This design comes from an exercise in tuning for small area on the open sky130 flow, not from production work. RTL that was checked went through simulation tests only; none was proved equivalent to the original. Not every run is shown, and edits may drop behaviour that the tests do not exercise. No functional check of the RTL was part of run 7. Power and IR drop assume default switching activity. The flow treats the clock pin as an ideal source, which a real chip does not have.

$ cat design/flow/design.v
module spi_dev (
		input  wire        clk,         
		input  wire        reset,       
		input  wire [1:0]  address,     
		input  wire [3:0]  byteenable,  
		input  wire        chipselect,  
		input  wire        read,        
		output reg  [31:0] readdata,    
		input  wire        write,       
		input  wire [31:0] writedata,   
		output wire        sclk,        
		output wire        tx,          
		input  wire        rx,          
		output wire        cs0,         
		output wire        cs1,         
		output wire        cs2,         
		output wire        cs3          
	);
    wire [31:0] status;
    reg [31:0] control;
    reg [31:0] brd;
	 wire [31:0] RX_data_out;
	 wire [31:0] RX_data_in;
	 wire [31:0] TX_data; 
	 wire TX_FIFO_WRITE;
	 wire TX_FIFO_READ;
	 wire RX_FIFO_WRITE;
	 wire RX_FIFO_READ;
	 wire TX_CLEAR_OV;
	 wire RX_CLEAR_OV;
	 wire RX_RESET;
	 wire TX_RESET;
	 wire BAUD_CLOCK;
	 wire CS_ASSERT;
	 wire SEL_CS_AUTO, SEL_CS_ENABLE, SEL_CS;
	 wire [1:0] SEL_MODE;
	 wire [3:0] CS;
    parameter DATA_REG     = 2'b00;
    parameter STATUS_REG   = 2'b01;
    parameter CONTROL_REG  = 2'b10;
    parameter BRD_REG      = 2'b11;
    always @ (*)
    begin
        if (read & chipselect)
            case (address)
                DATA_REG: 
                    readdata = RX_data_out;
                STATUS_REG:
                    readdata = status;
                CONTROL_REG: 
                    readdata = control;
                BRD_REG: 
                    readdata = brd;
            endcase
        else
            readdata = 32'b0;
    end        
    always @ (posedge clk or posedge reset)
    begin
        if (reset)
        begin
				control[4:0] 	<= 5'b11111;	   
				control[8:5] 	<= 4'b1111;		   
				control[12:9] 	<= 4'b0000;		   
				control[14:13] <= 2'b00;		   
				control[15] 	<= 1'b1;			   
				control[17:16] <= 2'b00;		   
				control[19:18] <= 2'b00;		   
				control[21:20] <= 2'b00;		   
				control[23:22] <= 2'b00;		   
				control[31:24] <= 2'b00;		   
				brd[31:0]		<= 32'h00000280;  
        end
        else
        begin
            if (write & chipselect)
            begin
                case (address)
                    CONTROL_REG: 
                        control <= writedata;
                    BRD_REG: 
                        brd <= writedata;
                endcase
            end
        end
    end
	assign status[31:16] = 16'b0;
	assign status[7:6] = 2'b00;
	assign cs0 = ~CS[0];
	assign cs1 = ~CS[1];
	assign cs2 = ~CS[2];
	assign cs3 = ~CS[3];
	assign RX_FIFO_READ = read & chipselect & (address == DATA_REG);
	assign TX_FIFO_WRITE = write & chipselect & (address == DATA_REG);
	assign TX_CLEAR_OV = write & chipselect & (address == STATUS_REG) & writedata[3];
	assign RX_CLEAR_OV = write & chipselect & (address == STATUS_REG) & writedata[0];
	assign TX_RESET = write & chipselect & (address == STATUS_REG) & writedata[7];
	assign RX_RESET = write & chipselect & (address == STATUS_REG) & writedata[6];
	clock_generator clock_generator (.clk(clk), .reset(reset), 
												.enable(control[15]), .brd(brd), .baud_out(BAUD_CLOCK));
	edge_triggered_FIFO TX_FIFO(.Read(TX_FIFO_READ),
									    .Write(TX_FIFO_WRITE),
									    .ClearOV(TX_CLEAR_OV),
									    .Clock(clk), .Reset(reset|TX_RESET),
								       .DataIn(writedata), .DataOut(TX_data), .store_count(status[15:12]),
								       .Full(status[4]), .Empty(status[5]), .OV(status[3]));
	edge_triggered_FIFO RX_FIFO(.Read(RX_FIFO_READ),
									    .Write(RX_FIFO_WRITE),
									    .ClearOV(RX_CLEAR_OV),
									    .Clock(clk), .Reset(reset|RX_RESET),
								       .DataIn(RX_data_in), .DataOut(RX_data_out), .store_count(status[11:8]),
								       .Full(status[1]), .Empty(status[2]), .OV(status[0]));
	cs_sclk_manager manager(.SCLK_IN(BAUD_CLOCK),
									.SCLK_ENABLE(TX_FIFO_READ),
									.CS_ASSERT(CS_ASSERT),
									.MODE(control[23:16]),
									.CS_SELECT(control[14:13]),
									.CS_AUTO(control[8:5]),
									.CS_ENABLE(control[12:9]),
									.SEL_CS_AUTO(SEL_CS_AUTO),
									.SEL_CS_ENABLE(SEL_CS_ENABLE),
									.SEL_CS(SEL_CS),
									.SEL_MODE(SEL_MODE),
									.CS(CS),
									.SCLK_OUT(sclk)
									);
	serializer TX_RX_serializer(.CLK(clk),
										 .SCLK((~BAUD_CLOCK & (SEL_MODE[1] ^ SEL_MODE[0])) | (BAUD_CLOCK & ~(SEL_MODE[1] ^ SEL_MODE[0]))),
									    .RESET(reset),
									    .SEND(~status[5]),
									    .CS_AUTO(SEL_CS_AUTO),
									    .CS_ENABLE(SEL_CS_ENABLE),
									    .MODE(SEL_MODE),
									    .WORD_SIZE(control[4:0]),
										 .RX(rx),
										 .RX_FIFO_WRITE(RX_FIFO_WRITE),
										 .DATA_OUT(RX_data_in),
										 .TX(tx),
									    .TX_FIFO_READ(TX_FIFO_READ),
										 .DATA_IN(TX_data),
									    .CS_ASSERT(CS_ASSERT)
									    );
endmodule
module clock_generator(
	input clk, reset, enable,
	input[31:0] brd,
	output reg baud_out
	);
	reg clk_div_2_out;
	reg[31:0] count;
	reg[31:0] target; 
	always @ (posedge clk)
	begin
		if(reset || !enable)
		begin
			clk_div_2_out <= 1'b0;
			baud_out <= 1'b0;
			count <= 32'b0;
			target <= brd;
		end
		else
		begin
			clk_div_2_out <= !clk_div_2_out;
			count <= count + 32'b10000000;
			if (count[31:7] == target[31:7])
			begin
				 target <= target + brd;
				 baud_out <= !baud_out;
			end
		end
	end
endmodule
module edge_detect(
	input signal_in, clock,
	output reg signal_out
	);
	reg previous_state;
	always @ (posedge clock)
	begin
		if((signal_in != previous_state) & signal_in)
			signal_out <= 1;	 
		else
			signal_out <= 0;	 
		previous_state <= signal_in;
	end
endmodule
module edge_triggered_FIFO(
	input  Read, Write, Clock, Reset, ClearOV,
	input  [31:0] DataIn,
	output [31:0] DataOut,
	output [3:0] store_count,			
	output Full, Empty, OV);
	wire read_edge, write_edge, clearOV_edge;
	edge_detect read_edge_detect(.signal_in(Read), .clock(Clock),
										  .signal_out(read_edge));
	edge_detect write_edge_detect(.signal_in(Write), .clock(Clock),
											.signal_out(write_edge));
	edge_detect clearOV_edge_detect(.signal_in(ClearOV), .clock(Clock),
											  .signal_out(clearOV_edge));
	FIFO FIFO(.Read(read_edge), .Write(write_edge), 
				 .Clock(Clock), .Reset(Reset), .ClearOV(clearOV_edge),
				 .DataIn(DataIn), .DataOut(DataOut), .store_count(store_count),
				 .Full(Full), .Empty(Empty), .OV(OV));
endmodule
module FIFO(
	input  Read, Write, Clock, Reset, ClearOV,
	input  [31:0] DataIn,
	output wire [31:0] DataOut,
	output reg [3:0] store_count,
	output wire Full, Empty, OV
	);
	reg [31:0] Stack [15:0];  
	reg [1:0] state;
	reg [3:0] ReadPtr, WritePtr;
	parameter EMPTY = 2'b00, NEUTRAL = 2'b01, FULL = 2'b10, OVR = 2'b11;
	assign Empty = state==EMPTY;
	assign Full = (state==FULL)|(state==OVR);
	assign OV = state==OVR;
	assign DataOut = Stack[ReadPtr];
	reg [1:0] n_state;
	reg [3:0] n_ReadPtr, n_WritePtr, n_count;
	reg we_a, we_b;
	always @ (*)
	begin
		n_state = state; n_ReadPtr = ReadPtr; n_WritePtr = WritePtr; n_count = store_count;
		we_a = 1'b0; we_b = 1'b0;
		case(state)
			EMPTY:
			begin
				if(Read)  begin n_state = EMPTY; end																												   
				if(Write) begin n_state = NEUTRAL; we_a = 1'b1; n_WritePtr = n_WritePtr+1'b1; n_count = n_count+1'b1; end  
			end
			NEUTRAL:
			begin
				if(Read  && (n_count == 1))  begin n_state = EMPTY; n_ReadPtr = n_ReadPtr+1'b1; n_count = n_count-1'b1; end 									  
				if(Write && (n_count < 14))  begin n_state = NEUTRAL; we_a = 1'b1; n_WritePtr = n_WritePtr+1'b1; n_count = n_count+1'b1; end  
				if(Read  && (n_count > 1))   begin n_state = NEUTRAL; n_ReadPtr  = n_ReadPtr+1'b1; n_count = n_count-1'b1; end 								  
				if(Write && (n_count == 14)) begin n_state = FULL; if (we_a) we_b = 1'b1; else we_a = 1'b1; n_WritePtr = n_WritePtr+1'b1; n_count = n_count+1'b1; end     
			end
			FULL: 
			begin
				if(Read)  begin n_state = NEUTRAL; n_ReadPtr = n_ReadPtr+1'b1; n_count = n_count-1'b1; end  
				if(Write) begin n_state = OVR; end																				    
			end
			OVR: 
			begin
				if(Read || Write) begin n_state = OVR; end   
				if(ClearOV) 		begin n_state = FULL; end  
			end
		endcase
	end
	always @ (posedge Clock, posedge Reset)
	begin 
		if(Reset)
		begin
			state <= EMPTY;
			ReadPtr <= 4'd0; WritePtr <= 4'd0; store_count <= 4'd0;
		end
		else
		begin
			state <= n_state;
			ReadPtr <= n_ReadPtr; WritePtr <= n_WritePtr; store_count <= n_count;
		end
	end
	always @ (posedge Clock)
	begin
		if(!Reset)
		begin
			if(we_a) Stack[WritePtr] <= DataIn;
			if(we_b) Stack[WritePtr+4'd1] <= DataIn;
		end
	end
endmodule
module cs_sclk_manager(
	input SCLK_IN,
	input SCLK_ENABLE,
	input CS_ASSERT,
	input [7:0] MODE,
	input [1:0] CS_SELECT,
	input [3:0] CS_AUTO, CS_ENABLE,
	output reg SEL_CS_AUTO, SEL_CS_ENABLE, SEL_CS,
	output reg [1:0] SEL_MODE,
	output reg [3:0] CS,
	output SCLK_OUT
	);
	parameter DEV0 = 2'b00, DEV1 = 2'b01, DEV2 = 2'b10, DEV3 = 2'b11;
	integer i;
	always @ (*)
	begin
		for (i = 0; i < 4; i = i + 1)
		begin 
			CS[i] = (CS_ENABLE[i] & ~CS_AUTO[i]) | (CS_AUTO[i] & CS_ASSERT & (i == CS_SELECT));
		end
		case(CS_SELECT)
			DEV0: begin SEL_CS_AUTO = CS_AUTO[0]; SEL_CS_ENABLE = CS_ENABLE[0]; SEL_CS = CS[0]; SEL_MODE = MODE[1:0]; end
			DEV1: begin SEL_CS_AUTO = CS_AUTO[1]; SEL_CS_ENABLE = CS_ENABLE[1]; SEL_CS = CS[1]; SEL_MODE = MODE[3:2]; end
			DEV2: begin SEL_CS_AUTO = CS_AUTO[2]; SEL_CS_ENABLE = CS_ENABLE[2]; SEL_CS = CS[2]; SEL_MODE = MODE[5:4]; end
			DEV3: begin SEL_CS_AUTO = CS_AUTO[3]; SEL_CS_ENABLE = CS_ENABLE[3]; SEL_CS = CS[3]; SEL_MODE = MODE[7:6]; end	
		endcase
	end
	assign SCLK_OUT = (((SCLK_IN & SCLK_ENABLE) & ~SEL_MODE[1]) | (~(SCLK_IN & SCLK_ENABLE) & SEL_MODE[1]));
endmodule
module serializer(
	input CLK, SCLK, RESET, SEND,
	input CS_AUTO, CS_ENABLE,
	input [1:0] MODE,
	input [4:0] WORD_SIZE,
	input [31:0] DATA_IN,
	input RX,
	output RX_FIFO_WRITE,
	output reg [31:0] DATA_OUT,
	output reg TX_FIFO_READ,
	output reg TX,
	output reg CS_ASSERT
	);
	reg [4:0] count;
	reg [31:0] latch_data;
	reg [1:0] state;
	reg last_sclk;
	parameter IDLE_STATE = 2'b00, CS_ASSERT_STATE = 2'b01, TX_RX_STATE = 2'b10;
	assign RX_FIFO_WRITE = ~TX_FIFO_READ;
	always @ (posedge CLK)
	begin
		if(RESET)
		begin
		state <= IDLE_STATE;
		TX_FIFO_READ <= 1'b0; CS_ASSERT <= 1'b0; TX <= 1'b0; DATA_OUT <= 32'b0;
		end
		else
		begin
			if (SCLK != last_sclk)
			begin
				if (SCLK)
				begin
					case(state)
						IDLE_STATE:
						begin
							TX_FIFO_READ <= 0; count <= WORD_SIZE; CS_ASSERT <= 0; latch_data <= DATA_IN;
							if(SEND & CS_AUTO) begin state <= CS_ASSERT_STATE; end
							if(SEND & ~CS_AUTO) begin state <= TX_RX_STATE; end
						end
						CS_ASSERT_STATE:
						begin
							TX_FIFO_READ <= 0; count <= WORD_SIZE; CS_ASSERT <= 1;
							state <= TX_RX_STATE;
						end
						TX_RX_STATE: 
						begin
							DATA_OUT[count] <= RX; TX_FIFO_READ <= 1; CS_ASSERT <= 1;
							if(count == 0) begin state <= IDLE_STATE; end
							else begin state <= TX_RX_STATE; count <= count-1'b1; end
						end
						default:
						begin
							state <= IDLE_STATE;
						end
					endcase
				end
				else
				begin
					if(state == TX_RX_STATE) begin TX <= latch_data[count]; end
						else begin TX <= 0; end
				end
			end
		end
		last_sclk <= SCLK;
	end
endmodule
$ cat design/flow/run.sh
#!/bin/bash
# synth_recipe.tcl (not shown) runs the flow's synth.tcl, then flattens the netlist and writes it again
# the make line also repeats each setting of config.mk as NAME=value (left out here)
make -C /OpenROAD-flow-scripts/flow DESIGN_CONFIG=/design/flow/config.mk WORK_HOME=/design/flow/orfs CLKGATE_MAP_FILE= SYNTH_SCRIPT=/design/flow/synth_recipe.tcl finish
$ cat design/flow/config.mk
export PLATFORM = sky130hd
export DESIGN_NAME = spi_dev
export DESIGN_NICKNAME = spi_dev
export VERILOG_FILES = /design/flow/design.v
export SDC_FILE = /design/flow/constraint.sdc
export NUM_CORES = 4
export LEC_CHECK = 0
export CAP_MARGIN = 20
export CORE_MARGIN = 2
export CORE_UTILIZATION = 40
export SLEW_MARGIN = 20
$ cat design/flow/constraint.sdc
create_clock -name core_clock -period 10.0 [get_ports {clk}]
set_input_delay 2.0000 -clock core_clock [delete_from_list [all_inputs] [get_ports {clk}]]
set_output_delay 2.0000 -clock core_clock [all_outputs]
set_load 0.01 [all_outputs]
Figure 1. The clock network (run 1).
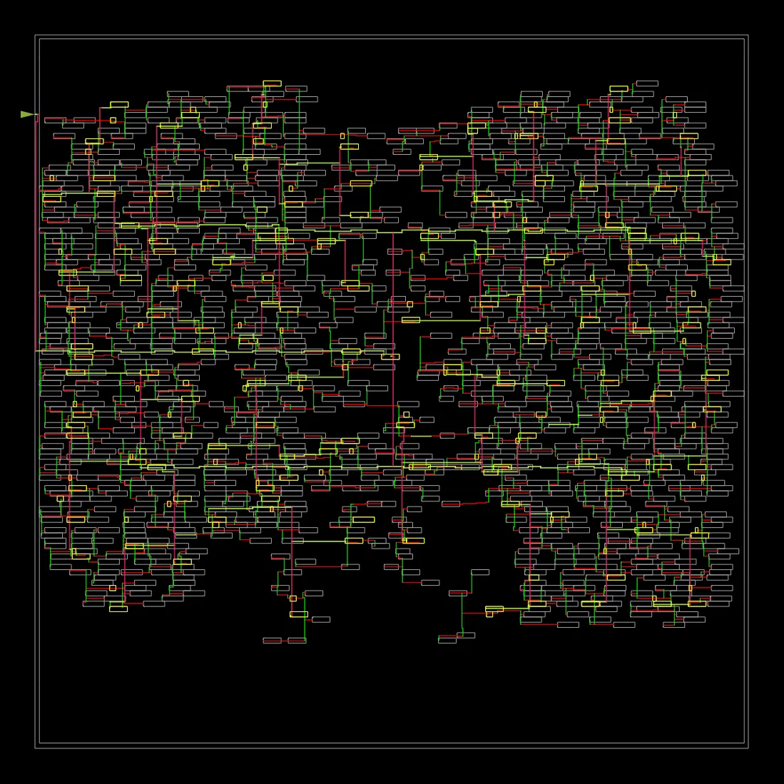
CTS Buf Count: 120
sequential cells: 1261
clk sinks: 1261

Figure 2. Ports around the boundary (run 1).
Scale bar: 100 um. Pins as bars across the die edge, other pins in gray.
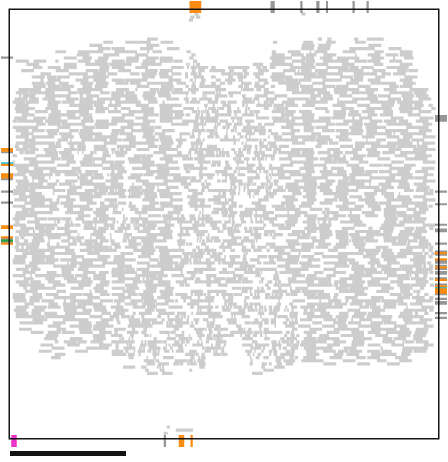
`address`: drawn in cyan, pins 2, direction input, edge 1 west, 1 east. `readdata`: drawn in orange, pins 32, direction output, edge 10 north, 10 west, 8 east, 4 south. `byteenable`: drawn in magenta, pins 4, direction input, edge south. `write`: drawn in green, pins 1, direction input, edge west.
All pins by edge: 35 east, 19 west, 19 north, 9 south.
height of the die: 369.2 um
I/O Buffers: 77
Die Wd: 369.2 um

==> results.yml, run 1 <==
status:
  status: "complete, no violations"
global_route:
  antenna_found_initial: 10
  grt_first_pass_wirelength_mm: 189.5
  grtUsageTotal_pct: 18.93
  overflow: 0
sta:
  hold_ws_ns: 0.3878
  worst_pin_slew_ns: 1.072
  fmax_ghz: 0.1405
  finalCritPeriodShare_pct: 71.18
  slew_viol_final: 0
  setup_violations: 0
  post-route-min-period_ns: 7.118
  final-hold-violation-count: 0
  max_slew_margin_pct: 27.75
  grt_setup_unrepaired: "no"
final_layout:
  drive_gt1_share_pct: 23.90
  final_cell_mix: "edfxtp_1, mux4_2, nand2_1"
  area_delta_synth_final_pct: 13.49
  final_nets: 3208
  fill_cells: 11340
  design_area_mm2: 0.06054
synthesis:
  synth.net_count: 3101
  synth_seq_area_share_pct: 68.72
  synth_cells: 2970
  syn_avg_cell_area_um2: 17.96
  synth-seq-cells: 1261
  synth_edf_count: 1093
  ys_warn_count: 6
  yosys.cell_types.count: 84
  synth_area_mm2: 0.05335
routing:
  dr.pass1.iters: 7
  viasPerCell: 5.635
  antenna_left: 0
  drcViolationCount: 0
  drt_iter0_drc: 2403
  routedWlPerCell_um: 25.98
worst_hold_path:
  holdPathEnd: "TX_FIFO.read_edge_detect.signal_out"
  hp-class: "reg2reg"
  min_path_cells: 1
worst_setup_path:
  cp-startpoint: "RX_FIFO.FIFO.store_count[0]"
  cp_num_cells: 18
  rr_endpoint: "RX_FIFO.FIFO.Stack[4][13]"
  cp-start-kind: "flip-flop"
  endpoint: "RX_FIFO.FIFO.Stack[4][13]"
  path_delay_family: "compound AO/OA/AOI/OAI gates"
  reg2regPathDepth: 18
  r2r_setup_slack_ns: 2.88
  critical_path_class: "reg2reg"
  critical-path-max-stage-delay_ns: 0.92
  cpMostUsedCell: "ha_1"
  crit_path_end_kind: "flip-flop"
  arrival_ns: 7.48
  worstPathMaxFanout: 19
clocking:
  hold_buffers: 0
  clk_pin_slew_ns: 0.06
  postCtsResizedCells: 0
  cts_max_level: 3
  clockBufferDepth: 3
  root_buffer: "clkbuf_16"
flow_run:
  cap_violations: 0
placed_design:
  placed_cells: 4723
  routabilityCongestion: 0.8376
  dpl.hpwl_mm: 74.03
  placed_area_mm2: 0.05652
power_and_ir_drop:
  powerDensity_mw_per_mm2: 245.4
  peakVddDrop_mv: 0.1638
die:
  io_pins: 82
  rows: 134
Figure 3. Sequential cells grouped by signal name (run 1).
Scale bar: 100 um. Other sequential cells in the stronger gray, the rest of the logic in the fainter gray.
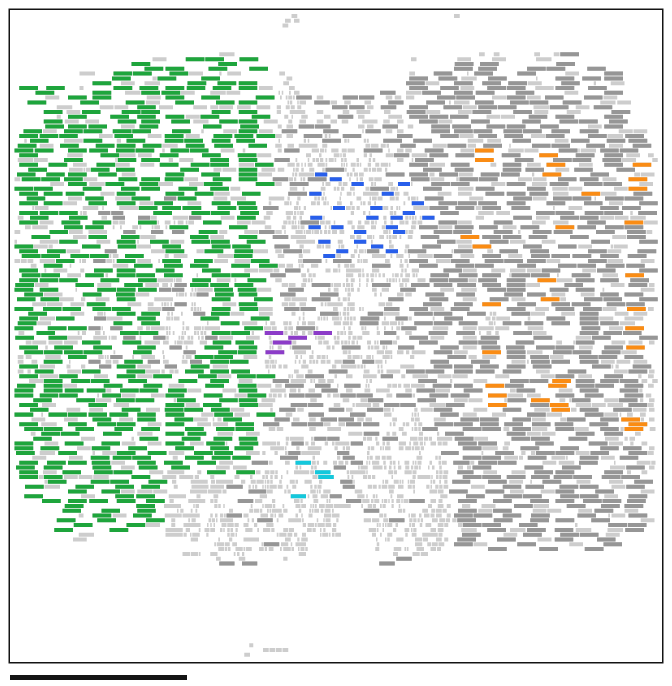
`TX_RX_serializer.count`: drawn in purple, flops 5, where center. `RX_FIFO.FIFO.store_count`: drawn in cyan, flops 4. `TX_RX_serializer.latch_data`: drawn in orange, flops 32. `RX_FIFO.FIFO.Stack`: drawn in green, flops 512. `clock_generator.count`: drawn in blue, flops 25.
Another 683 sequential cells are not colored.
Seq power: 6.45 mW
fraction of area in registers: 60.58%
post-layout util: 45.54%
FF/Latch Area: 0.03668 mm^2

Figure 4. Flops by top-level scope (run 1).
Scale bar: 100 um. Other sequential cells in the stronger gray, the rest of the logic in the fainter gray.
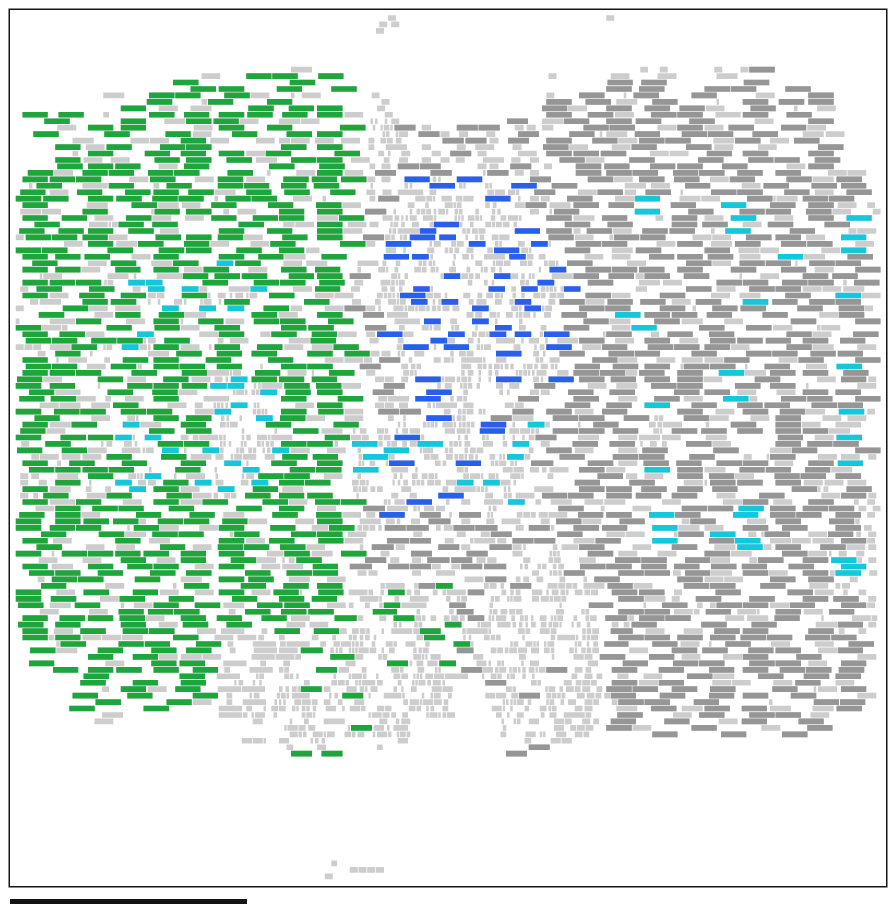
`RX_FIFO`: drawn in green, flops 532. `clock_generator`: drawn in blue, flops 58. `TX_RX_serializer`: drawn in cyan, flops 75.
Another 596 sequential cells are not colored.
fin cells: 4954
die area: 0.1363 mm^2

run 1: kinds of logic (layout without fill, tap and decap cells):
group | count (synthesis) | in the layout | synth area share [%]
flops | 1261 | 1261 | 68.72
simple gates | 474 | 474 | 4.219
mux | 445 | 445 | 16.57
compound gates | 374 | 374 | 4.960
buf+inv | 223 | 437 | 1.667
xor+xnor | 106 | 106 | 1.815
fa+ha+maj | 87 | 87 | 2.054
other cells | 0 | 2 | 0
run 1: per-layer routing:
metal	vias up	global-route usage, %	wire [um]
li1	12230	-	-
met1	14710	25.81	53850
met2	772	31.16	62720
met3	200	3.969	9279
met4	8	4.466	2803
met5	-	0	56
run 1: cell type report:
| type | count | area (um^2) | share of cell area, % |
|---|---|---|---|
| diodes | 2 | 5.005 | 0.008266 |
| clock buffers | 149 | 3254 | 5.375 |
| clock inverters | 80 | 760.7 | 1.256 |
| inverters | 68 | 257.7 | 0.4257 |
| multi-input cells | 1486 | 16120 | 26.62 |
| flip-flops and latches | 1261 | 36680 | 60.58 |
| well taps | 1768 | 2212 | 3.654 |
| repair buffers | 140 | 1259 | 2.079 |
run 1: per-stage QoR:
stage / util (%) / setup WS (ns)
after detailed placement: 42.51 / 2.923
after global placement: 42.51 / 3.053
after floorplan: - / 2.693
final: 45.54 / 2.883
after global routing: 45.53 / 2.562
after CTS: 45.53 / 2.870
run 1: where the power goes:
| part | total (mW) | internal (mW) | leakage, nW | switching (mW) |
|---|---|---|---|---|
| Sequential | 6.45 | 6.02 | 10.8 | 0.434 |
| Combinational | 3.79 | 1.74 | 5.73 | 2.04 |
| Clock | 4.62 | 2.62 | 1.98 | 2.00 |
run 1: cell usage after synthesis, drive strengths merged, types with 13 or more instances:
library cell	instances	area, um^2
a22o	18	157.7
xnor2	55	500.5
a32o	26	260.3
nand2	152	570.6
and3	16	100.1
o32ai	13	113.9
buf	57	266.5
xor2	50	445.4
dfrtp	80	2002
dfxtp	76	1521
or3	13	86.33
mux2	84	945.9
nand2b	14	87.58
nand4	16	100.1
mux4	342	7702
a22oi	21	157.7
nor3	32	160.2
edfxtp	1093	32820
ha	86	1076
clkbuf	98	367.9
o21ai	76	384.1
nor2b	30	187.7
a211oi	16	140.1
inv	66	247.7
o31ai	18	148.9
nor2	120	450.4
nand3	37	185.2
a21oi	85	425.4
mux2i	19	190.2
--- run 2 (changed files replaced; the others as in run 1) ---
==> design/flow/design.v <==
module spi_dev (
		input  wire        clk,
		input  wire        reset,
		input  wire [1:0]  address,
		input  wire [3:0]  byteenable,
		input  wire        chipselect,
		input  wire        read,
		output reg  [31:0] readdata,
		input  wire        write,
		input  wire [31:0] writedata,
		output wire        sclk,
		output wire        tx,
		input  wire        rx,
		output wire        cs0,
		output wire        cs1,
		output wire        cs2,
		output wire        cs3
	);
	reg  [31:0] control;
	reg  [31:0] brd;
	wire wr = write & chipselect;
	wire rd = read & chipselect;
	always @ (posedge clk or posedge reset)
	begin
		if (reset)
		begin
			control <= 32'h000081FF;
			brd     <= 32'h00000280;
		end
		else
		begin
			if (wr & (address == 2'd2)) control <= writedata;
			if (wr & (address == 2'd3)) brd <= writedata;
		end
	end
	wire TX_FIFO_WRITE = wr & (address == 2'd0);
	wire RX_FIFO_READ  = rd & (address == 2'd0);
	wire st_wr         = wr & (address == 2'd1);
	wire TX_CLEAR_OV   = st_wr & writedata[3];
	wire RX_CLEAR_OV   = st_wr & writedata[0];
	wire TX_RESET      = st_wr & writedata[7];
	wire RX_RESET      = st_wr & writedata[6];
	reg [24:0] bg_e;
	reg [6:0]  bg_f;
	reg        BAUD_CLOCK;
	wire       bg_match = (bg_e == 25'd0);
	wire [7:0] bg_s = {1'b0, brd[6:0]} + {1'b0, bg_f};
	always @ (posedge clk)
	begin
		if (reset | ~control[15])
		begin
			bg_e <= brd[31:7];
			bg_f <= brd[6:0];
			BAUD_CLOCK <= 1'b0;
		end
		else if (bg_match)
		begin
			bg_e <= brd[31:7] - {24'd0, ~bg_s[7]};
			bg_f <= bg_s[6:0];
			BAUD_CLOCK <= ~BAUD_CLOCK;
		end
		else
			bg_e <= bg_e - 25'd1;
	end
	wire        TX_FIFO_READ;
	wire [31:0] TX_data;
	wire [31:0] RX_data_in;
	wire [31:0] RX_rd;
	wire [3:0]  tx_cnt, rx_cnt;
	wire        tx_full, tx_empty, tx_ov, rx_full, rx_empty, rx_ov;
	fifo TX_FIFO(.clk(clk), .areset(reset | TX_RESET),
		.rd_in(TX_FIFO_READ), .wr_in(TX_FIFO_WRITE), .clr_in(TX_CLEAR_OV),
		.din(writedata), .oe(1'b1), .dout(TX_data), .count(tx_cnt),
		.full(tx_full), .empty(tx_empty), .ov(tx_ov));
	fifo RX_FIFO(.clk(clk), .areset(reset | RX_RESET),
		.rd_in(RX_FIFO_READ), .wr_in(~TX_FIFO_READ), .clr_in(RX_CLEAR_OV),
		.din(RX_data_in), .oe(RX_FIFO_READ), .dout(RX_rd), .count(rx_cnt),
		.full(rx_full), .empty(rx_empty), .ov(rx_ov));
	wire [31:0] status = {16'd0, tx_cnt, rx_cnt, 2'b00, tx_empty, tx_full, tx_ov, rx_empty, rx_full, rx_ov};
	always @ (*)
	begin
		readdata = RX_rd
			| (status  & {32{rd & (address == 2'd1)}})
			| (control & {32{rd & (address == 2'd2)}})
			| (brd     & {32{rd & (address == 2'd3)}});
	end
	wire [1:0] CS_SELECT = control[14:13];
	wire [3:0] CS_AUTO   = control[8:5];
	wire [3:0] CS_ENABLE = control[12:9];
	wire       CS_ASSERT;
	reg  [1:0] SEL_MODE;
	reg        SEL_CS_AUTO, SEL_CS_ENABLE;
	wire [3:0] CS;
	genvar g;
	generate
		for (g = 0; g < 4; g = g + 1)
		begin : csg
			assign CS[g] = (CS_ENABLE[g] & ~CS_AUTO[g]) | (CS_AUTO[g] & CS_ASSERT & (CS_SELECT == g));
		end
	endgenerate
	always @ (*)
	begin
		case (CS_SELECT)
			2'd0: begin SEL_CS_AUTO = CS_AUTO[0]; SEL_CS_ENABLE = CS_ENABLE[0]; SEL_MODE = control[17:16]; end
			2'd1: begin SEL_CS_AUTO = CS_AUTO[1]; SEL_CS_ENABLE = CS_ENABLE[1]; SEL_MODE = control[19:18]; end
			2'd2: begin SEL_CS_AUTO = CS_AUTO[2]; SEL_CS_ENABLE = CS_ENABLE[2]; SEL_MODE = control[21:20]; end
			default: begin SEL_CS_AUTO = CS_AUTO[3]; SEL_CS_ENABLE = CS_ENABLE[3]; SEL_MODE = control[23:22]; end
		endcase
	end
	assign cs0 = ~CS[0];
	assign cs1 = ~CS[1];
	assign cs2 = ~CS[2];
	assign cs3 = ~CS[3];
	assign sclk = (BAUD_CLOCK & TX_FIFO_READ) ^ SEL_MODE[1];
	wire SCLK = BAUD_CLOCK ^ SEL_MODE[1] ^ SEL_MODE[0];
	reg [4:0]  ser_count;
	reg [31:0] latch_data;
	reg [1:0]  ser_state;
	reg        last_sclk;
	reg        TX_FIFO_READ_r, CS_ASSERT_r, TX_r;
	reg [31:0] DATA_OUT;
	assign TX_FIFO_READ = TX_FIFO_READ_r;
	assign CS_ASSERT = CS_ASSERT_r;
	assign tx = TX_r;
	assign RX_data_in = DATA_OUT;
	localparam IDLE_STATE = 2'b00, CS_ASSERT_STATE = 2'b01, TX_RX_STATE = 2'b10;
	always @ (posedge clk)
	begin
		if (reset)
		begin
			ser_state <= IDLE_STATE;
			TX_FIFO_READ_r <= 1'b0; CS_ASSERT_r <= 1'b0; TX_r <= 1'b0; DATA_OUT <= 32'b0;
		end
		else if (SCLK != last_sclk)
		begin
			if (SCLK)
			begin
				case (ser_state)
					IDLE_STATE:
					begin
						TX_FIFO_READ_r <= 1'b0; ser_count <= control[4:0]; CS_ASSERT_r <= 1'b0; latch_data <= TX_data;
						if (~tx_empty & SEL_CS_AUTO) ser_state <= CS_ASSERT_STATE;
						if (~tx_empty & ~SEL_CS_AUTO) ser_state <= TX_RX_STATE;
					end
					CS_ASSERT_STATE:
					begin
						TX_FIFO_READ_r <= 1'b0; ser_count <= control[4:0]; CS_ASSERT_r <= 1'b1;
						ser_state <= TX_RX_STATE;
					end
					TX_RX_STATE:
					begin
						DATA_OUT[ser_count] <= rx; TX_FIFO_READ_r <= 1'b1; CS_ASSERT_r <= 1'b1;
						if (ser_count == 5'd0) ser_state <= IDLE_STATE;
						else ser_count <= ser_count - 5'd1;
					end
					default:
						ser_state <= IDLE_STATE;
				endcase
			end
			else
			begin
				if (ser_state == TX_RX_STATE) TX_r <= latch_data[ser_count];
				else TX_r <= 1'b0;
			end
		end
		last_sclk <= SCLK;
	end
endmodule
module fifo(
	input  clk, areset,
	input  rd_in, wr_in, clr_in,
	input  [31:0] din,
	input  oe,
	output [31:0] dout,
	output reg [3:0] count,
	output full, empty, ov
	);
	reg rd_p, wr_p, clr_p, Read, Write, ClearOV;
	always @ (posedge clk)
	begin
		rd_p <= rd_in; wr_p <= wr_in; clr_p <= clr_in;
		Read <= rd_in & ~rd_p;
		Write <= wr_in & ~wr_p;
		ClearOV <= clr_in & ~clr_p;
	end
	localparam EMPTY = 2'b00, NEUTRAL = 2'b01, FULL = 2'b10, OVR = 2'b11;
	reg [1:0]  state;
	reg [3:0]  rp;
	reg [3:0]  wp;
	assign empty = state == EMPTY;
	assign full  = state[1];
	assign ov    = state == OVR;
	reg [1:0] n_state;
	reg [3:0] n_count;
	reg       n_rinc, n_winc, we_a, we_b;
	always @ (*)
	begin
		n_state = state; n_count = count; n_rinc = 1'b0; n_winc = 1'b0;
		we_a = 1'b0; we_b = 1'b0;
		case (state)
			EMPTY:
			begin
				if (Write) begin n_state = NEUTRAL; we_a = 1'b1; n_count = n_count + 1'b1; end
			end
			NEUTRAL:
			begin
				if (Read  && (n_count == 1))  begin n_state = EMPTY; n_rinc = 1'b1; n_count = n_count - 1'b1; end
				if (Write && (n_count < 14))  begin n_state = NEUTRAL; we_a = 1'b1; n_count = n_count + 1'b1; end
				if (Read  && (n_count > 1))   begin n_state = NEUTRAL; n_rinc = 1'b1; n_count = n_count - 1'b1; end
				if (Write && (n_count == 14)) begin n_state = FULL; if (we_a) we_b = 1'b1; else we_a = 1'b1; n_count = n_count + 1'b1; end
			end
			FULL:
			begin
				if (Read)  begin n_state = NEUTRAL; n_rinc = 1'b1; n_count = n_count - 1'b1; end
				if (Write) begin n_state = OVR; end
			end
			OVR:
			begin
				if (ClearOV) n_state = FULL;
			end
		endcase
	end
	always @ (posedge clk or posedge areset)
	begin
		if (areset)
		begin
			state <= EMPTY; count <= 4'd0; wp <= 4'd0; rp <= 4'd0;
		end
		else
		begin
			state <= n_state; count <= n_count;
			wp <= wp + {3'b000, we_a} + {3'b000, we_b};
			rp <= rp + n_rinc;
		end
	end
	reg [511:0] st;
	wire [15:0] wdec = 16'd1 << wp;
	wire [15:0] wen  = ({16{we_a}} & wdec) | ({16{we_b}} & {wdec[14:0], wdec[15]});
	genvar i;
	generate
		for (i = 0; i < 16; i = i + 1)
		begin : row
			always @ (posedge clk)
				if (wen[i] & ~areset) st[i*32 +: 32] <= din;
		end
	endgenerate
	wire [15:0] rsel = (16'd1 << rp) & {16{oe}};
	reg  [31:0] d;
	integer k;
	always @ (*)
	begin
		d = 32'd0;
		for (k = 0; k < 16; k = k + 1)
			d = d | (st[k*32 +: 32] & {32{rsel[k]}});
	end
	assign dout = d;
endmodule
==> design/flow/config.mk <==
export PLATFORM = sky130hd
export DESIGN_NAME = spi_dev
export DESIGN_NICKNAME = spi_dev
export VERILOG_FILES = /design/flow/design.v
export SDC_FILE = /design/flow/constraint.sdc
export NUM_CORES = 4
export LEC_CHECK = 0
export CAP_MARGIN = 20
export CORE_MARGIN = 2
export CORE_UTILIZATION = 40
export CTS_BUF_LIST = sky130_fd_sc_hd__clkbuf_4
export SLEW_MARGIN = 20
==> run 2 against run 1 <==
Net effect:
- critical endpoint is now readdata[27]
- clock skew up 0.067 ns
- synthesized area down 8.4%
- design area down 7.5%
- die area down 8.3%
- clock power down about 10%
- largest power group unchanged
- sequential share of layout area up 3.5 points
- combinational power down 35%
- hold slack worse by 0.015 ns
- total power down 13%
- routed wire length up 11%
- utilization up 0.54 points
==> results.yml, run 2 <==
clocking:
  postCtsResizedCells: 0
  hold_buffers: 0
  clk_pin_slew_ns: 0.06
  cts_max_level: 5
  cts.sinks: 1236
  root_buffer: "clkbuf_4"
  clockBufferDepth: 4
synthesis:
  yosys.cell_types.count: 91
  synth_seq_area_share_pct: 73.47
  synthFlopType: "edfxtp_1"
  synth-seq-cells: 1236
  synth_area_mm2: 0.04887
  synth_most_common_cell: "edfxtp_1"
  ys_top_cells_by_area: "edfxtp_1, dfrtp_1, dfxtp_1"
  ys_warn_count: 2
  syn_avg_cell_area_um2: 15.76
  synthTopCellsByCount: "edfxtp_1, nor2_1, a22o_1"
  yosysTopAreaCellShare_pct: 65.62
  synth_edf_count: 1068
  synth_top_cell_by_area: "edfxtp_1"
  synth_cells: 3102
final_layout:
  final_nets: 3528
  drive_gt1_share_pct: 21.79
  final_cell_mix: "edfxtp_1, clkbuf_4, a22o_1"
  area_delta_synth_final_pct: 14.60
  utilization_pct: 46.07
die:
  io_pins: 82
  die_area_mm2: 0.1250
  rows: 128
sta:
  grt_setup_unrepaired: "no"
  slew_viol_final: 0
  finalCritPeriodShare_pct: 82.13
  worst_pin_slew_ns: 1.102
  max_slew_margin_pct: 26.56
  fmax_ghz: 0.1218
  final-hold-violation-count: 0
  post-route-min-period_ns: 8.213
  setup_violations: 0
routing:
  drcViolationCount: 0
  antenna_left: 0
  dr.pass1.iters: 6
  dr.max_layer_used: "met5"
  wl_met3_mm: 11.88
  dr_wl_met2_mm: 69.68
  drt_iter0_drc: 3258
  wl_met1_mm: 58.47
  viasPerCell: 5.888
  routedWlPerCell_um: 27.26
global_route:
  met3_usage_pct: 4.237
  grt.busiest_layer: "met2"
  grt_first_pass_wirelength_mm: 207.3
  antenna_found_initial: 8
  overflow: 0
  use_met2_pct: 37.45
worst_setup_path:
  crit_path_end_kind: "output port"
  arrival_ns: 6.21
  cp-start-kind: "primary input"
  cp-startpoint: "address[1]"
  critical_path_class: "in2out"
flow_run:
  cap_violations: 0
placed_design:
  dpl.hpwl_mm: 80.81
  routabilityCongestion: 0.8477
  io_buffers: 77
power_and_ir_drop:
  powerDensity_mw_per_mm2: 230.0
worst_hold_path:
  hp-class: "reg2reg"
status:
  status: "complete, no violations"
-- run 2: logic make-up (layout without fill, tap and decap cells) --
logic type / Yosys count / count (layout) / share of synthesized area, %
and+or+nand+nor: 616 / 616 / 6.372
DFF: 1236 / 1236 / 73.47
buffers and inverters: 226 / 749 / 1.769
adders and majority gates: 55 / 55 / 1.454
muxes: 156 / 156 / 3.868
other: 0 / 8 / 0
AOI/OAI and AO/OA: 762 / 762 / 12.15
xor gates and xnor gates: 51 / 51 / 0.9140
-- run 2: critical path, stage by stage --
cell,delay (ns)
clkdlybuf4s50_1,0.68
nand4bb_1,0.34
inv_1,0.15
nand3b_1,0.38
nor3_2,0.07
buf_4,0.31
a222oi_1,0.45
nand4_1,0.21
a2111oi_0,0.82
nand3_1,0.24
clkdlybuf4s50_1,0.55
-- run 2: stage by stage --
stage | hold WS [ns] | instance area, um^2 | cells | setup WS, ns | total power [mW]
finish | 0.3730 | 56010 | 5258 | 1.787 | 12.88
floorplan | 0.3627 | 48870 | 3102 | 1.945 | 7.839
global route | 0.3791 | 56000 | 5255 | 1.639 | 13.45
global placement | 0.3667 | 52180 | 4730 | 1.730 | 8.784
detailed placement | 0.3717 | 52200 | 4732 | 1.951 | 8.818
CTS | 0.3730 | 55960 | 5250 | 1.931 | 12.95
-- run 2: area by class of cell --
| class | count | area (um^2) |
|---|---|---|
| sequential | 1236 | 35910 |
| inverter | 62 | 232.7 |
| fill | 10690 | 65550 |
| multi-input combinational | 1640 | 12570 |
| clock buffer | 456 | 3423 |
| clock inverter | 62 | 346.6 |
| tap | 1625 | 2033 |
| antenna | 8 | 20.02 |
| timing repair buffer | 169 | 1461 |
-- run 2: worst paths after layout --
path	slack, ns	endpoint	cells after the start
max	1.79	readdata[27]	11
max in group asynchronous	6.86	RX_FIFO.rp[0]	6
max reg2reg	3.10	TX_FIFO.st[348]	19
min	0.37	TX_FIFO.Read	1
min in group asynchronous	1.26	TX_FIFO.rp[0]	4
min reg2reg	0.37	TX_FIFO.Read	1
-- run 2: report_power, final --
group,internal (mW),leakage (nW),switching [mW]
registers,5.90,11.4,0.361
clock network,2.18,2.27,1.97
logic,0.954,4.95,1.52
total,9.03,18.6,3.85
Figure 5. The clock network (run 2).
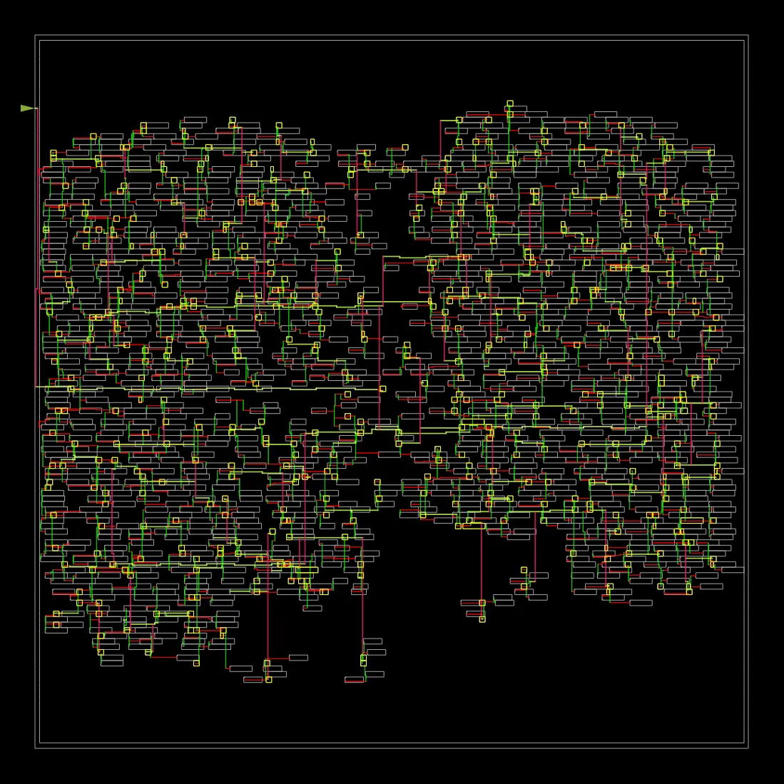
clock latency on the worst-skew pair: 1.24 ns
CTS Buf Count: 320
sequential cells: 1236

Figure 6. Ports around the boundary (run 2).
Scale bar: 100 um. Pins as bars across the die edge, other pins in gray.
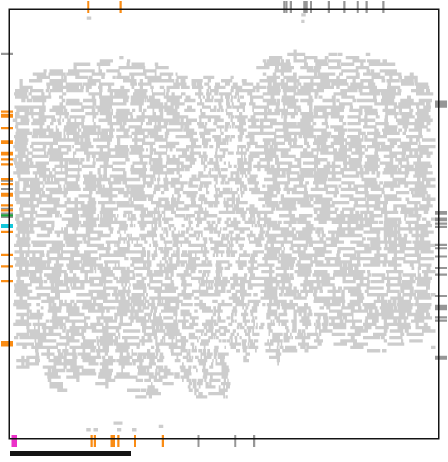
`address`: drawn in cyan, pins 2, direction input, edge west. `readdata`: drawn in orange, pins 32, direction output, edge 23 west, 7 south, 2 north. `write`: drawn in green, pins 1, direction input, edge west. `byteenable`: drawn in magenta, pins 4, direction input, edge south.
height of the die: 353.5 um
Die Wd: 353.5 um

## Run 3: what changed since run 2
--- a/design/flow/config.mk
+++ b/design/flow/config.mk
@@ -8,5 +8,7 @@
 export CAP_MARGIN = 20
 export CORE_MARGIN = 2
 export CORE_UTILIZATION = 40
-export CTS_BUF_LIST = sky130_fd_sc_hd__clkbuf_4
+export CTS_BUF_LIST = sky130_fd_sc_hd__clkbuf_16
+export CTS_CLUSTER_DIAMETER = 100
+export CTS_CLUSTER_SIZE = 25
 export SLEW_MARGIN = 20
==> run 3 against run 2 <==
Net effect:
- still clean
- worst setup slack lost 0.15 ns
- final cell count shrank 7.9%
- clock skew shrank 0.069 ns
- combinational power is essentially flat
- synthesized cell count is the same
- flip-flop and latch count is the same
- register-to-register slack is essentially flat
- utilization shrank 1.8 points
- largest power group unchanged
==> results.yml, run 3 <==
clocking:
  hold_buffers: 0
  postCtsResizedCells: 0
  clockBufferDepth: 3
  cts_max_level: 2
global_route:
  overflow: 0
  grtUsageTotal_pct: 21.93
worst_setup_path:
  cpMostUsedCell: "clkdlybuf4s50_1"
  arrival_ns: 6.37
  rr_endpoint: "TX_FIFO.st[342]"
  crit_chain: "clkdlybuf4s50_1 > nand4bb_1 > inv_1 > nand3b_1 > nor3_2 > buf_4 > a222oi_1 > nand4_1 > a2111oi_0 > nand3_1 > clkdlybuf4s50_1"
  critical-path-max-stage-delay_ns: 0.96
  slowest_stage: "a2111oi_0"
  reg2regPathDepth: 19
  endpoint: "readdata[27]"
  cp-startpoint: "address[1]"
  crit_path_end_kind: "output port"
  cp-start-kind: "primary input"
final_layout:
  final_cell_mix: "edfxtp_1, a22o_1, a221oi_1"
synthesis:
  synth_edf_count: 1068
  ys_top_cells_by_area: "edfxtp_1, dfrtp_1, dfxtp_1"
  ys_warn_count: 2
  yosys.cell_types.count: 91
  synth_top_cell_by_area: "edfxtp_1"
  syn_avg_cell_area_um2: 15.76
routing:
  antenna_left: 0
  drt_iter0_drc: 3425
power_and_ir_drop:
  peakVddDrop_mv: 0.1371
  internal-power_mw: 7.887
  combPwrFrac_pct: 21.8
  powerDensity_mw_per_mm2: 210.8
  totalPowerFinal_mw: 11.35
  switching_power_mw: 3.460
placed_design:
  dpl.hpwl_mm: 80.81
  routabilityCongestion: 0.8477
  io_buffers: 77
die:
  io_pins: 82
  rows: 128
sta:
  worst_pin_slew_ns: 1.149
  setup_violations: 0
  max_slew_margin_pct: 22.84
  fmax_ghz: 0.1195
  slew_viol_final: 0
status:
  status: "complete, no violations"
flow_run:
  cap_violations: 0
[run 3: cell counts after synthesis]
No cell type changed its count.
[run 3: cell type report]
cell class              count  area (um^2)  share of cell area (%)
clock inverters            46        185.2                  0.3439
repair buffers            169         1461                   2.714
clock buffers              57         1426                   2.649
diodes                      7        17.52                 0.03253
well taps                1625         2033                   3.776
multi-input cells        1640        12570                   23.35
inverters                  62        232.7                  0.4322
flip-flops and latches   1236        35910                   66.71
[run 3: power by group through the flow]
stage / combinational (mW) / sequential, mW / clock, mW
after CTS: 2.47 / 6.25 / 2.64
after global placement: 2.43 / 6.36 / 0
after floorplan: 1.69 / 6.15 / 0
after global routing: 2.67 / 6.29 / 2.81
after detailed placement: 2.45 / 6.36 / 0
final: 2.47 / 6.25 / 2.62
[run 3: cell families after synthesis]
group	after synthesis	share of synthesized area, %
mux	156	3.868
xor+xnor	51	0.9140
buf+inv	226	1.769
simple gates	616	6.372
fa+ha+maj	55	1.454
flops	1236	73.47
compound gates	762	12.15
[run 3: per-stage QoR]
step / instances / setup WS (ns) / util [%] / hold WS, ns / cell area (um^2)
2_1_floorplan: 3102 / 1.945 / - / 0.3627 / 48870
3_3_place_gp: 4730 / 1.730 / 42.92 / 0.3667 / 52180
3_5_place_dp: 4732 / 1.951 / 42.94 / 0.3717 / 52200
4_1_cts: 4835 / 1.900 / 44.26 / 0.3854 / 53810
5_1_grt: 4836 / 1.587 / 44.28 / 0.3954 / 53830
6_report: 4842 / 1.634 / 44.29 / 0.3853 / 53840
[run 3: how the worst min path moves through the flow]
stage / start / end / slack [ns] / cells past startpoint
floorplan: RX_FIFO.wr_p / RX_FIFO.Write / 0.36 / 1
global placement: TX_FIFO.rd_p / TX_FIFO.Read / 0.37 / 1
detailed placement: TX_FIFO.rd_p / TX_FIFO.Read / 0.37 / 1
CTS: TX_FIFO.rd_p / TX_FIFO.Read / 0.39 / 1
global route: TX_FIFO.rd_p / TX_FIFO.Read / 0.40 / 1
finish: TX_FIFO.rd_p / TX_FIFO.Read / 0.39 / 1
[run 3: per-layer routing]
metal,global-route usage (%),wire (um)
met3,3.088,10490
met4,4.366,2677
met5,0,45
met1,30.24,58530
met2,37.16,68700
[run 3: critical path: cells and delay by family]
kind                   cells  cell delay (ns)
AOI/OAI and AO/OA          2             1.42
buffers and inverters      4             1.69
and+or+nand+nor            5             1.23
Figure 7. The clock network (run 3).
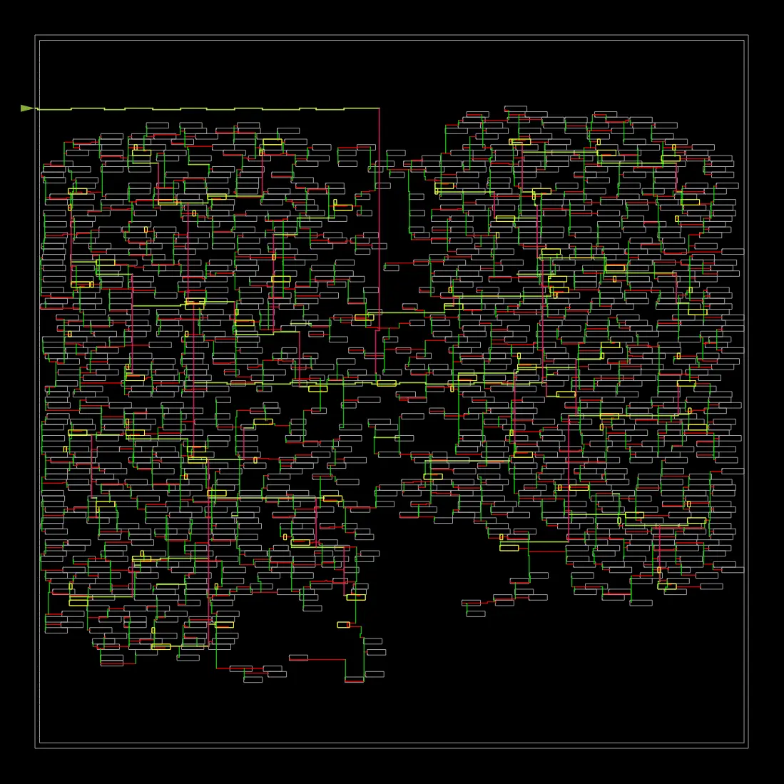
Setup Skew: 0.02060 ns
Clock group: 2.62 mW
CLK BUF: 57
clk sinks: 1236
CTS Buf Count: 55

Figure 8. Logic cells by family (run 3).
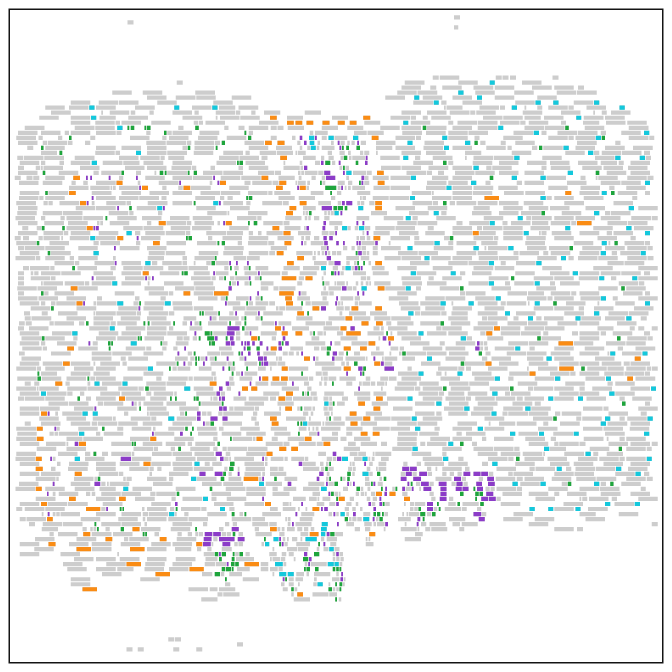
non-inverting ao/oa cells: drawn in cyan, cells 198, most used a22o_1. mux cells: drawn in orange, cells 156, most used mux2_2. nand cells: drawn in green, cells 286, most used nand2_1. nor cells: drawn in purple, cells 273, most used nor2_1.
fraction of area in multi-input gates: 23.35%
fin cells: 4842
commonest non-fill, non-tap cell in the layout: edfxtp_1

## Run 4: what changed since run 3
==> design/flow/config.mk (replaced) <==
export PLATFORM = sky130hd
export DESIGN_NAME = spi_dev
export DESIGN_NICKNAME = spi_dev
export VERILOG_FILES = /design/flow/design.v
export SDC_FILE = /design/flow/constraint.sdc
export NUM_CORES = 4
export LEC_CHECK = 0
export CAP_MARGIN = 10
export CORE_MARGIN = 2
export CORE_UTILIZATION = 65
export CTS_BUF_LIST = sky130_fd_sc_hd__clkbuf_16
export CTS_CLUSTER_DIAMETER = 100
export CTS_CLUSTER_SIZE = 25
export SLEW_MARGIN = 10
==> run 4 against run 3 <==
Net effect:
- still clean
- synthesized area stayed put
- die area is 38% lower
- critical path depth fell by 2
- non-clock buffer count fell by 4
- hold slack improved by 0.0067 ns
- critical path type unchanged
- largest cell class unchanged
==> results.yml, run 4 <==
power_and_ir_drop:
  power_switching_share_pct: 30.11
  totalPowerFinal_mw: 11.24
  peakVddDrop_mv: 0.1705
  switching_power_mw: 3.385
  internal-power_mw: 7.860
  powerDensity_mw_per_mm2: 212.4
  p_leak_nw: 17.30
  seqPwrFrac_pct: 55.5
  combPwrFrac_pct: 21.9
  power_frac_clock_pct: 22.6
synthesis:
  synth.net_count: 3201
  synthMuxAreaShare_pct: 3.868
  ys_top_cells_by_area: "edfxtp_1, dfrtp_1, dfxtp_1"
  synth_xor_xnor_area_share_pct: 0.9140
  synth_compound_area_share_pct: 12.15
  ys_warn_count: 2
  synthFlopType: "edfxtp_1"
  synth_seq_area_share_pct: 73.47
  synth-seq-cells: 1236
  synth_most_common_cell: "edfxtp_1"
  synth_fa_ha_area_share_pct: 1.454
  yosys.cell_types.count: 91
  synth_top_family_by_area: "compound AO/OA/AOI/OAI gates"
  synth_cells: 3102
  synth_edf_count: 1068
  yosysTopAreaCellShare_pct: 65.62
  syn_avg_cell_area_um2: 15.76
  synthTopCellsByCount: "edfxtp_1, nor2_1, a22o_1"
  yosys.area_share.simple_pct: 6.372
  synth_top_cell_by_area: "edfxtp_1"
  synth_area_mm2: 0.04887
sta:
  final-hold-violation-count: 0
  fin_ws_ns: 1.668
  post-route-min-period_ns: 8.332
  max_slew_margin_pct: 18.84
  grt_setup_unrepaired: "no"
  setup_violations: 0
  slew_viol_final: 0
  fmax_ghz: 0.1200
  finalCritPeriodShare_pct: 83.32
  worst_pin_slew_ns: 1.215
  skew_ns: 0.05634
worst_hold_path:
  hp-class: "reg2reg"
  min_path_cells: 1
  holdPathEnd: "RX_FIFO.Write"
  hp-start: "RX_FIFO.wr_p"
die:
  rows: 100
  io_pins: 82
  die_area_mm2: 0.07740
  die_y_um: 278.2
  fp.dieW_um: 278.2
global_route:
  overflow: 0
  grt_first_pass_wirelength_mm: 192.6
  grtUsageTotal_pct: 34.26
  antenna_found_initial: 6
placed_design:
  placed_cells: 4072
  dpl.hpwl_mm: 78.33
  io_buffers: 77
  placed_area_mm2: 0.05133
routing:
  routedWlPerCell_um: 31.61
  vias: 29700
  antenna_left: 0
  dr.pass1.iters: 8
  drt_iter0_drc: 4081
  drcViolationCount: 0
  viasPerCell: 7.108
final_layout:
  fill_cells: 4748
  layout_commonest_cell: "edfxtp_1"
  design_area_mm2: 0.05294
  drive_gt1_share_pct: 11.57
  final_cell_mix: "edfxtp_1, a22o_1, a221oi_1"
  area_delta_synth_final_pct: 8.323
  reg_top3: "RX_FIFO.st (512), TX_FIFO.st (512)"
  final_nets: 3259
worst_setup_path:
  crit_chain: "clkdlybuf4s50_1 > nand4bb_1 > inv_1 > nand3b_1 > nor2_2 > buf_4 > a2111oi_0 > nand3_1 > clkdlybuf4s50_1"
  critical-path-max-stage-delay_ns: 0.96
  worstPathMaxFanout: 19
  reg2regPathDepth: 19
  rr_endpoint: "TX_FIFO.st[166]"
  cpMostUsedCell: "clkdlybuf4s50_1"
  r2r_setup_slack_ns: 3.18
  cp-start-kind: "primary input"
  crit_path_end_kind: "output port"
  arrival_ns: 6.33
  critical_path_class: "in2out"
status:
  status: "complete, no violations"
clocking:
  cts.sinks: 1236
  postCtsResizedCells: 0
  hold_buffers: 0
  clk_pin_slew_ns: 0.10
  clockBufferDepth: 3
  clk_latency_ns: 0.68
  numCtsBuffers: 55
  cts_max_level: 2
  root_buffer: "clkbuf_16"
flow_run:
  cap_violations: 0
run 4: cell count changes in the layout (fill, tap and decap cells not counted), sizes merged:
cell    change
clkbuf      -2
inv         -1
diode       -3
buf         -4
clkinv      +3
run 4: final cells by class:
cell class / instances / area [um^2] / area share, %
sequential: 1236 / 35910 / 67.84
multi-input combinational: 1640 / 12550 / 23.71
timing repair buffer: 165 / 1426 / 2.694
clock buffer: 55 / 1376 / 2.600
tap: 969 / 1212 / 2.290
inverter: 62 / 232.7 / 0.4396
clock inverter: 48 / 217.7 / 0.4112
antenna: 4 / 10.01 / 0.01891
run 4: how the worst max path moves through the flow:
stage,to,from,cells after the start,slack (ns)
global route,readdata[14],address[0],9,1.41
floorplan,TX_FIFO.st[100],TX_FIFO.count[1],20,1.95
CTS,readdata[14],address[0],9,1.70
detailed placement,readdata[14],address[1],9,1.73
finish,readdata[14],address[0],9,1.67
global placement,readdata[14],address[1],9,1.74
run 4: power by group through the flow:
stage | registers, mW | logic [mW] | clock network, mW
2_1_floorplan | 6.15 | 1.69 | 0
4_1_cts | 6.23 | 2.44 | 2.55
3_5_place_dp | 6.35 | 2.42 | 0
6_report | 6.24 | 2.46 | 2.54
3_3_place_gp | 6.33 | 2.37 | 0
5_1_grt | 6.28 | 2.64 | 2.72
run 4: kinds of logic (layout without fill, tap and decap cells):
logic type	count (synthesis)	count (layout)
DFF	1236	1236
buffers and inverters	226	330
other	0	4
xor gates and xnor gates	51	51
adders and majority gates	55	55
AOI/OAI and AO/OA	762	762
and+or+nand+nor	616	616
muxes	156	156
run 4: routing by layer:
layer  global-route usage, %  part of all wire [%]
met5                       0                 0.020
met2                   59.96                    51
met1                   45.35                    37
met4                   10.05                   3.2
met3                   4.483                   8.6
run 4: stage by stage:
step | util [%] | hold slack [ns]
after floorplan | - | 0.3627
after global placement | 68.95 | 0.3726
after detailed placement | 68.95 | 0.3726
after CTS | 71.09 | 0.3919
after global routing | 71.11 | 0.4093
final | 71.11 | 0.3920
run 4: worst max-delay path, delay by kind of cell:
kind                   cells  cell delay (ns)
AO/OA/AOI/OAI              1             0.96
buffers and inverters      4             1.72
AND/OR/NAND/NOR            4             1.63
Figure 9. Logic cells by family (run 4).
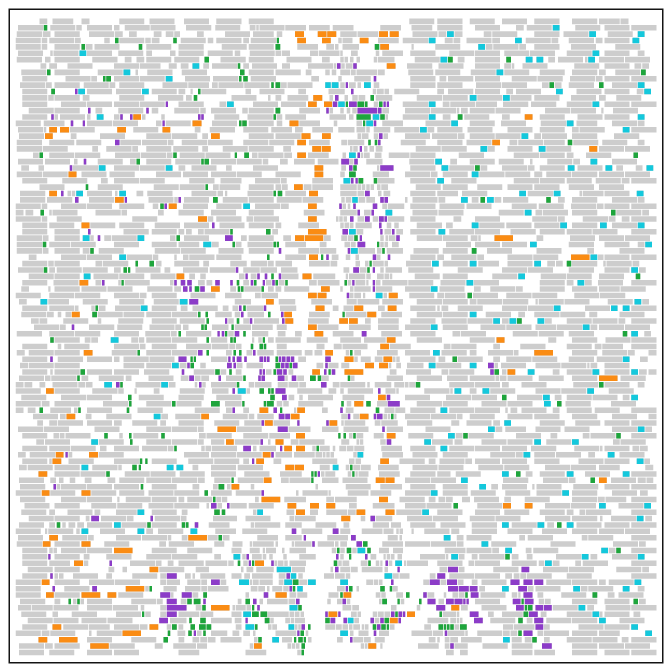
nand cells: drawn in green, cells 286, most used nand2_1. mux cells: drawn in orange, cells 156, most used mux2_2. non-inverting ao/oa cells: drawn in cyan, cells 198, most used a22o_1, where all over the die. nor cells: drawn in purple, cells 273, most used nor2_1.
fraction of area in multi-input gates: 23.71%
fin cells: 4179

Figure 10. Sequential cells grouped by signal name (run 4).
Scale bar: 100 um. Other sequential cells in the stronger gray, the rest of the logic in the fainter gray.
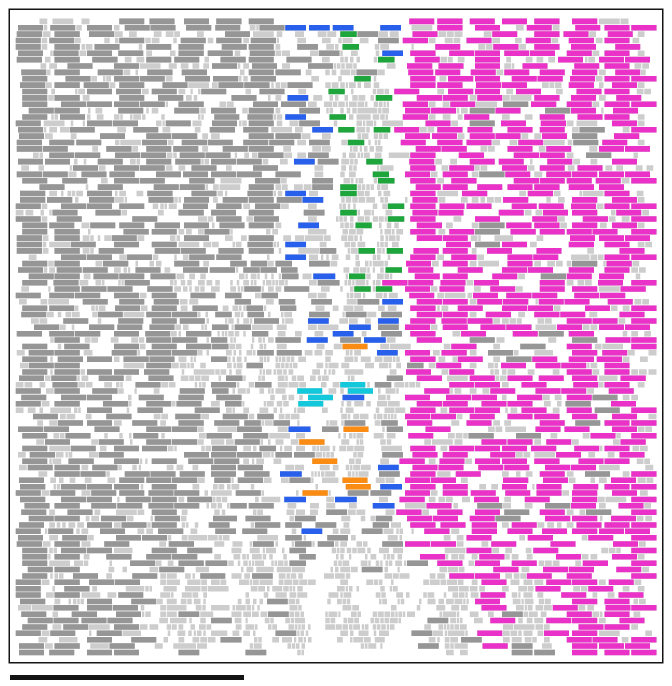
`bg_e`: drawn in green, flops 25. `bg_f`: drawn in orange, flops 7. `ser_count`: drawn in cyan, flops 5, where center. `control`: drawn in blue, flops 32, where a column down the middle. `TX_FIFO.st`: drawn in magenta, flops 512.
Another 655 sequential cells are not colored.
FF/Latch Area: 0.03591 mm^2
post-layout util: 71.11%
Seq power: 6.24 mW
fraction of area in registers: 67.84%

## Run 5: what changed since run 4
--- a/design/flow/design.v
+++ b/design/flow/design.v
@@ -45,22 +45,22 @@
 	reg        BAUD_CLOCK;
 	wire       bg_match = (bg_e == 25'd0);
 	wire [7:0] bg_s = {1'b0, brd[6:0]} + {1'b0, bg_f};
+	wire       bg_rst = reset | ~control[15];
+	wire [24:0] bg_x = (bg_rst | bg_match) ? brd[31:7] : bg_e;
+	wire       bg_b = ~bg_rst & ~(bg_match & bg_s[7]);
 	always @ (posedge clk)
 	begin
-		if (reset | ~control[15])
-		begin
-			bg_e <= brd[31:7];
+		bg_e <= bg_x - {24'd0, bg_b};
+		if (bg_rst)
+		begin
 			bg_f <= brd[6:0];
 			BAUD_CLOCK <= 1'b0;
 		end
 		else if (bg_match)
 		begin
-			bg_e <= brd[31:7] - {24'd0, ~bg_s[7]};
 			bg_f <= bg_s[6:0];
 			BAUD_CLOCK <= ~BAUD_CLOCK;
 		end
-		else
-			bg_e <= bg_e - 25'd1;
 	end
 	wire        TX_FIFO_READ;
 	wire [31:0] TX_data;
==> design/flow/flow/run.sh (new file) <==
#!/bin/bash
# The standard layout (standard.sh), with three changes:
#  - synthesis maps logic with flow/abc_area.script in place of ORFS's abc speed script
#    (synth_recipe.tcl is sourced unchanged; only the abc call's -script is swapped)
#  - clock-tree synthesis without dummy loads, with larger sink clusters of clkbuf_16
#  - port buffers are buf_1
set -euo pipefail
HERE=$PWD
cat > my_synth.tcl <<EOF
proc abc {args} {
  set i [lsearch -exact \$args -script]
  if {\$i >= 0} { lset args [expr {\$i + 1}] $HERE/flow/abc_area.script }
  yosys abc {*}\$args
}
source $HERE/synth_recipe.tcl
EOF
sed "s#SYNTH_SCRIPT=[^ ]*#SYNTH_SCRIPT=$HERE/my_synth.tcl#" standard.sh > my_standard.sh
export CTS_ARGS="-sink_clustering_enable -repair_clock_nets -dont_use_dummy_load -sink_clustering_size 25 -sink_clustering_max_diameter 100 -buf_list sky130_fd_sc_hd__clkbuf_16"
export BUFFER_PORTS_ARGS="-buffer_cell sky130_fd_sc_hd__buf_1"
bash my_standard.sh > standard.log 2>&1
==> design/flow/flow/abc_area.script (new file) <==
&get -n
&st
&syn2
&dch
&nf -R 1000
&st
&syn2
&dch
&nf -R 1000
&st
&syn2
&dch
&nf -R 1000
&put
topo
dnsize -c
==> design/flow/standard.sh (new file) <==
#!/bin/bash
# synth_recipe.tcl (not shown) runs the flow's synth.tcl, then flattens the netlist and writes it again
# the make line also repeats each setting of config.mk as NAME=value (left out here)
make -C /OpenROAD-flow-scripts/flow DESIGN_CONFIG=/design/flow/config.mk WORK_HOME=/design/flow/orfs CLKGATE_MAP_FILE= SYNTH_SCRIPT=/design/flow/synth_recipe.tcl "${@:-finish}"
==> design/flow/config.mk (replaced) <==
export PLATFORM = sky130hd
export DESIGN_NAME = spi_dev
export DESIGN_NICKNAME = spi_dev
export VERILOG_FILES = /design/flow/design.v
export SDC_FILE = /design/flow/constraint.sdc
export NUM_CORES = 4
export LEC_CHECK = 0
export CAP_MARGIN = 20
export CORE_MARGIN = 2
export CORE_UTILIZATION = 40
export CTS_BUF_LIST = sky130_fd_sc_hd__clkbuf_16
export CTS_CLUSTER_DIAMETER = 100
export CTS_CLUSTER_SIZE = 25
export GPL_TIMING_DRIVEN = 0
export SLEW_MARGIN = 20
removed: design/flow/run.sh
==> run 5 against run 4 <==
Net effect:
- clock power is 2% lower
- utilization down 25 points
- clock skew grew 0.0085 ns
- combinational power grew 12%
- final cell count grew 9.8%
- non-clock buffer count up 90
- total power up 4.9%
- largest power group unchanged
- highest routed layer unchanged
==> results.yml, run 5 <==
synthesis:
  synthMuxAreaShare_pct: 2.361
  synth_compound_area_share_pct: 10.92
  synth_most_common_cell: "edfxtp_1"
  ys_top_cells_by_area: "edfxtp_1, a222oi_1, dfrtp_1"
  synthFlopType: "edfxtp_1"
  synth_seq_area_share_pct: 77.17
  synth.net_count: 2846
  synth_top_cell_by_area: "edfxtp_1"
  synth_edf_count: 1068
  yosys.cell_types.count: 58
  yosysTopAreaCellShare_pct: 68.92
  synth_xor_xnor_area_share_pct: 1.035
  synth-seq-cells: 1236
  synthTopCellsByCount: "edfxtp_1, a222oi_1, nand2_1"
  synth_area_mm2: 0.04653
  yosys.area_share.simple_pct: 6.631
  synth_cells: 2749
final_layout:
  sh_seq_area_pct: 67.40
  drive_gt1_share_pct: 10.52
  multi_input_area_mm2: 0.01092
  design_area_mm2: 0.05328
  area_delta_synth_final_pct: 14.50
  reg_top3: "RX_FIFO.st (512), TX_FIFO.st (512)"
  finalNonFillerCells: 4589
  n_all_inverters: 50
  seq_cells: 1236
  seq_area_mm2: 0.03591
  multi_input_area_share_pct: 20.50
  multi_input_comb_cells: 1463
  layout_commonest_cell: "edfxtp_1"
  antenna_cells: 5
  largest_class: "sequential cells"
  final_cell_mix: "edfxtp_1, a222oi_1, nand2_1"
  clkCellAreaFrac_pct: 2.630
  utilization_pct: 46.03
  layout.nonclk_buf_share_pct: 5.498
  fill_cells: 9835
  final_nets: 3159
sta:
  finalCritPeriodShare_pct: 72.94
  setup_violations: 0
  worst_pin_slew_ns: 1.123
  slew_viol_final: 0
  max_slew_margin_pct: 25.13
  fmax_ghz: 0.1371
  hold_ws_ns: 0.3876
  final-hold-violation-count: 0
  fin_ws_ns: 2.706
  grt_setup_unrepaired: "no"
  post-route-min-period_ns: 7.294
  fin_setup_tns_ns: 0
placed_design:
  io_buffers: 77
  routabilityCongestion: 0.8250
  dpl.hpwl_mm: 92.05
  placed_cells: 4528
  post-place-ws_ns: 2.758
  placed_area_mm2: 0.05186
status:
  status: "complete, no violations"
worst_setup_path:
  cp-startpoint: "chipselect"
  arrival_ns: 5.29
  cp-start-kind: "primary input"
  crit_path_end_kind: "output port"
  cp_num_cells: 12
  crit_buf_inv: 4
  path_delay_family: "simple AND/OR/NAND/NOR gates"
  worstPathMaxFanout: 7
  critical_path_class: "in2out"
  reg2regPathDepth: 27
  slowest_stage: "nor3_2"
  crit_chain: "buf_1 > nand2_1 > or3_1 > or3_1 > nor3_2 > buf_4 > buf_6 > a22o_1 > a221oi_1 > and4_1 > nand3_1 > buf_1"
  critical-path-max-stage-delay_ns: 0.59
worst_hold_path:
  min_path_cells: 1
  hp-class: "reg2reg"
  hp-start: "RX_FIFO.rd_p"
die:
  tapCellCount: 1524
  rows: 125
  die_area_mm2: 0.1191
routing:
  dr.pass1.iters: 9
  viasPerCell: 6.162
  vias: 28280
  drcViolationCount: 0
  routedWlPerCell_um: 29.43
  drt_iter0_drc: 3899
  antenna_left: 0
power_and_ir_drop:
  totalPowerFinal_mw: 11.79
  internal-power_mw: 8.157
  combPwrFrac_pct: 23.4
  power_switching_share_pct: 30.84
  powerDensity_mw_per_mm2: 221.4
  peakVddDrop_mv: 0.1688
  seqPwrFrac_pct: 55.5
  switching_power_mw: 3.638
  power_frac_clock_pct: 21.1
  p_leak_nw: 16.85
clocking:
  root_buffer: "clkbuf_16"
  hold_buffers: 0
  clk_pin_slew_ns: 0.10
  postCtsResizedCells: 0
  cts.sinks: 1236
  clockBufferDepth: 3
  tritoncts: "built"
  cts_max_level: 2
global_route:
  grt.busiest_layer: "met2"
  use_met2_pct: 37.13
  grtUsageTotal_pct: 22.03
  met3_usage_pct: 3.878
  grt_max_degree: 68
  antenna_found_initial: 12
  use_met1_pct: 29.34
  overflow: 0
flow_run:
  cap_violations: 0
-- run 5: cell types whose count changed after synthesis, sizes merged, moves of 53 or more --
cell / before / now
a22o: 161 / 55
inv: 62 / 0
clkbuf: 137 / 0
a222oi: 33 / 222
a221oi: 147 / 60
a22oi: 131 / 78
-- run 5: logic make-up (layout without fill, tap and decap cells) --
| kind of cell | count (synthesis) | count (layout) |
|---|---|---|
| XOR/XNOR | 55 | 55 |
| multiplexers | 98 | 98 |
| AND/OR/NAND/NOR | 637 | 637 |
| AO/OA/AOI/OAI | 620 | 620 |
| adder cells (fa/ha/maj) | 53 | 53 |
| buffers and inverters | 50 | 361 |
| other | 0 | 5 |
| flip-flops | 1236 | 1236 |
-- run 5: path summary, 6_finish.rpt --
kind	endpoint	slack (ns)
worst min register to register	RX_FIFO.Read	0.39
worst max-delay path	readdata[21]	2.71
max in group asynchronous	TX_FIFO.state[1]	7.61
worst min-delay path	RX_FIFO.Read	0.39
min in group asynchronous	RX_FIFO.count[1]	1.58
worst max register to register	RX_FIFO.st[347]	2.80
-- run 5: per-layer routing --
metal  vias up  wire [um]  part of all wire, %
li1      12110          -                    -
met1     14540      52760                   39
met2      1391      66050                   49
met3       226      12470                  9.2
met4        12       3703                  2.7
met5         -         71                0.053
-- run 5: worst register-to-register path, stage by stage (launching register included) --
cell      delay (ns)
dfrtp_1         0.49
clkinv_1        0.12
ha_1            0.19
nand2_1         0.08
nor3_1          0.40
nor2_1          0.08
a21oi_1         0.34
nand2_1         0.18
o21a_1          0.26
xnor2_1         0.37
ha_1            0.27
a2bb2o_1        0.30
o21ai_0         0.52
o21ai_0         0.29
clkinv_1        0.13
ha_1            0.15
nand3b_1        0.08
nor2b_1         0.33
nand2_1         0.15
a21o_1          0.23
nand2b_1        0.20
nand2_1         0.08
o21ai_0         0.20
nor3_2          0.62
buf_6           0.25
buf_4           0.21
buf_4           0.22
buf_6           0.17
-- run 5: power groups by stage --
| stage | Clock (mW) | Combinational [mW] | Sequential, mW |
|---|---|---|---|
| floorplan | 0 | 1.53 | 6.52 |
| global placement | 0 | 2.40 | 6.69 |
| detailed placement | 0 | 2.73 | 6.66 |
| CTS | 2.53 | 2.75 | 6.55 |
| global route | 2.69 | 2.96 | 6.61 |
| finish | 2.49 | 2.76 | 6.55 |
Figure 11. Ports around the boundary (run 5).
Scale bar: 100 um. Pins as bars across the die edge, other pins in gray.
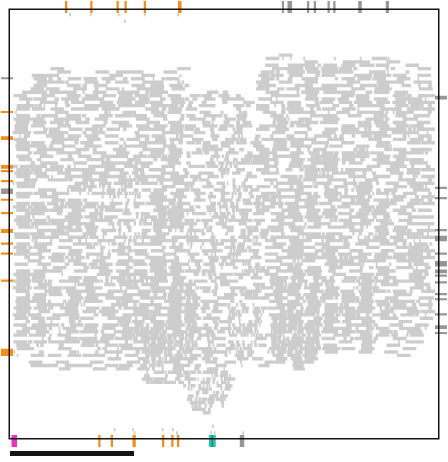
`write`: drawn in green, pins 1, direction input, edge south. `readdata`: drawn in orange, pins 32, direction output, edge 18 west, 7 south, 7 north. `byteenable`: drawn in magenta, pins 4, direction input, edge south. `address`: drawn in cyan, pins 2, direction input, edge south.
All pins by edge: 22 west, 22 east, 19 south, 19 north.
Die Wd: 345.1 um
height of the die: 345.1 um

Figure 12. The clock network (run 5).
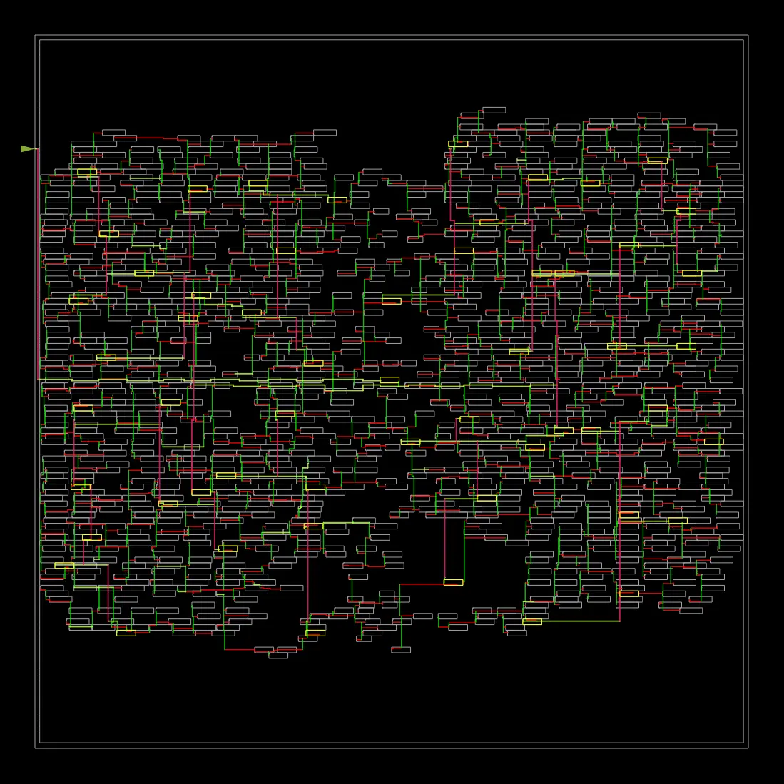
clock latency on the worst-skew pair: 0.67 ns
CLK BUF: 56
CTS Buf Count: 56
Setup Skew: 0.06486 ns
Clock group: 2.49 mW

## Run 6: what changed since run 5
--- a/design/flow/config.mk
+++ b/design/flow/config.mk
@@ -11,5 +11,4 @@
 export CTS_BUF_LIST = sky130_fd_sc_hd__clkbuf_16
 export CTS_CLUSTER_DIAMETER = 100
 export CTS_CLUSTER_SIZE = 25
-export GPL_TIMING_DRIVEN = 0
 export SLEW_MARGIN = 20
==> run 6 against run 5 <==
Net effect:
- flip-flop and latch count unchanged
- still clean on timing, DRC and antenna
- total power decreased by 1.8%
- global-route usage fell by 0.21 points
- combinational power fell by 7.6%
- critical path depth rose by 13
- clock-buffer cell count is 1 lower
- sequential power about the same
- largest cell class unchanged
- register-to-register slack worse by 0.06 ns
- non-clock buffer count fell by 98
- design area decreased by 3.9%
==> results.yml, run 6 <==
routing:
  dr.pass1.iters: 6
  drt_iter0_drc: 4006
  routedWlPerCell_um: 29.66
  antenna_left: 0
synthesis:
  synth_seq_area_share_pct: 77.17
  synthTopCellsByCount: "edfxtp_1, a222oi_1, nand2_1"
  ys_warn_count: 2
  synth.net_count: 2846
  synth_top_cell_by_area: "edfxtp_1"
  yosys.cell_types.count: 58
  synth_edf_count: 1068
  synth_fa_ha_area_share_pct: 1.474
  ys_top_cells_by_area: "edfxtp_1, a222oi_1, dfrtp_1"
  synth_top_family_by_area: "compound AO/OA/AOI/OAI gates"
  synthFlopType: "edfxtp_1"
  synth_area_mm2: 0.04653
  yosys.area_share.simple_pct: 6.631
  synth-seq-cells: 1236
  synth_cells: 2749
clocking:
  clk_latency_ns: 0.68
  clockBufferDepth: 3
  root_buffer: "clkbuf_16"
status:
  status: "complete, no violations"
sta:
  skew_ns: 0.04799
  post-route-min-period_ns: 7.255
  slew_viol_final: 0
  final-hold-violation-count: 0
final_layout:
  reg_top3: "RX_FIFO.st (512), TX_FIFO.st (512)"
  layout_commonest_cell: "edfxtp_1"
die:
  die_y_um: 345.1
  die_area_mm2: 0.1191
  rows: 125
  fp.dieW_um: 345.1
worst_setup_path:
  cpMostUsedCell: "nand2_1"
  critical-path-max-stage-delay_ns: 0.58
  worstPathMaxFanout: 19
  cp-startpoint: "RX_FIFO.count[1]"
  path_delay_family: "simple AND/OR/NAND/NOR gates"
  arrival_ns: 7.57
  cp_num_cells: 25
  crit_path_end_kind: "flip-flop"
  critical_path_class: "reg2reg"
global_route:
  grt_max_degree: 67
  grt_first_pass_wirelength_mm: 191.1
  overflow: 0
  grtUsageTotal_pct: 21.82
placed_design:
  dpl.hpwl_mm: 72.77
  routabilityCongestion: 0.8491
flow_run:
  cap_violations: 0
power_and_ir_drop:
  powerDensity_mw_per_mm2: 226.1
## run 6: cell counts after synthesis
No cell type changed its count.
## run 6: layout make-up
cell class / instances / area [um^2]
antenna: 6 / 15.01
clock buffer: 55 / 1376
fill: 10170 / 64540
inverter: 50 / 187.7
multi-input combinational: 1463 / 10910
sequential: 1236 / 35910
tap: 1524 / 1907
timing repair buffer: 157 / 890.9
## run 6: report_power, final
group | leakage, nW | internal (mW) | switching [mW]
logic | 4.02 | 0.834 | 1.72
clock network | 0.678 | 0.984 | 1.51
registers | 11.3 | 6.17 | 0.367
## run 6: worst min path at each step
stage	to	cells after the start	startpoint
floorplan	RX_FIFO.Write	1	RX_FIFO.wr_p
global placement	TX_FIFO.Read	1	TX_FIFO.rd_p
detailed placement	TX_FIFO.Read	1	TX_FIFO.rd_p
CTS	TX_FIFO.Read	1	TX_FIFO.rd_p
global route	TX_FIFO.Read	1	TX_FIFO.rd_p
finish	TX_FIFO.Read	1	TX_FIFO.rd_p
## run 6: cells by family (layout without fill, tap and decap cells)
group	Yosys count	in the layout
buffers and inverters	50	262
other	0	6
DFF	1236	1236
AOI/OAI and AO/OA	620	620
and+or+nand+nor	637	637
adders and majority gates	53	53
muxes	98	98
xor gates and xnor gates	55	55
## run 6: through the flow
step           utilization, %  cell area [um^2]  setup slack, ns  power (mW)  cells
2_1_floorplan               -             46530           0.7188       8.044   2749
3_3_place_gp            43.04             49810            2.873       9.151   4430
3_5_place_dp            43.04             49810            2.837       9.182   4430
4_1_cts                 44.22             51180            2.773       11.61   4485
5_1_grt                 44.23             51190            2.007       12.05   4487
6_report                44.24             51200            2.745       11.58   4491
## run 6: layer usage
layer	wire [um]	track usage, %	share of wire (%)	up-vias
met5	13	0	0.0098	-
met4	2678	4.789	2.0	2
met3	10760	2.946	8.1	170
met2	64850	36.78	49	1204
met1	54890	30.22	41	14480
li1	-	-	-	11890
Figure 13. Sequential cells grouped by signal name (run 6).
Scale bar: 100 um. Other sequential cells in the stronger gray, the rest of the logic in the fainter gray.
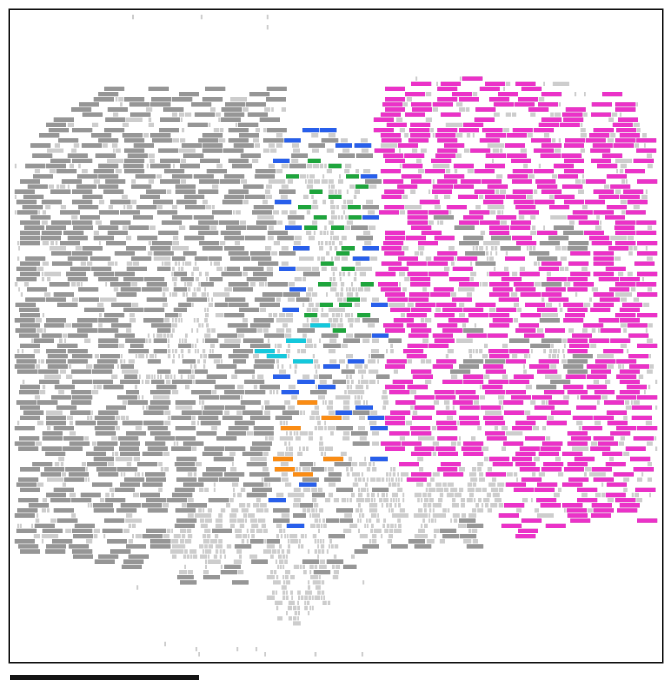
`control`: drawn in blue, flops 32. `bg_e`: drawn in green, flops 25. `TX_FIFO.st`: drawn in magenta, flops 512. `ser_count`: drawn in cyan, flops 5, where center. `bg_f`: drawn in orange, flops 7.
Another 655 sequential cells are not colored.
Seq power: 6.53 mW
FF/Latch Area: 0.03591 mm^2

Figure 14. Logic cells by family (run 6).
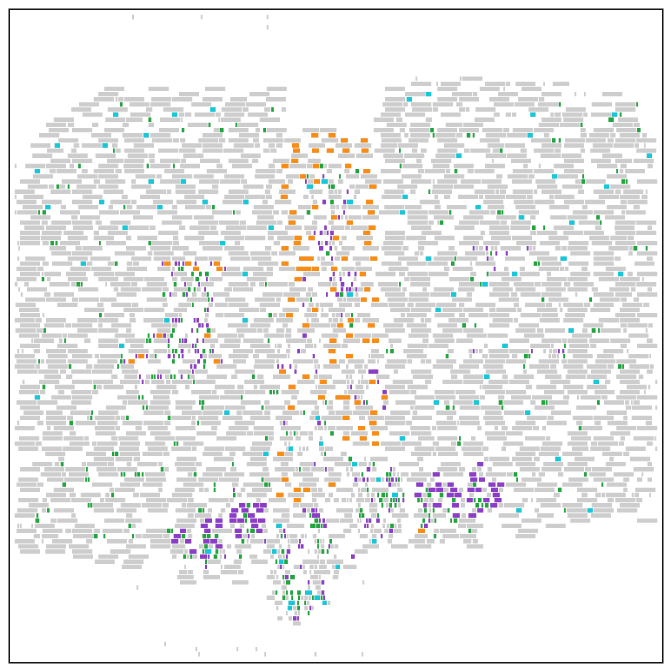
nor cells: drawn in purple, cells 232, most used nor2_1. mux cells: drawn in orange, cells 98, most used mux2_1. non-inverting ao/oa cells: drawn in cyan, cells 78, most used a22o_1, where all over the die. nand cells: drawn in green, cells 328, most used nand2_1.
fraction of area in multi-input gates: 21.31%
fin cells: 4491

## Run 7: what changed since run 6
--- a/design/flow/design.v
+++ b/design/flow/design.v
@@ -244,7 +244,7 @@
 				if (wen[i] & ~areset) st[i*32 +: 32] <= din;
 		end
 	endgenerate
-	wire [15:0] rsel = (16'd1 << rp) & {16{oe}};
+	wire [15:0] rsel = 16'd1 << rp;
 	reg  [31:0] d;
 	integer k;
 	always @ (*)
@@ -253,5 +253,5 @@
 		for (k = 0; k < 16; k = k + 1)
 			d = d | (st[k*32 +: 32] & {32{rsel[k]}});
 	end
-	assign dout = d;
+	assign dout = d & {32{oe}};
 endmodule
==> run 7 against run 6 <==
Net effect:
- still clean on timing, DRC and antenna
- register-to-register slack better by 0.60 ns
- sequential power is 0.6% lower
- via count is 0.23% lower
- flip-flop and latch count stayed put
- synthesized cell count is 0.18% lower
- utilization hardly changed
- first-iteration DRC count is 2.2% lower
- routed wire length is 0.74% higher
- hold slack better by 0.011 ns
- critical path depth stayed put
- critical endpoint is now RX_FIFO.st[248]
==> results.yml, run 7 <==
status:
  status: "complete, no violations"
sta:
  slew_viol_final: 0
  post-route-min-period_ns: 6.654
  setup_violations: 0
  worst_pin_slew_ns: 1.053
  final-hold-violation-count: 0
  fmax_ghz: 0.1503
  fin_ws_ns: 3.346
  max_slew_margin_pct: 29.78
  fin_setup_tns_ns: 0
  grt_setup_unrepaired: "no"
  finalCritPeriodShare_pct: 66.54
final_layout:
  multi_input_area_mm2: 0.01098
  finalNonFillerCells: 4491
  final_cell_mix: "edfxtp_1, a222oi_1, nand2_1"
  fill_cells: 10070
  final_nets: 3064
  utilization_pct: 44.28
  area_delta_synth_final_pct: 10.13
  seq_area_mm2: 0.03591
  drive_gt1_share_pct: 8.061
  layout_commonest_cell: "edfxtp_1"
  reg_top3: "RX_FIFO.st (512), TX_FIFO.st (512)"
worst_setup_path:
  crit_path_end_kind: "flip-flop"
  cp-startpoint: "RX_FIFO.count[1]"
  critical_path_class: "reg2reg"
  arrival_ns: 6.92
  rr_startpoint: "RX_FIFO.count[1]"
  worstPathMaxFanout: 23
  cp-start-kind: "flip-flop"
  critical-path-max-stage-delay_ns: 0.56
  crit_buf_inv: 4
  required_ns: 10.27
  slowest_stage: "buf_4"
  path_delay_family: "simple AND/OR/NAND/NOR gates"
  r2r_setup_slack_ns: 3.35
  cpMostUsedCell: "nand2_1"
die:
  rows: 125
  io_pins: 82
  die_area_mm2: 0.1192
  core_area_mm2: 0.1159
  fp.dieW_um: 345.3
  start_util_pct: 40.21
  die_y_um: 345.3
placed_design:
  dpl.hpwl_mm: 71.70
  routabilityCongestion: 0.8052
  post-place-ws_ns: 3.449
  io_buffers: 77
  placed_cells: 4433
power_and_ir_drop:
  internal-power_mw: 8.111
  p_leak_nw: 16.52
  combPwrFrac_pct: 25.3
  powerDensity_mw_per_mm2: 234.1
  switching_power_mw: 3.902
  power_frac_clock_pct: 20.7
  seqPwrFrac_pct: 54.0
  peakVddDrop_mv: 0.2081
  power_switching_share_pct: 32.48
global_route:
  grtUsageTotal_pct: 21.99
  grt_pass1_vias: 26710
  grt_first_pass_wirelength_mm: 191.2
  overflow: 0
  antenna_found_initial: 2
  grt_max_degree: 67
synthesis:
  synth_top_cell_by_area: "edfxtp_1"
  synth_area_mm2: 0.04660
  synth-seq-cells: 1236
  ys_warn_count: 2
  synthTopCellsByCount: "edfxtp_1, a222oi_1, nand2_1"
  synthArstFlopShare_pct: 7.443
  yosysTopAreaCellShare_pct: 68.83
  yosys.cell_types.count: 56
  ys_top_cells_by_area: "edfxtp_1, dfrtp_1, a222oi_1"
  syn_avg_cell_area_um2: 16.98
  synth_edf_count: 1068
  synthFlopType: "edfxtp_1"
  synth_cells: 2744
  synth.net_count: 2841
  synth_most_common_cell: "edfxtp_1"
  synth_seq_area_share_pct: 77.07
clocking:
  post-cts-setup-buffers: 0
  cts_max_level: 2
  clk_pin_slew_ns: 0.10
  tritoncts: "built"
  cts.sinks: 1236
  root_buffer: "clkbuf_16"
  postCtsResizedCells: 0
  hold_buffers: 0
  clockBufferDepth: 3
flow_run:
  cap_violations: 0
routing:
  dr.pass1.iters: 6
  antenna_left: 0
  drcViolationCount: 0
  routedWlPerCell_um: 29.88
  drt_iter0_drc: 3917
  viasPerCell: 6.162
  routed_wl_mm: 134.2
  vias: 27670
worst_hold_path:
  hp-start: "RX_FIFO.clr_p"
  hp-class: "reg2reg"
run 7: cell count changes in the layout (fill, tap and decap cells not counted), sizes merged, moves of 15 or more:
cell    previous run  this run
a22oi             78       136
a222oi           222       197
nand3             71        46
nor2             160       142
nor3              47        64
o21ai             61        76
run 7: cell families (layout without fill, tap and decap cells):
| group | count (synthesis) | count (layout) | share of synthesized area [%] |
|---|---|---|---|
| compound gates | 664 | 664 | 11.32 |
| xor+xnor | 56 | 56 | 1.053 |
| fa+ha+maj | 53 | 53 | 1.472 |
| buf+inv | 47 | 268 | 0.3786 |
| flops | 1236 | 1236 | 77.07 |
| mux | 98 | 98 | 2.570 |
| other cells | 0 | 2 | 0 |
| simple gates | 590 | 590 | 6.146 |
run 7: cell type report:
class | count | share of cell area [%]
clock buffer | 55 | 2.682
tap | 1524 | 3.716
timing repair buffer | 166 | 1.868
sequential | 1236 | 69.98
multi-input combinational | 1461 | 21.40
inverter | 47 | 0.3438
antenna | 2 | 0.009753
run 7: layer usage:
layer | part of all wire, % | track usage (%) | up-vias
met1 | 40 | 29.39 | 14370
met2 | 49 | 36.85 | 1248
li1 | - | - | 11880
met4 | 2.2 | 5.227 | 2
met5 | 0.0052 | 0 | -
met3 | 9.3 | 4.556 | 174
run 7: worst paths after layout:
check | to | depth (start not counted)
max in group asynchronous | brd[26] | 4
min | RX_FIFO.ClearOV | 1
max | RX_FIFO.st[248] | 25
min in group asynchronous | RX_FIFO.state[0] | 4
max reg2reg | RX_FIFO.st[248] | 25
min reg2reg | RX_FIFO.ClearOV | 1
run 7: power groups by stage:
stage	sequential [mW]	combinational, mW	clock, mW
6_report	6.49	3.04	2.49
5_1_grt	6.54	3.26	2.68
4_1_cts	6.49	3.02	2.51
3_5_place_dp	6.61	3.01	0
3_3_place_gp	6.59	3.00	0
2_1_floorplan	6.49	1.75	0
run 7: metrics by stage:
step	hold slack, ns	cell area (um^2)	total power [mW]
after global routing	0.4066	51310	12.49
after global placement	0.3728	49920	9.588
final	0.3928	51320	12.01
after detailed placement	0.3772	49920	9.614
after CTS	0.3952	51300	12.03
after floorplan	0.3627	46600	8.244
Figure 15. The clock network (run 7).
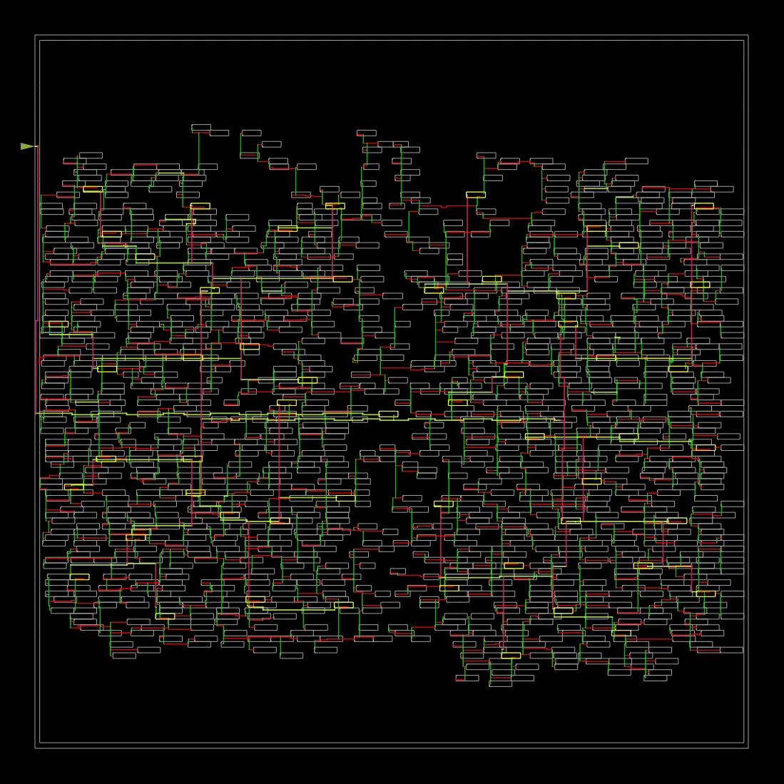
Setup Skew: 0.03552 ns
clock latency on the worst-skew pair: 0.66 ns
CLK BUF: 55
CTS Buf Count: 55

Figure 16. Layout detail (run 7).
Scale bar: 10 um. Window x 246 to 271, y 246 to 271 um. Cells in gray, sequential cells in the stronger gray; small squares are vias.
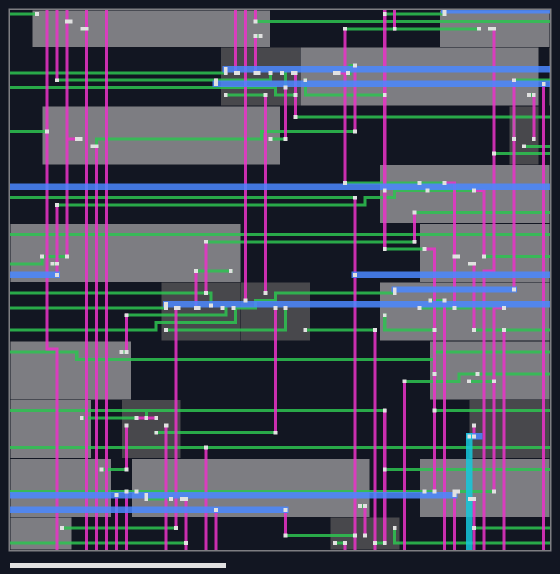
M3: drawn in blue. M4: drawn in cyan. M2: drawn in magenta. M1: drawn in green.
Sequential cells in the window: 11. Most frequent: edfxtp_1 (11), a222oi_1 (2). 17 logic cells have their middle in the window. Netlist names of flops here include `TX_FIFO.st` (11).

## Run 8: what changed since run 7
--- a/design/flow/design.v
+++ b/design/flow/design.v
@@ -244,7 +244,7 @@
 				if (wen[i] & ~areset) st[i*32 +: 32] <= din;
 		end
 	endgenerate
-	wire [15:0] rsel = 16'd1 << rp;
+	wire [15:0] rsel = (16'd1 << rp) & {16{oe}};
 	reg  [31:0] d;
 	integer k;
 	always @ (*)
@@ -253,5 +253,5 @@
 		for (k = 0; k < 16; k = k + 1)
 			d = d | (st[k*32 +: 32] & {32{rsel[k]}});
 	end
-	assign dout = d & {32{oe}};
+	assign dout = d;
 endmodule
--- a/design/flow/flow/run.sh
+++ b/design/flow/flow/run.sh
@@ -15,6 +15,6 @@
 source $HERE/synth_recipe.tcl
 EOF
 sed "s#SYNTH_SCRIPT=[^ ]*#SYNTH_SCRIPT=$HERE/my_synth.tcl#" standard.sh > my_standard.sh
-export CTS_ARGS="-sink_clustering_enable -repair_clock_nets -dont_use_dummy_load -sink_clustering_size 25 -sink_clustering_max_diameter 100 -buf_list sky130_fd_sc_hd__clkbuf_16"
+export CTS_ARGS="-sink_clustering_enable -repair_clock_nets -dont_use_dummy_load -sink_clustering_size 30 -sink_clustering_max_diameter 100 -buf_list sky130_fd_sc_hd__clkbuf_16"
 export BUFFER_PORTS_ARGS="-buffer_cell sky130_fd_sc_hd__buf_1"
 bash my_standard.sh > standard.log 2>&1
--- a/design/flow/config.mk
+++ b/design/flow/config.mk
@@ -7,8 +7,9 @@
 export LEC_CHECK = 0
 export CAP_MARGIN = 20
 export CORE_MARGIN = 2
-export CORE_UTILIZATION = 40
+export CORE_UTILIZATION = 55
 export CTS_BUF_LIST = sky130_fd_sc_hd__clkbuf_16
 export CTS_CLUSTER_DIAMETER = 100
 export CTS_CLUSTER_SIZE = 25
+export PLACE_DENSITY = 0.75
 export SLEW_MARGIN = 20
==> run 8 against run 7 <==
Net effect:
- first-iteration DRC count grew 15%
- largest cell class unchanged
- critical path depth shrank 14
- flip-flop and latch count is the same
- highest routed layer unchanged
- global-route usage grew 7.0 points
- sequential share of layout area grew 1.2 points
- sequential power grew 0.8%
- clock power shrank 8.4%
==> results.yml, run 8 <==
global_route:
  grt_pass1_vias: 27690
  antenna_found_initial: 7
  overflow: 0
  grt_first_pass_wirelength_mm: 182.7
  grt_max_degree: 67
  grtUsageTotal_pct: 28.96
synthesis:
  synthArstFlopShare_pct: 7.443
  synth_top_cell_by_area: "edfxtp_1"
  synth_most_common_cell: "edfxtp_1"
  synth-seq-cells: 1236
  ys_top_cells_by_area: "edfxtp_1, a222oi_1, dfrtp_1"
  synth.net_count: 2846
  synth_cells: 2749
  ys_warn_count: 2
  yosysTopAreaCellShare_pct: 68.92
  synth_seq_area_share_pct: 77.17
  synth_area_mm2: 0.04653
  synthTopCellsByCount: "edfxtp_1, a222oi_1, nand2_1"
  synthFlopType: "edfxtp_1"
  syn_avg_cell_area_um2: 16.93
  yosys.cell_types.count: 58
  synth_edf_count: 1068
worst_setup_path:
  required_ns: 8.00
  crit_buf_inv: 3
  crit_path_end_kind: "output port"
  cp-start-kind: "primary input"
  slowest_stage: "nor2_4"
  crit_chain: "buf_1 > nand2_1 > or3_1 > or3_1 > nor2_4 > buf_4 > a22o_1 > a221oi_1 > and4_1 > nand3_1 > buf_1"
  critical_path_class: "in2out"
  arrival_ns: 5.16
  critical-path-max-stage-delay_ns: 0.53
  path_delay_family: "simple AND/OR/NAND/NOR gates"
  worstPathMaxFanout: 18
die:
  rows: 106
  die_area_mm2: 0.08695
  start_util_pct: 55.60
  core_area_mm2: 0.08369
  die_y_um: 294.9
  fp.dieW_um: 294.9
  io_pins: 82
placed_design:
  routabilityCongestion: 0.8931
  dpl.hpwl_mm: 69.69
  io_buffers: 77
  placed_area_mm2: 0.04928
  placed_cells: 4037
  post-place-ws_ns: 2.933
power_and_ir_drop:
  totalPowerFinal_mw: 11.36
  peakVddDrop_mv: 0.1686
  powerDensity_mw_per_mm2: 225.1
  p_leak_nw: 15.83
clocking:
  cts_max_level: 2
  post-cts-setup-buffers: 0
  postCtsResizedCells: 0
  clk_latency_ns: 0.65
  hold_buffers: 0
  numCtsBuffers: 47
  root_buffer: "clkbuf_16"
  clk_pin_slew_ns: 0.09
  cts.sinks: 1236
  clockBufferDepth: 3
  tritoncts: "built"
sta:
  final-hold-violation-count: 0
  grt_setup_unrepaired: "no"
  fin_ws_ns: 2.836
  slew_viol_final: 0
  setup_violations: 0
  fin_setup_tns_ns: 0
  post-route-min-period_ns: 7.164
  skew_ns: 0.03040
  fmax_ghz: 0.1396
  max_slew_margin_pct: 28.93
  hold_ws_ns: 0.3861
  finalCritPeriodShare_pct: 71.64
  worst_pin_slew_ns: 1.066
routing:
  vias: 28350
  viasPerCell: 6.935
  routed_wl_mm: 126.6
  drt_iter0_drc: 4502
  routedWlPerCell_um: 30.96
  drcViolationCount: 0
  antenna_left: 0
  dr.pass1.iters: 9
final_layout:
  layout_commonest_cell: "edfxtp_1"
  fill_cells: 5977
  reg_top3: "RX_FIFO.st (512), TX_FIFO.st (512)"
  area_delta_synth_final_pct: 8.457
  final_cell_mix: "edfxtp_1, a222oi_1, nand2_1"
  utilization_pct: 60.30
  drive_gt1_share_pct: 7.153
  design_area_mm2: 0.05047
  final_nets: 3049
flow_run:
  cap_violations: 0
worst_hold_path:
  hp-class: "reg2reg"
status:
  status: "complete, no violations"
[run 8: cell count changes in the layout (fill, tap and decap cells not counted), moves of 13 or more]
cell,delta
a221oi_1,+13
a222oi_1,+25
a22oi_1,-58
nand3_1,+25
nor2_1,+14
nor3_1,-13
o21ai_0,-15
[run 8: per-layer routing]
| metal | up-vias | share of wire (%) | track usage [%] |
|---|---|---|---|
| met4 | 4 | 3.5 | 9.731 |
| met5 | - | 0.018 | 0 |
| met1 | 14270 | 35 | 37.65 |
| li1 | 11850 | - | - |
| met2 | 1920 | 50 | 50.31 |
| met3 | 308 | 12 | 4.080 |
[run 8: path summary, 6_finish.rpt]
kind / from / end / slack (ns) / depth (start not counted)
min in group asynchronous: writedata[6] / RX_FIFO.wp[2] / 1.85 / 3
max: chipselect / readdata[31] / 2.84 / 11
min: RX_FIFO.rd_p / RX_FIFO.Read / 0.39 / 1
max in group asynchronous: address[1] / TX_FIFO.wp[1] / 7.37 / 4
max reg2reg: RX_FIFO.count[0] / RX_FIFO.st[216] / 3.21 / 24
min reg2reg: RX_FIFO.rd_p / RX_FIFO.Read / 0.39 / 1
[run 8: layout make-up]
class | instances | area [um^2] | share of cell area [%]
diodes | 3 | 7.507 | 0.01488
multi-input cells | 1463 | 10900 | 21.59
flip-flops and latches | 1236 | 35910 | 71.16
well taps | 1134 | 1419 | 2.812
repair buffers | 154 | 868.3 | 1.721
clock buffers | 47 | 1176 | 2.331
inverters | 50 | 187.7 | 0.3719
[run 8: worst reg2reg max path: cells and delay by family, from the launching register on]
family	cells	cell delay (ns)
adder cells (fa/ha/maj)	3	0.70
AND/OR/NAND/NOR	11	1.95
buffers and inverters	2	0.69
flip-flops	1	0.57
AO/OA/AOI/OAI	7	2.08
XOR/XNOR	1	0.39
[run 8: kinds of logic (layout without fill, tap and decap cells)]
| logic type | Yosys count | in the layout | synth area share, % |
|---|---|---|---|
| fa+ha+maj | 53 | 53 | 1.474 |
| compound gates | 620 | 620 | 10.92 |
| simple gates | 637 | 637 | 6.631 |
| other cells | 0 | 3 | 0 |
| xor+xnor | 55 | 55 | 1.035 |
| buf+inv | 50 | 251 | 0.4033 |
| mux | 98 | 98 | 2.361 |
| flops | 1236 | 1236 | 77.17 |
[run 8: report_power, final]
part	switching, mW	total, mW	internal (mW)
Combinational	1.70	2.53	0.831
Sequential	0.377	6.54	6.17
Clock	1.43	2.28	0.850
Figure 17. Layout detail (run 8).
Scale bar: 10 um. Window x 209 to 234, y 209 to 234 um. Cells in gray, sequential cells in the stronger gray; small squares are vias.
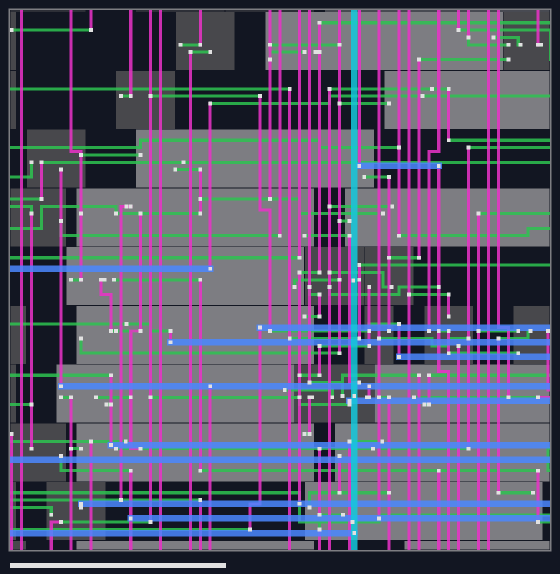
M4: drawn in cyan. M2: drawn in magenta. M3: drawn in blue. M1: drawn in green.
Netlist names of flops here include `TX_FIFO.st` (12). 24 logic cells have their middle in the window. Most frequent: edfxtp_1 (12), buf_4 (4). Sequential cells in the window: 12.

Figure 18. Logic cells by family (run 8).
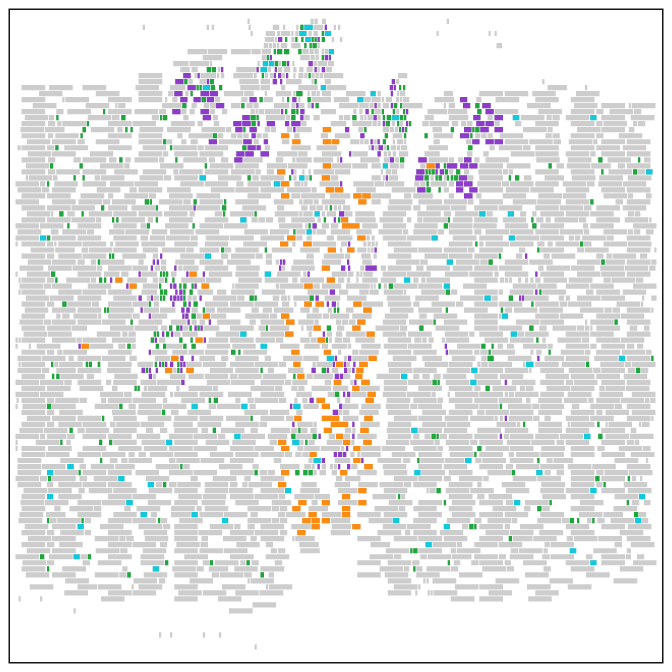
nor cells: drawn in purple, cells 232, most used nor2_1. nand cells: drawn in green, cells 328, most used nand2_1. mux cells: drawn in orange, cells 98, most used mux2_1. non-inverting ao/oa cells: drawn in cyan, cells 78, most used a22o_1, where all over the die.
fraction of area in multi-input gates: 21.59%
fin cells: 4087

## Run 9: what changed since run 8
==> design/flow/flow/abc_area.script (replaced) <==
&get -n
&st
&syn2
&dch
&nf -R 1000
&st
&syn2
&dch
&nf -R 1000
&st
&syn2
&dch
&nf -R 1000
&put
buffer -c
topo
stime -c
upsize -c
dnsize -c
==> run 9 against run 8 <==
Net effect:
- still clean on timing, DRC and antenna
- fmax is 2.6% higher
- die area rose by 1.6%
- clock skew increased by 0.050 ns
- sequential share of layout area decreased by 0.20 points
- critical path type unchanged
- largest cell class unchanged
- highest routed layer unchanged
==> results.yml, run 9 <==
routing:
  viasPerCell: 6.945
  antenna_left: 0
  routedWlPerCell_um: 30.96
  dr.pass1.iters: 10
  routed_wl_mm: 126.8
  drt_iter0_drc: 4824
clocking:
  numCtsBuffers: 47
  clk_pin_slew_ns: 0.12
  clk_latency_ns: 0.66
  root_buffer: "clkbuf_16"
  tritoncts: "built"
  post-cts-setup-buffers: 0
  cts.sinks: 1236
power_and_ir_drop:
  power_frac_clock_pct: 19.9
  peakVddDrop_mv: 0.1718
  power_switching_share_pct: 30.91
  combPwrFrac_pct: 22.6
  internal-power_mw: 7.872
synthesis:
  synth_area_mm2: 0.04728
  synthFlopType: "edfxtp_1"
  synth_cells: 2905
  synthArstFlopShare_pct: 7.443
  ys_top_cells_by_area: "edfxtp_1, a222oi_1, dfrtp_1"
  synth-seq-cells: 1236
  yosysTopAreaCellShare_pct: 67.83
sta:
  post-route-min-period_ns: 6.983
  max_slew_margin_pct: 21.38
  setup_violations: 0
  fin_ws_ns: 3.017
  finalCritPeriodShare_pct: 69.83
  fin_setup_tns_ns: 0
  grt_setup_unrepaired: "no"
  worst_pin_slew_ns: 1.179
  fmax_ghz: 0.1432
worst_setup_path:
  crit_buf_inv: 4
  crit_chain: "buf_1 > nand2_1 > or3_1 > inv_1 > nand3_1 > nor2_4 > buf_4 > a222oi_1 > and4_1 > nand4_1 > buf_1"
  reg2regPathDepth: 22
  arrival_ns: 4.98
  crit_path_end_kind: "output port"
  cp-start-kind: "primary input"
  required_ns: 8.00
  critical-path-max-stage-delay_ns: 0.54
  path_delay_family: "simple AND/OR/NAND/NOR gates"
  cpMostUsedCell: "buf_1"
placed_design:
  dpl.hpwl_mm: 69.89
  post-place-ws_ns: 3.053
  routabilityCongestion: 0.8908
global_route:
  grt_first_pass_wirelength_mm: 184.7
  antenna_found_initial: 3
  grt_max_degree: 74
  overflow: 0
  grt_pass1_vias: 27840
final_layout:
  drive_gt1_share_pct: 10.30
  fill_cells: 6193
  area_delta_synth_final_pct: 7.029
  layout_commonest_cell: "edfxtp_1"
status:
  status: "complete, no violations"
die:
  rows: 107
  io_pins: 82
worst_hold_path:
  min_path_cells: 1
[run 9: cell types whose count changed after synthesis, sizes merged]
cell    change
and2b       +2
buf        +19
clkbuf    +137
clkinv     -49
inv        +49
nor2b       -2
[run 9: stage by stage]
stage	power [mW]	std cells	area, um^2	hold slack (ns)
final	11.39	4097	50600	0.3922
after CTS	11.35	4095	50600	0.3939
after global placement	9.044	4047	49420	0.3727
after floorplan	8.126	2905	47280	0.3627
after global routing	11.79	4096	50600	0.4037
after detailed placement	9.177	4048	49420	0.3737
[run 9: routing by layer]
metal  vias up  routed length, um  track usage, %
li1      11860                  -               -
met1     14310              44650           37.67
met2      1963              61920           47.65
met3       317              15040           4.207
met4         2               5227           10.61
met5         -                 13               0
[run 9: final timing paths]
check | startpoint | end | slack [ns]
max | chipselect | readdata[26] | 3.02
min | TX_FIFO.clr_p | TX_FIFO.ClearOV | 0.39
max reg2reg | RX_FIFO.count[0] | RX_FIFO.st[272] | 3.86
min reg2reg | TX_FIFO.clr_p | TX_FIFO.ClearOV | 0.39
max in group asynchronous | reset | control[27] | 7.47
min in group asynchronous | write | RX_FIFO.count[0] | 1.70
[run 9: area by class of cell]
type	count	area (um^2)	area share, %
Clock buffer	47	1176	2.324
Tap cell	1144	1431	2.829
Antenna cell	2	5.005	0.009890
Multi-Input combinational cell	1463	11020	21.78
Sequential cell	1236	35910	70.96
Timing Repair Buffer	155	873.3	1.726
Inverter	50	187.7	0.3709
[run 9: logic make-up after synthesis]
logic type               after synthesis  share of synthesized area [%]
XOR/XNOR                              55                          1.035
AND/OR/NAND/NOR                      637                          6.767
multiplexers                          98                          2.323
AO/OA/AOI/OAI                        620                          10.78
adder cells (fa/ha/maj)               53                          1.450
buffers and inverters                206                          1.694
flip-flops                          1236                          75.95
[run 9: power groups by stage]
stage / sequential [mW] / combinational, mW / clock, mW
after floorplan: 6.46 / 1.66 / 0
after global placement: 6.61 / 2.43 / 0
after detailed placement: 6.65 / 2.52 / 0
after CTS: 6.54 / 2.54 / 2.27
after global routing: 6.60 / 2.75 / 2.44
final: 6.55 / 2.58 / 2.27
Figure 19. Sequential cells grouped by signal name (run 9).
Scale bar: 100 um. Other sequential cells in the stronger gray, the rest of the logic in the fainter gray.
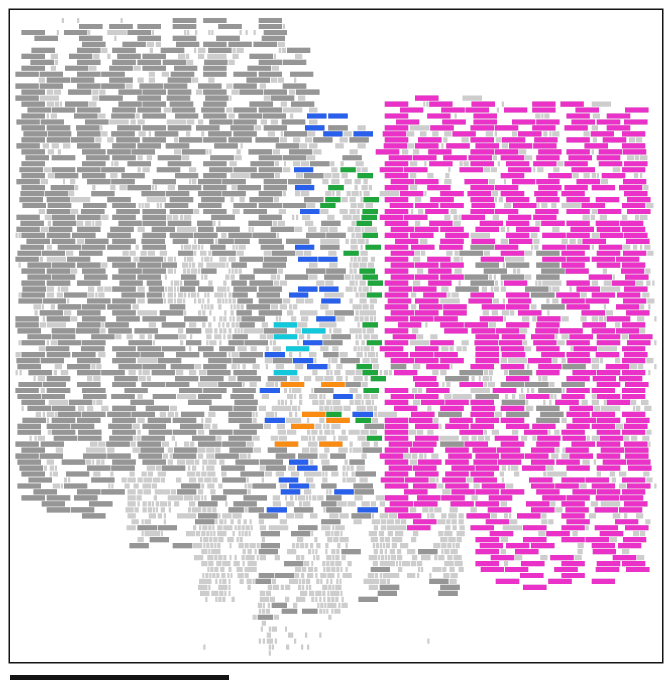
`TX_FIFO.st`: drawn in magenta, flops 512. `control`: drawn in blue, flops 32. `ser_count`: drawn in cyan, flops 5, where center. `bg_e`: drawn in green, flops 25. `bg_f`: drawn in orange, flops 7.
Another 655 sequential cells are not colored.
fraction of area in registers: 70.96%
post-layout util: 59.43%
Seq power: 6.55 mW

Figure 20. Ports around the boundary (run 9).
Scale bar: 100 um. Pins as bars across the die edge, other pins in gray.
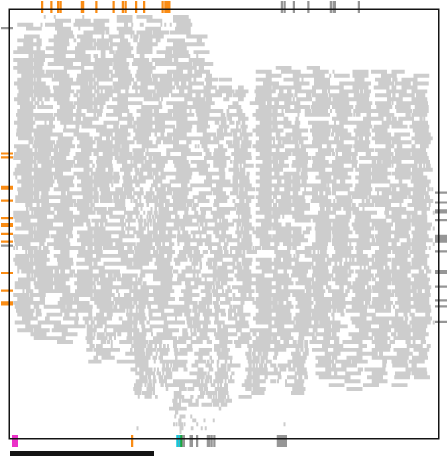
`address`: drawn in cyan, pins 2, direction input, edge south. `readdata`: drawn in orange, pins 32, direction output, edge 17 north, 14 west, 1 south. `byteenable`: drawn in magenta, pins 4, direction input, edge south. `write`: drawn in green, pins 1, direction input, edge south.
All pins by edge: 25 south, 25 north, 16 west, 16 east.
Die Wd: 297.2 um
height of the die: 297.2 um

## Run 10: what changed since run 9
==> design/flow/flow/abc_area.script (replaced) <==
&get -n
&st
&syn2
&dch
&nf -R 1000
&st
&syn2
&dch
&nf -R 1000
&st
&syn2
&dch
&nf -R 1000
&put
topo
dnsize -c
==> design/flow/config.mk (replaced) <==
export PLATFORM = sky130hd
export DESIGN_NAME = spi_dev
export DESIGN_NICKNAME = spi_dev
export VERILOG_FILES = /design/flow/design.v
export SDC_FILE = /design/flow/constraint.sdc
export NUM_CORES = 4
export LEC_CHECK = 0
export CAP_MARGIN = 5
export CORE_MARGIN = 2
export CORE_UTILIZATION = 55
export CTS_BUF_LIST = sky130_fd_sc_hd__clkbuf_16
export CTS_CLUSTER_DIAMETER = 100
export CTS_CLUSTER_SIZE = 25
export PLACE_DENSITY = 0.75
export SLEW_MARGIN = 5
==> run 10 against run 9 <==
Net effect:
- critical path type unchanged
- still clean
- utilization grew 0.87 points
- die area is 1.6% lower
- routed wire length fell by 0.23%
==> results.yml, run 10 <==
clocking:
  cts_max_level: 2
  cts.sinks: 1236
  hold_buffers: 0
routing:
  drcViolationCount: 0
  routedWlPerCell_um: 30.96
  antenna_left: 0
  dr.pass1.iters: 9
worst_setup_path:
  crit_path_end_kind: "output port"
  arrival_ns: 5.16
  required_ns: 8.00
  worstPathMaxFanout: 18
final_layout:
  seq_area_mm2: 0.03591
  multi_input_area_mm2: 0.01090
  area_delta_synth_final_pct: 8.457
  final_cell_mix: "edfxtp_1, a222oi_1, nand2_1"
  drive_gt1_share_pct: 7.153
  design_area_mm2: 0.05047
synthesis:
  synthFlopType: "edfxtp_1"
  synthArstFlopShare_pct: 7.443
  ys_warn_count: 2
  syn_avg_cell_area_um2: 16.93
  yosysTopAreaCellShare_pct: 68.92
sta:
  grt_setup_unrepaired: "no"
  fin_setup_tns_ns: 0
  skew_ns: 0.03040
  setup_violations: 0
  fmax_ghz: 0.1396
  final-hold-violation-count: 0
  hold_ws_ns: 0.3861
  post-route-min-period_ns: 7.164
power_and_ir_drop:
  p_leak_nw: 15.83
  powerDensity_mw_per_mm2: 225.1
  totalPowerFinal_mw: 11.36
status:
  status: "complete, no violations"
die:
  start_util_pct: 55.60
  rows: 106
global_route:
  grtUsageTotal_pct: 28.96
  antenna_found_initial: 7
  grt_max_degree: 67
placed_design:
  placed_area_mm2: 0.04928
[run 10: layer usage]
layer / vias to the layer above / share of wire, % / global-route usage, %
li1: 11850 / - / -
met1: 14270 / 35 / 37.65
met2: 1920 / 50 / 50.31
met3: 308 / 12 / 4.080
met4: 4 / 3.5 / 9.731
met5: - / 0.018 / 0
[run 10: kinds of logic after synthesis]
kind of cell | synth area share, %
AOI/OAI and AO/OA | 10.92
xor gates and xnor gates | 1.035
adders and majority gates | 1.474
buffers and inverters | 0.4033
DFF | 77.17
muxes | 2.361
and+or+nand+nor | 6.631
[run 10: worst max-delay path, stage by stage]
cell,delay (ns)
buf_1,0.18
nand2_1,0.15
or3_1,0.40
or3_1,0.49
nor2_4,0.53
buf_4,0.47
a22o_1,0.19
a221oi_1,0.04
and4_1,0.26
nand3_1,0.19
buf_1,0.20
[run 10: worst paths after layout]
kind | slack, ns | startpoint | to | cells after the start
min in group asynchronous | 1.85 | writedata[6] | RX_FIFO.wp[2] | 3
max in group asynchronous | 7.37 | address[1] | TX_FIFO.wp[1] | 4
hold / removal | 0.39 | RX_FIFO.rd_p | RX_FIFO.Read | 1
hold reg to reg | 0.39 | RX_FIFO.rd_p | RX_FIFO.Read | 1
setup / recovery | 2.84 | chipselect | readdata[31] | 11
setup reg to reg | 3.21 | RX_FIFO.count[0] | RX_FIFO.st[216] | 24
[run 10: where the power goes]
group / leakage [nW] / internal [mW] / switching, mW
logic: 4.00 / 0.831 / 1.70
clock network: 0.579 / 0.850 / 1.43
registers: 11.3 / 6.17 / 0.377
[run 10: metrics by stage]
stage | std cells | util [%]
2_1_floorplan | 2749 | -
3_5_place_dp | 4037 | 58.89
4_1_cts | 4084 | 60.29
6_report | 4087 | 60.30
5_1_grt | 4086 | 60.30
3_3_place_gp | 4037 | 58.89
[run 10: layout make-up]
| cell class | count | area share, % |
|---|---|---|
| clock buffers | 47 | 2.331 |
| multi-input cells | 1463 | 21.59 |
| diodes | 3 | 0.01488 |
| well taps | 1134 | 2.812 |
| inverters | 50 | 0.3719 |
| repair buffers | 154 | 1.721 |
| flip-flops and latches | 1236 | 71.16 |
Figure 21. The clock network (run 10).
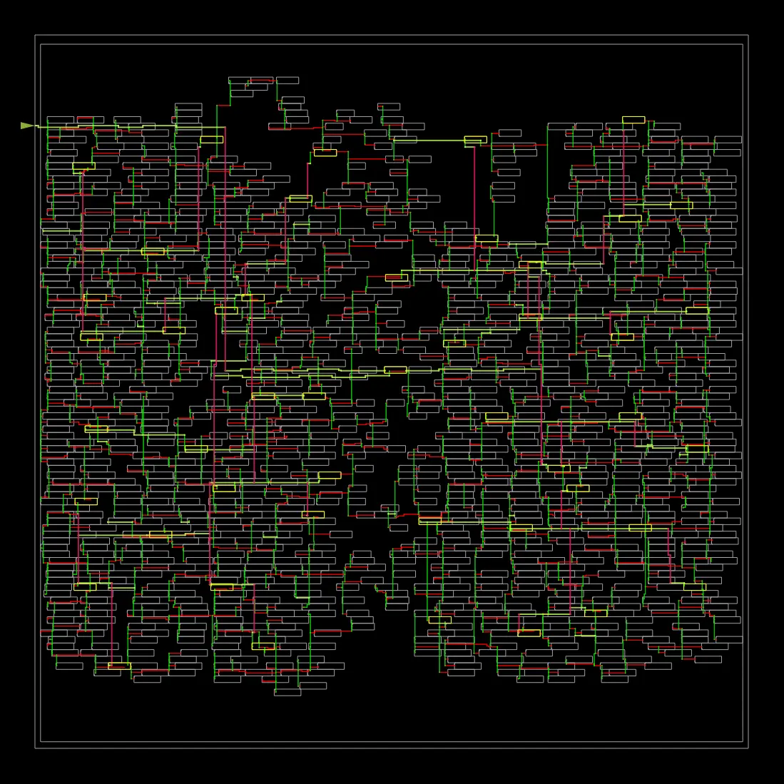
clock latency on the worst-skew pair: 0.65 ns
CTS Buf Count: 47
CLK BUF: 47
Clock group: 2.28 mW

Figure 22. Ports around the boundary (run 10).
Scale bar: 100 um. Pins as bars across the die edge, other pins in gray.
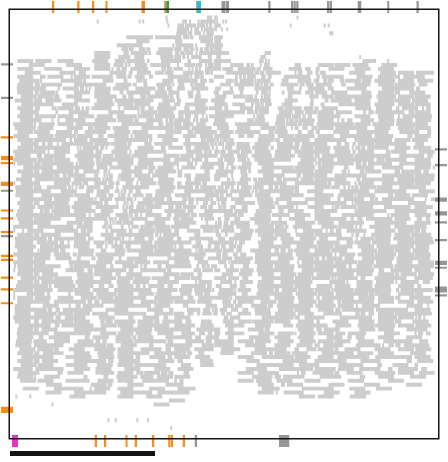
`readdata`: drawn in orange, pins 32, direction output, edge 17 west, 8 south, 7 north. `write`: drawn in green, pins 1, direction input, edge north. `byteenable`: drawn in magenta, pins 4, direction input, edge south. `address`: drawn in cyan, pins 2, direction input, edge north.
All pins by edge: 26 north, 21 west, 20 south, 15 east.
height of the die: 294.9 um
Die Wd: 294.9 um


==> notes/layouts.md <==
Pictures saved along the way, in no particular order.

The clock network.
picture 1
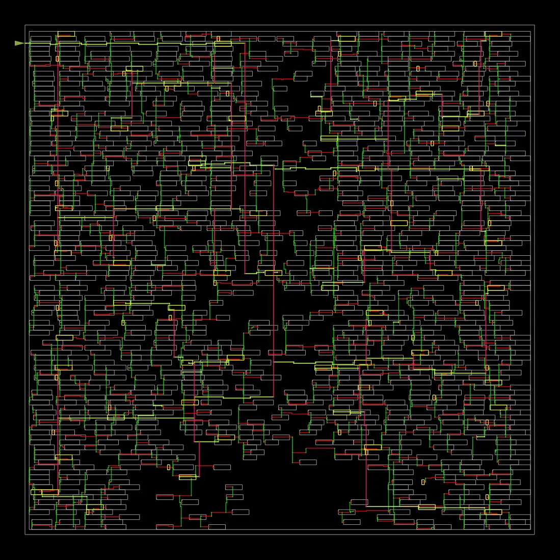
picture 2
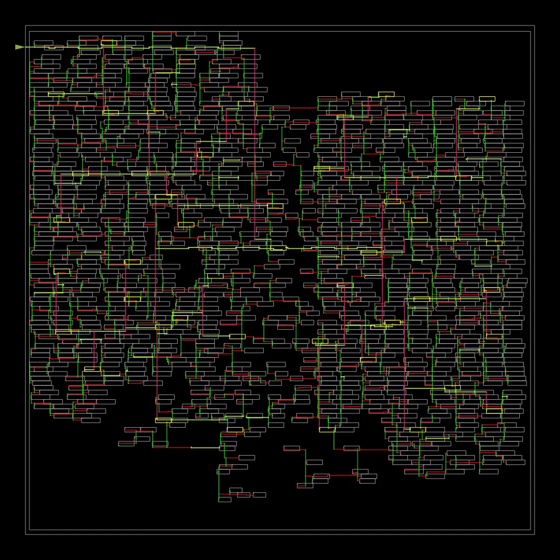
picture 3
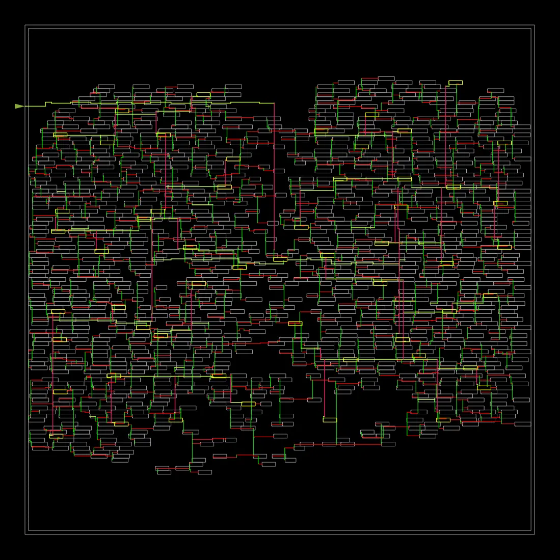
| picture | from |
|---|---|
| picture 2 | run 9 |
| picture 1 | run 4 |
| picture 3 | run 6 |

## port drivers added, routing unchanged
Ports are ideal in the flow. The routed layouts listed here were re-timed in OpenROAD.
Step 1 (the two cells are an assumption about what drives the block):
set clk [get_ports {clk}]
set_driving_cell -lib_cell sky130_fd_sc_hd__clkbuf_16 $clk
set_driving_cell -lib_cell sky130_fd_sc_hd__buf_2 [delete_from_list [all_inputs] $clk]
Step 2 moves the port delays by t, midway between the first and last clock arrival at a register: inputs arrive t later, outputs are due t later. That takes back most of the time a late clock gives input paths.
Three values: no drivers, after step 1, after step 2; two values: the first two.
run	shift t [ns]	setup slack, ns	hold slack, ns	worst setup path at the end
run 1	0.784	2.882 / 2.883 / 2.883	0.388 / 0.388 / 0.388	register to register
run 2	1.264	1.787 / 1.671 / 1.671	0.373 / 0.373 / 0.373	input to output
run 3	0.738	1.634 / 1.518 / 1.518	0.385 / 0.385 / 0.385	input to output
run 4	0.724	1.668 / 1.569 / 1.569	0.392 / 0.392 / 0.392	input to output
run 5	0.704	2.706 / 2.684 / 2.684	0.388 / 0.388 / 0.388	input to output
run 6	0.719	2.745 / 2.708 / 2.708	0.382 / 0.382 / 0.382	input to output
run 7	0.716	3.346 / 3.346 / 3.346	0.393 / 0.393 / 0.393	register to register
run 8	0.703	2.836 / 2.813 / 2.813	0.386 / 0.386 / 0.386	input to output
run 9	0.685	3.017 / 2.993 / 2.993	0.392 / 0.392 / 0.392	input to output
run 10	0.703	2.836 / 2.813 / 2.813	0.386 / 0.386 / 0.386	input to output
After both steps every run listed still meets setup and hold.
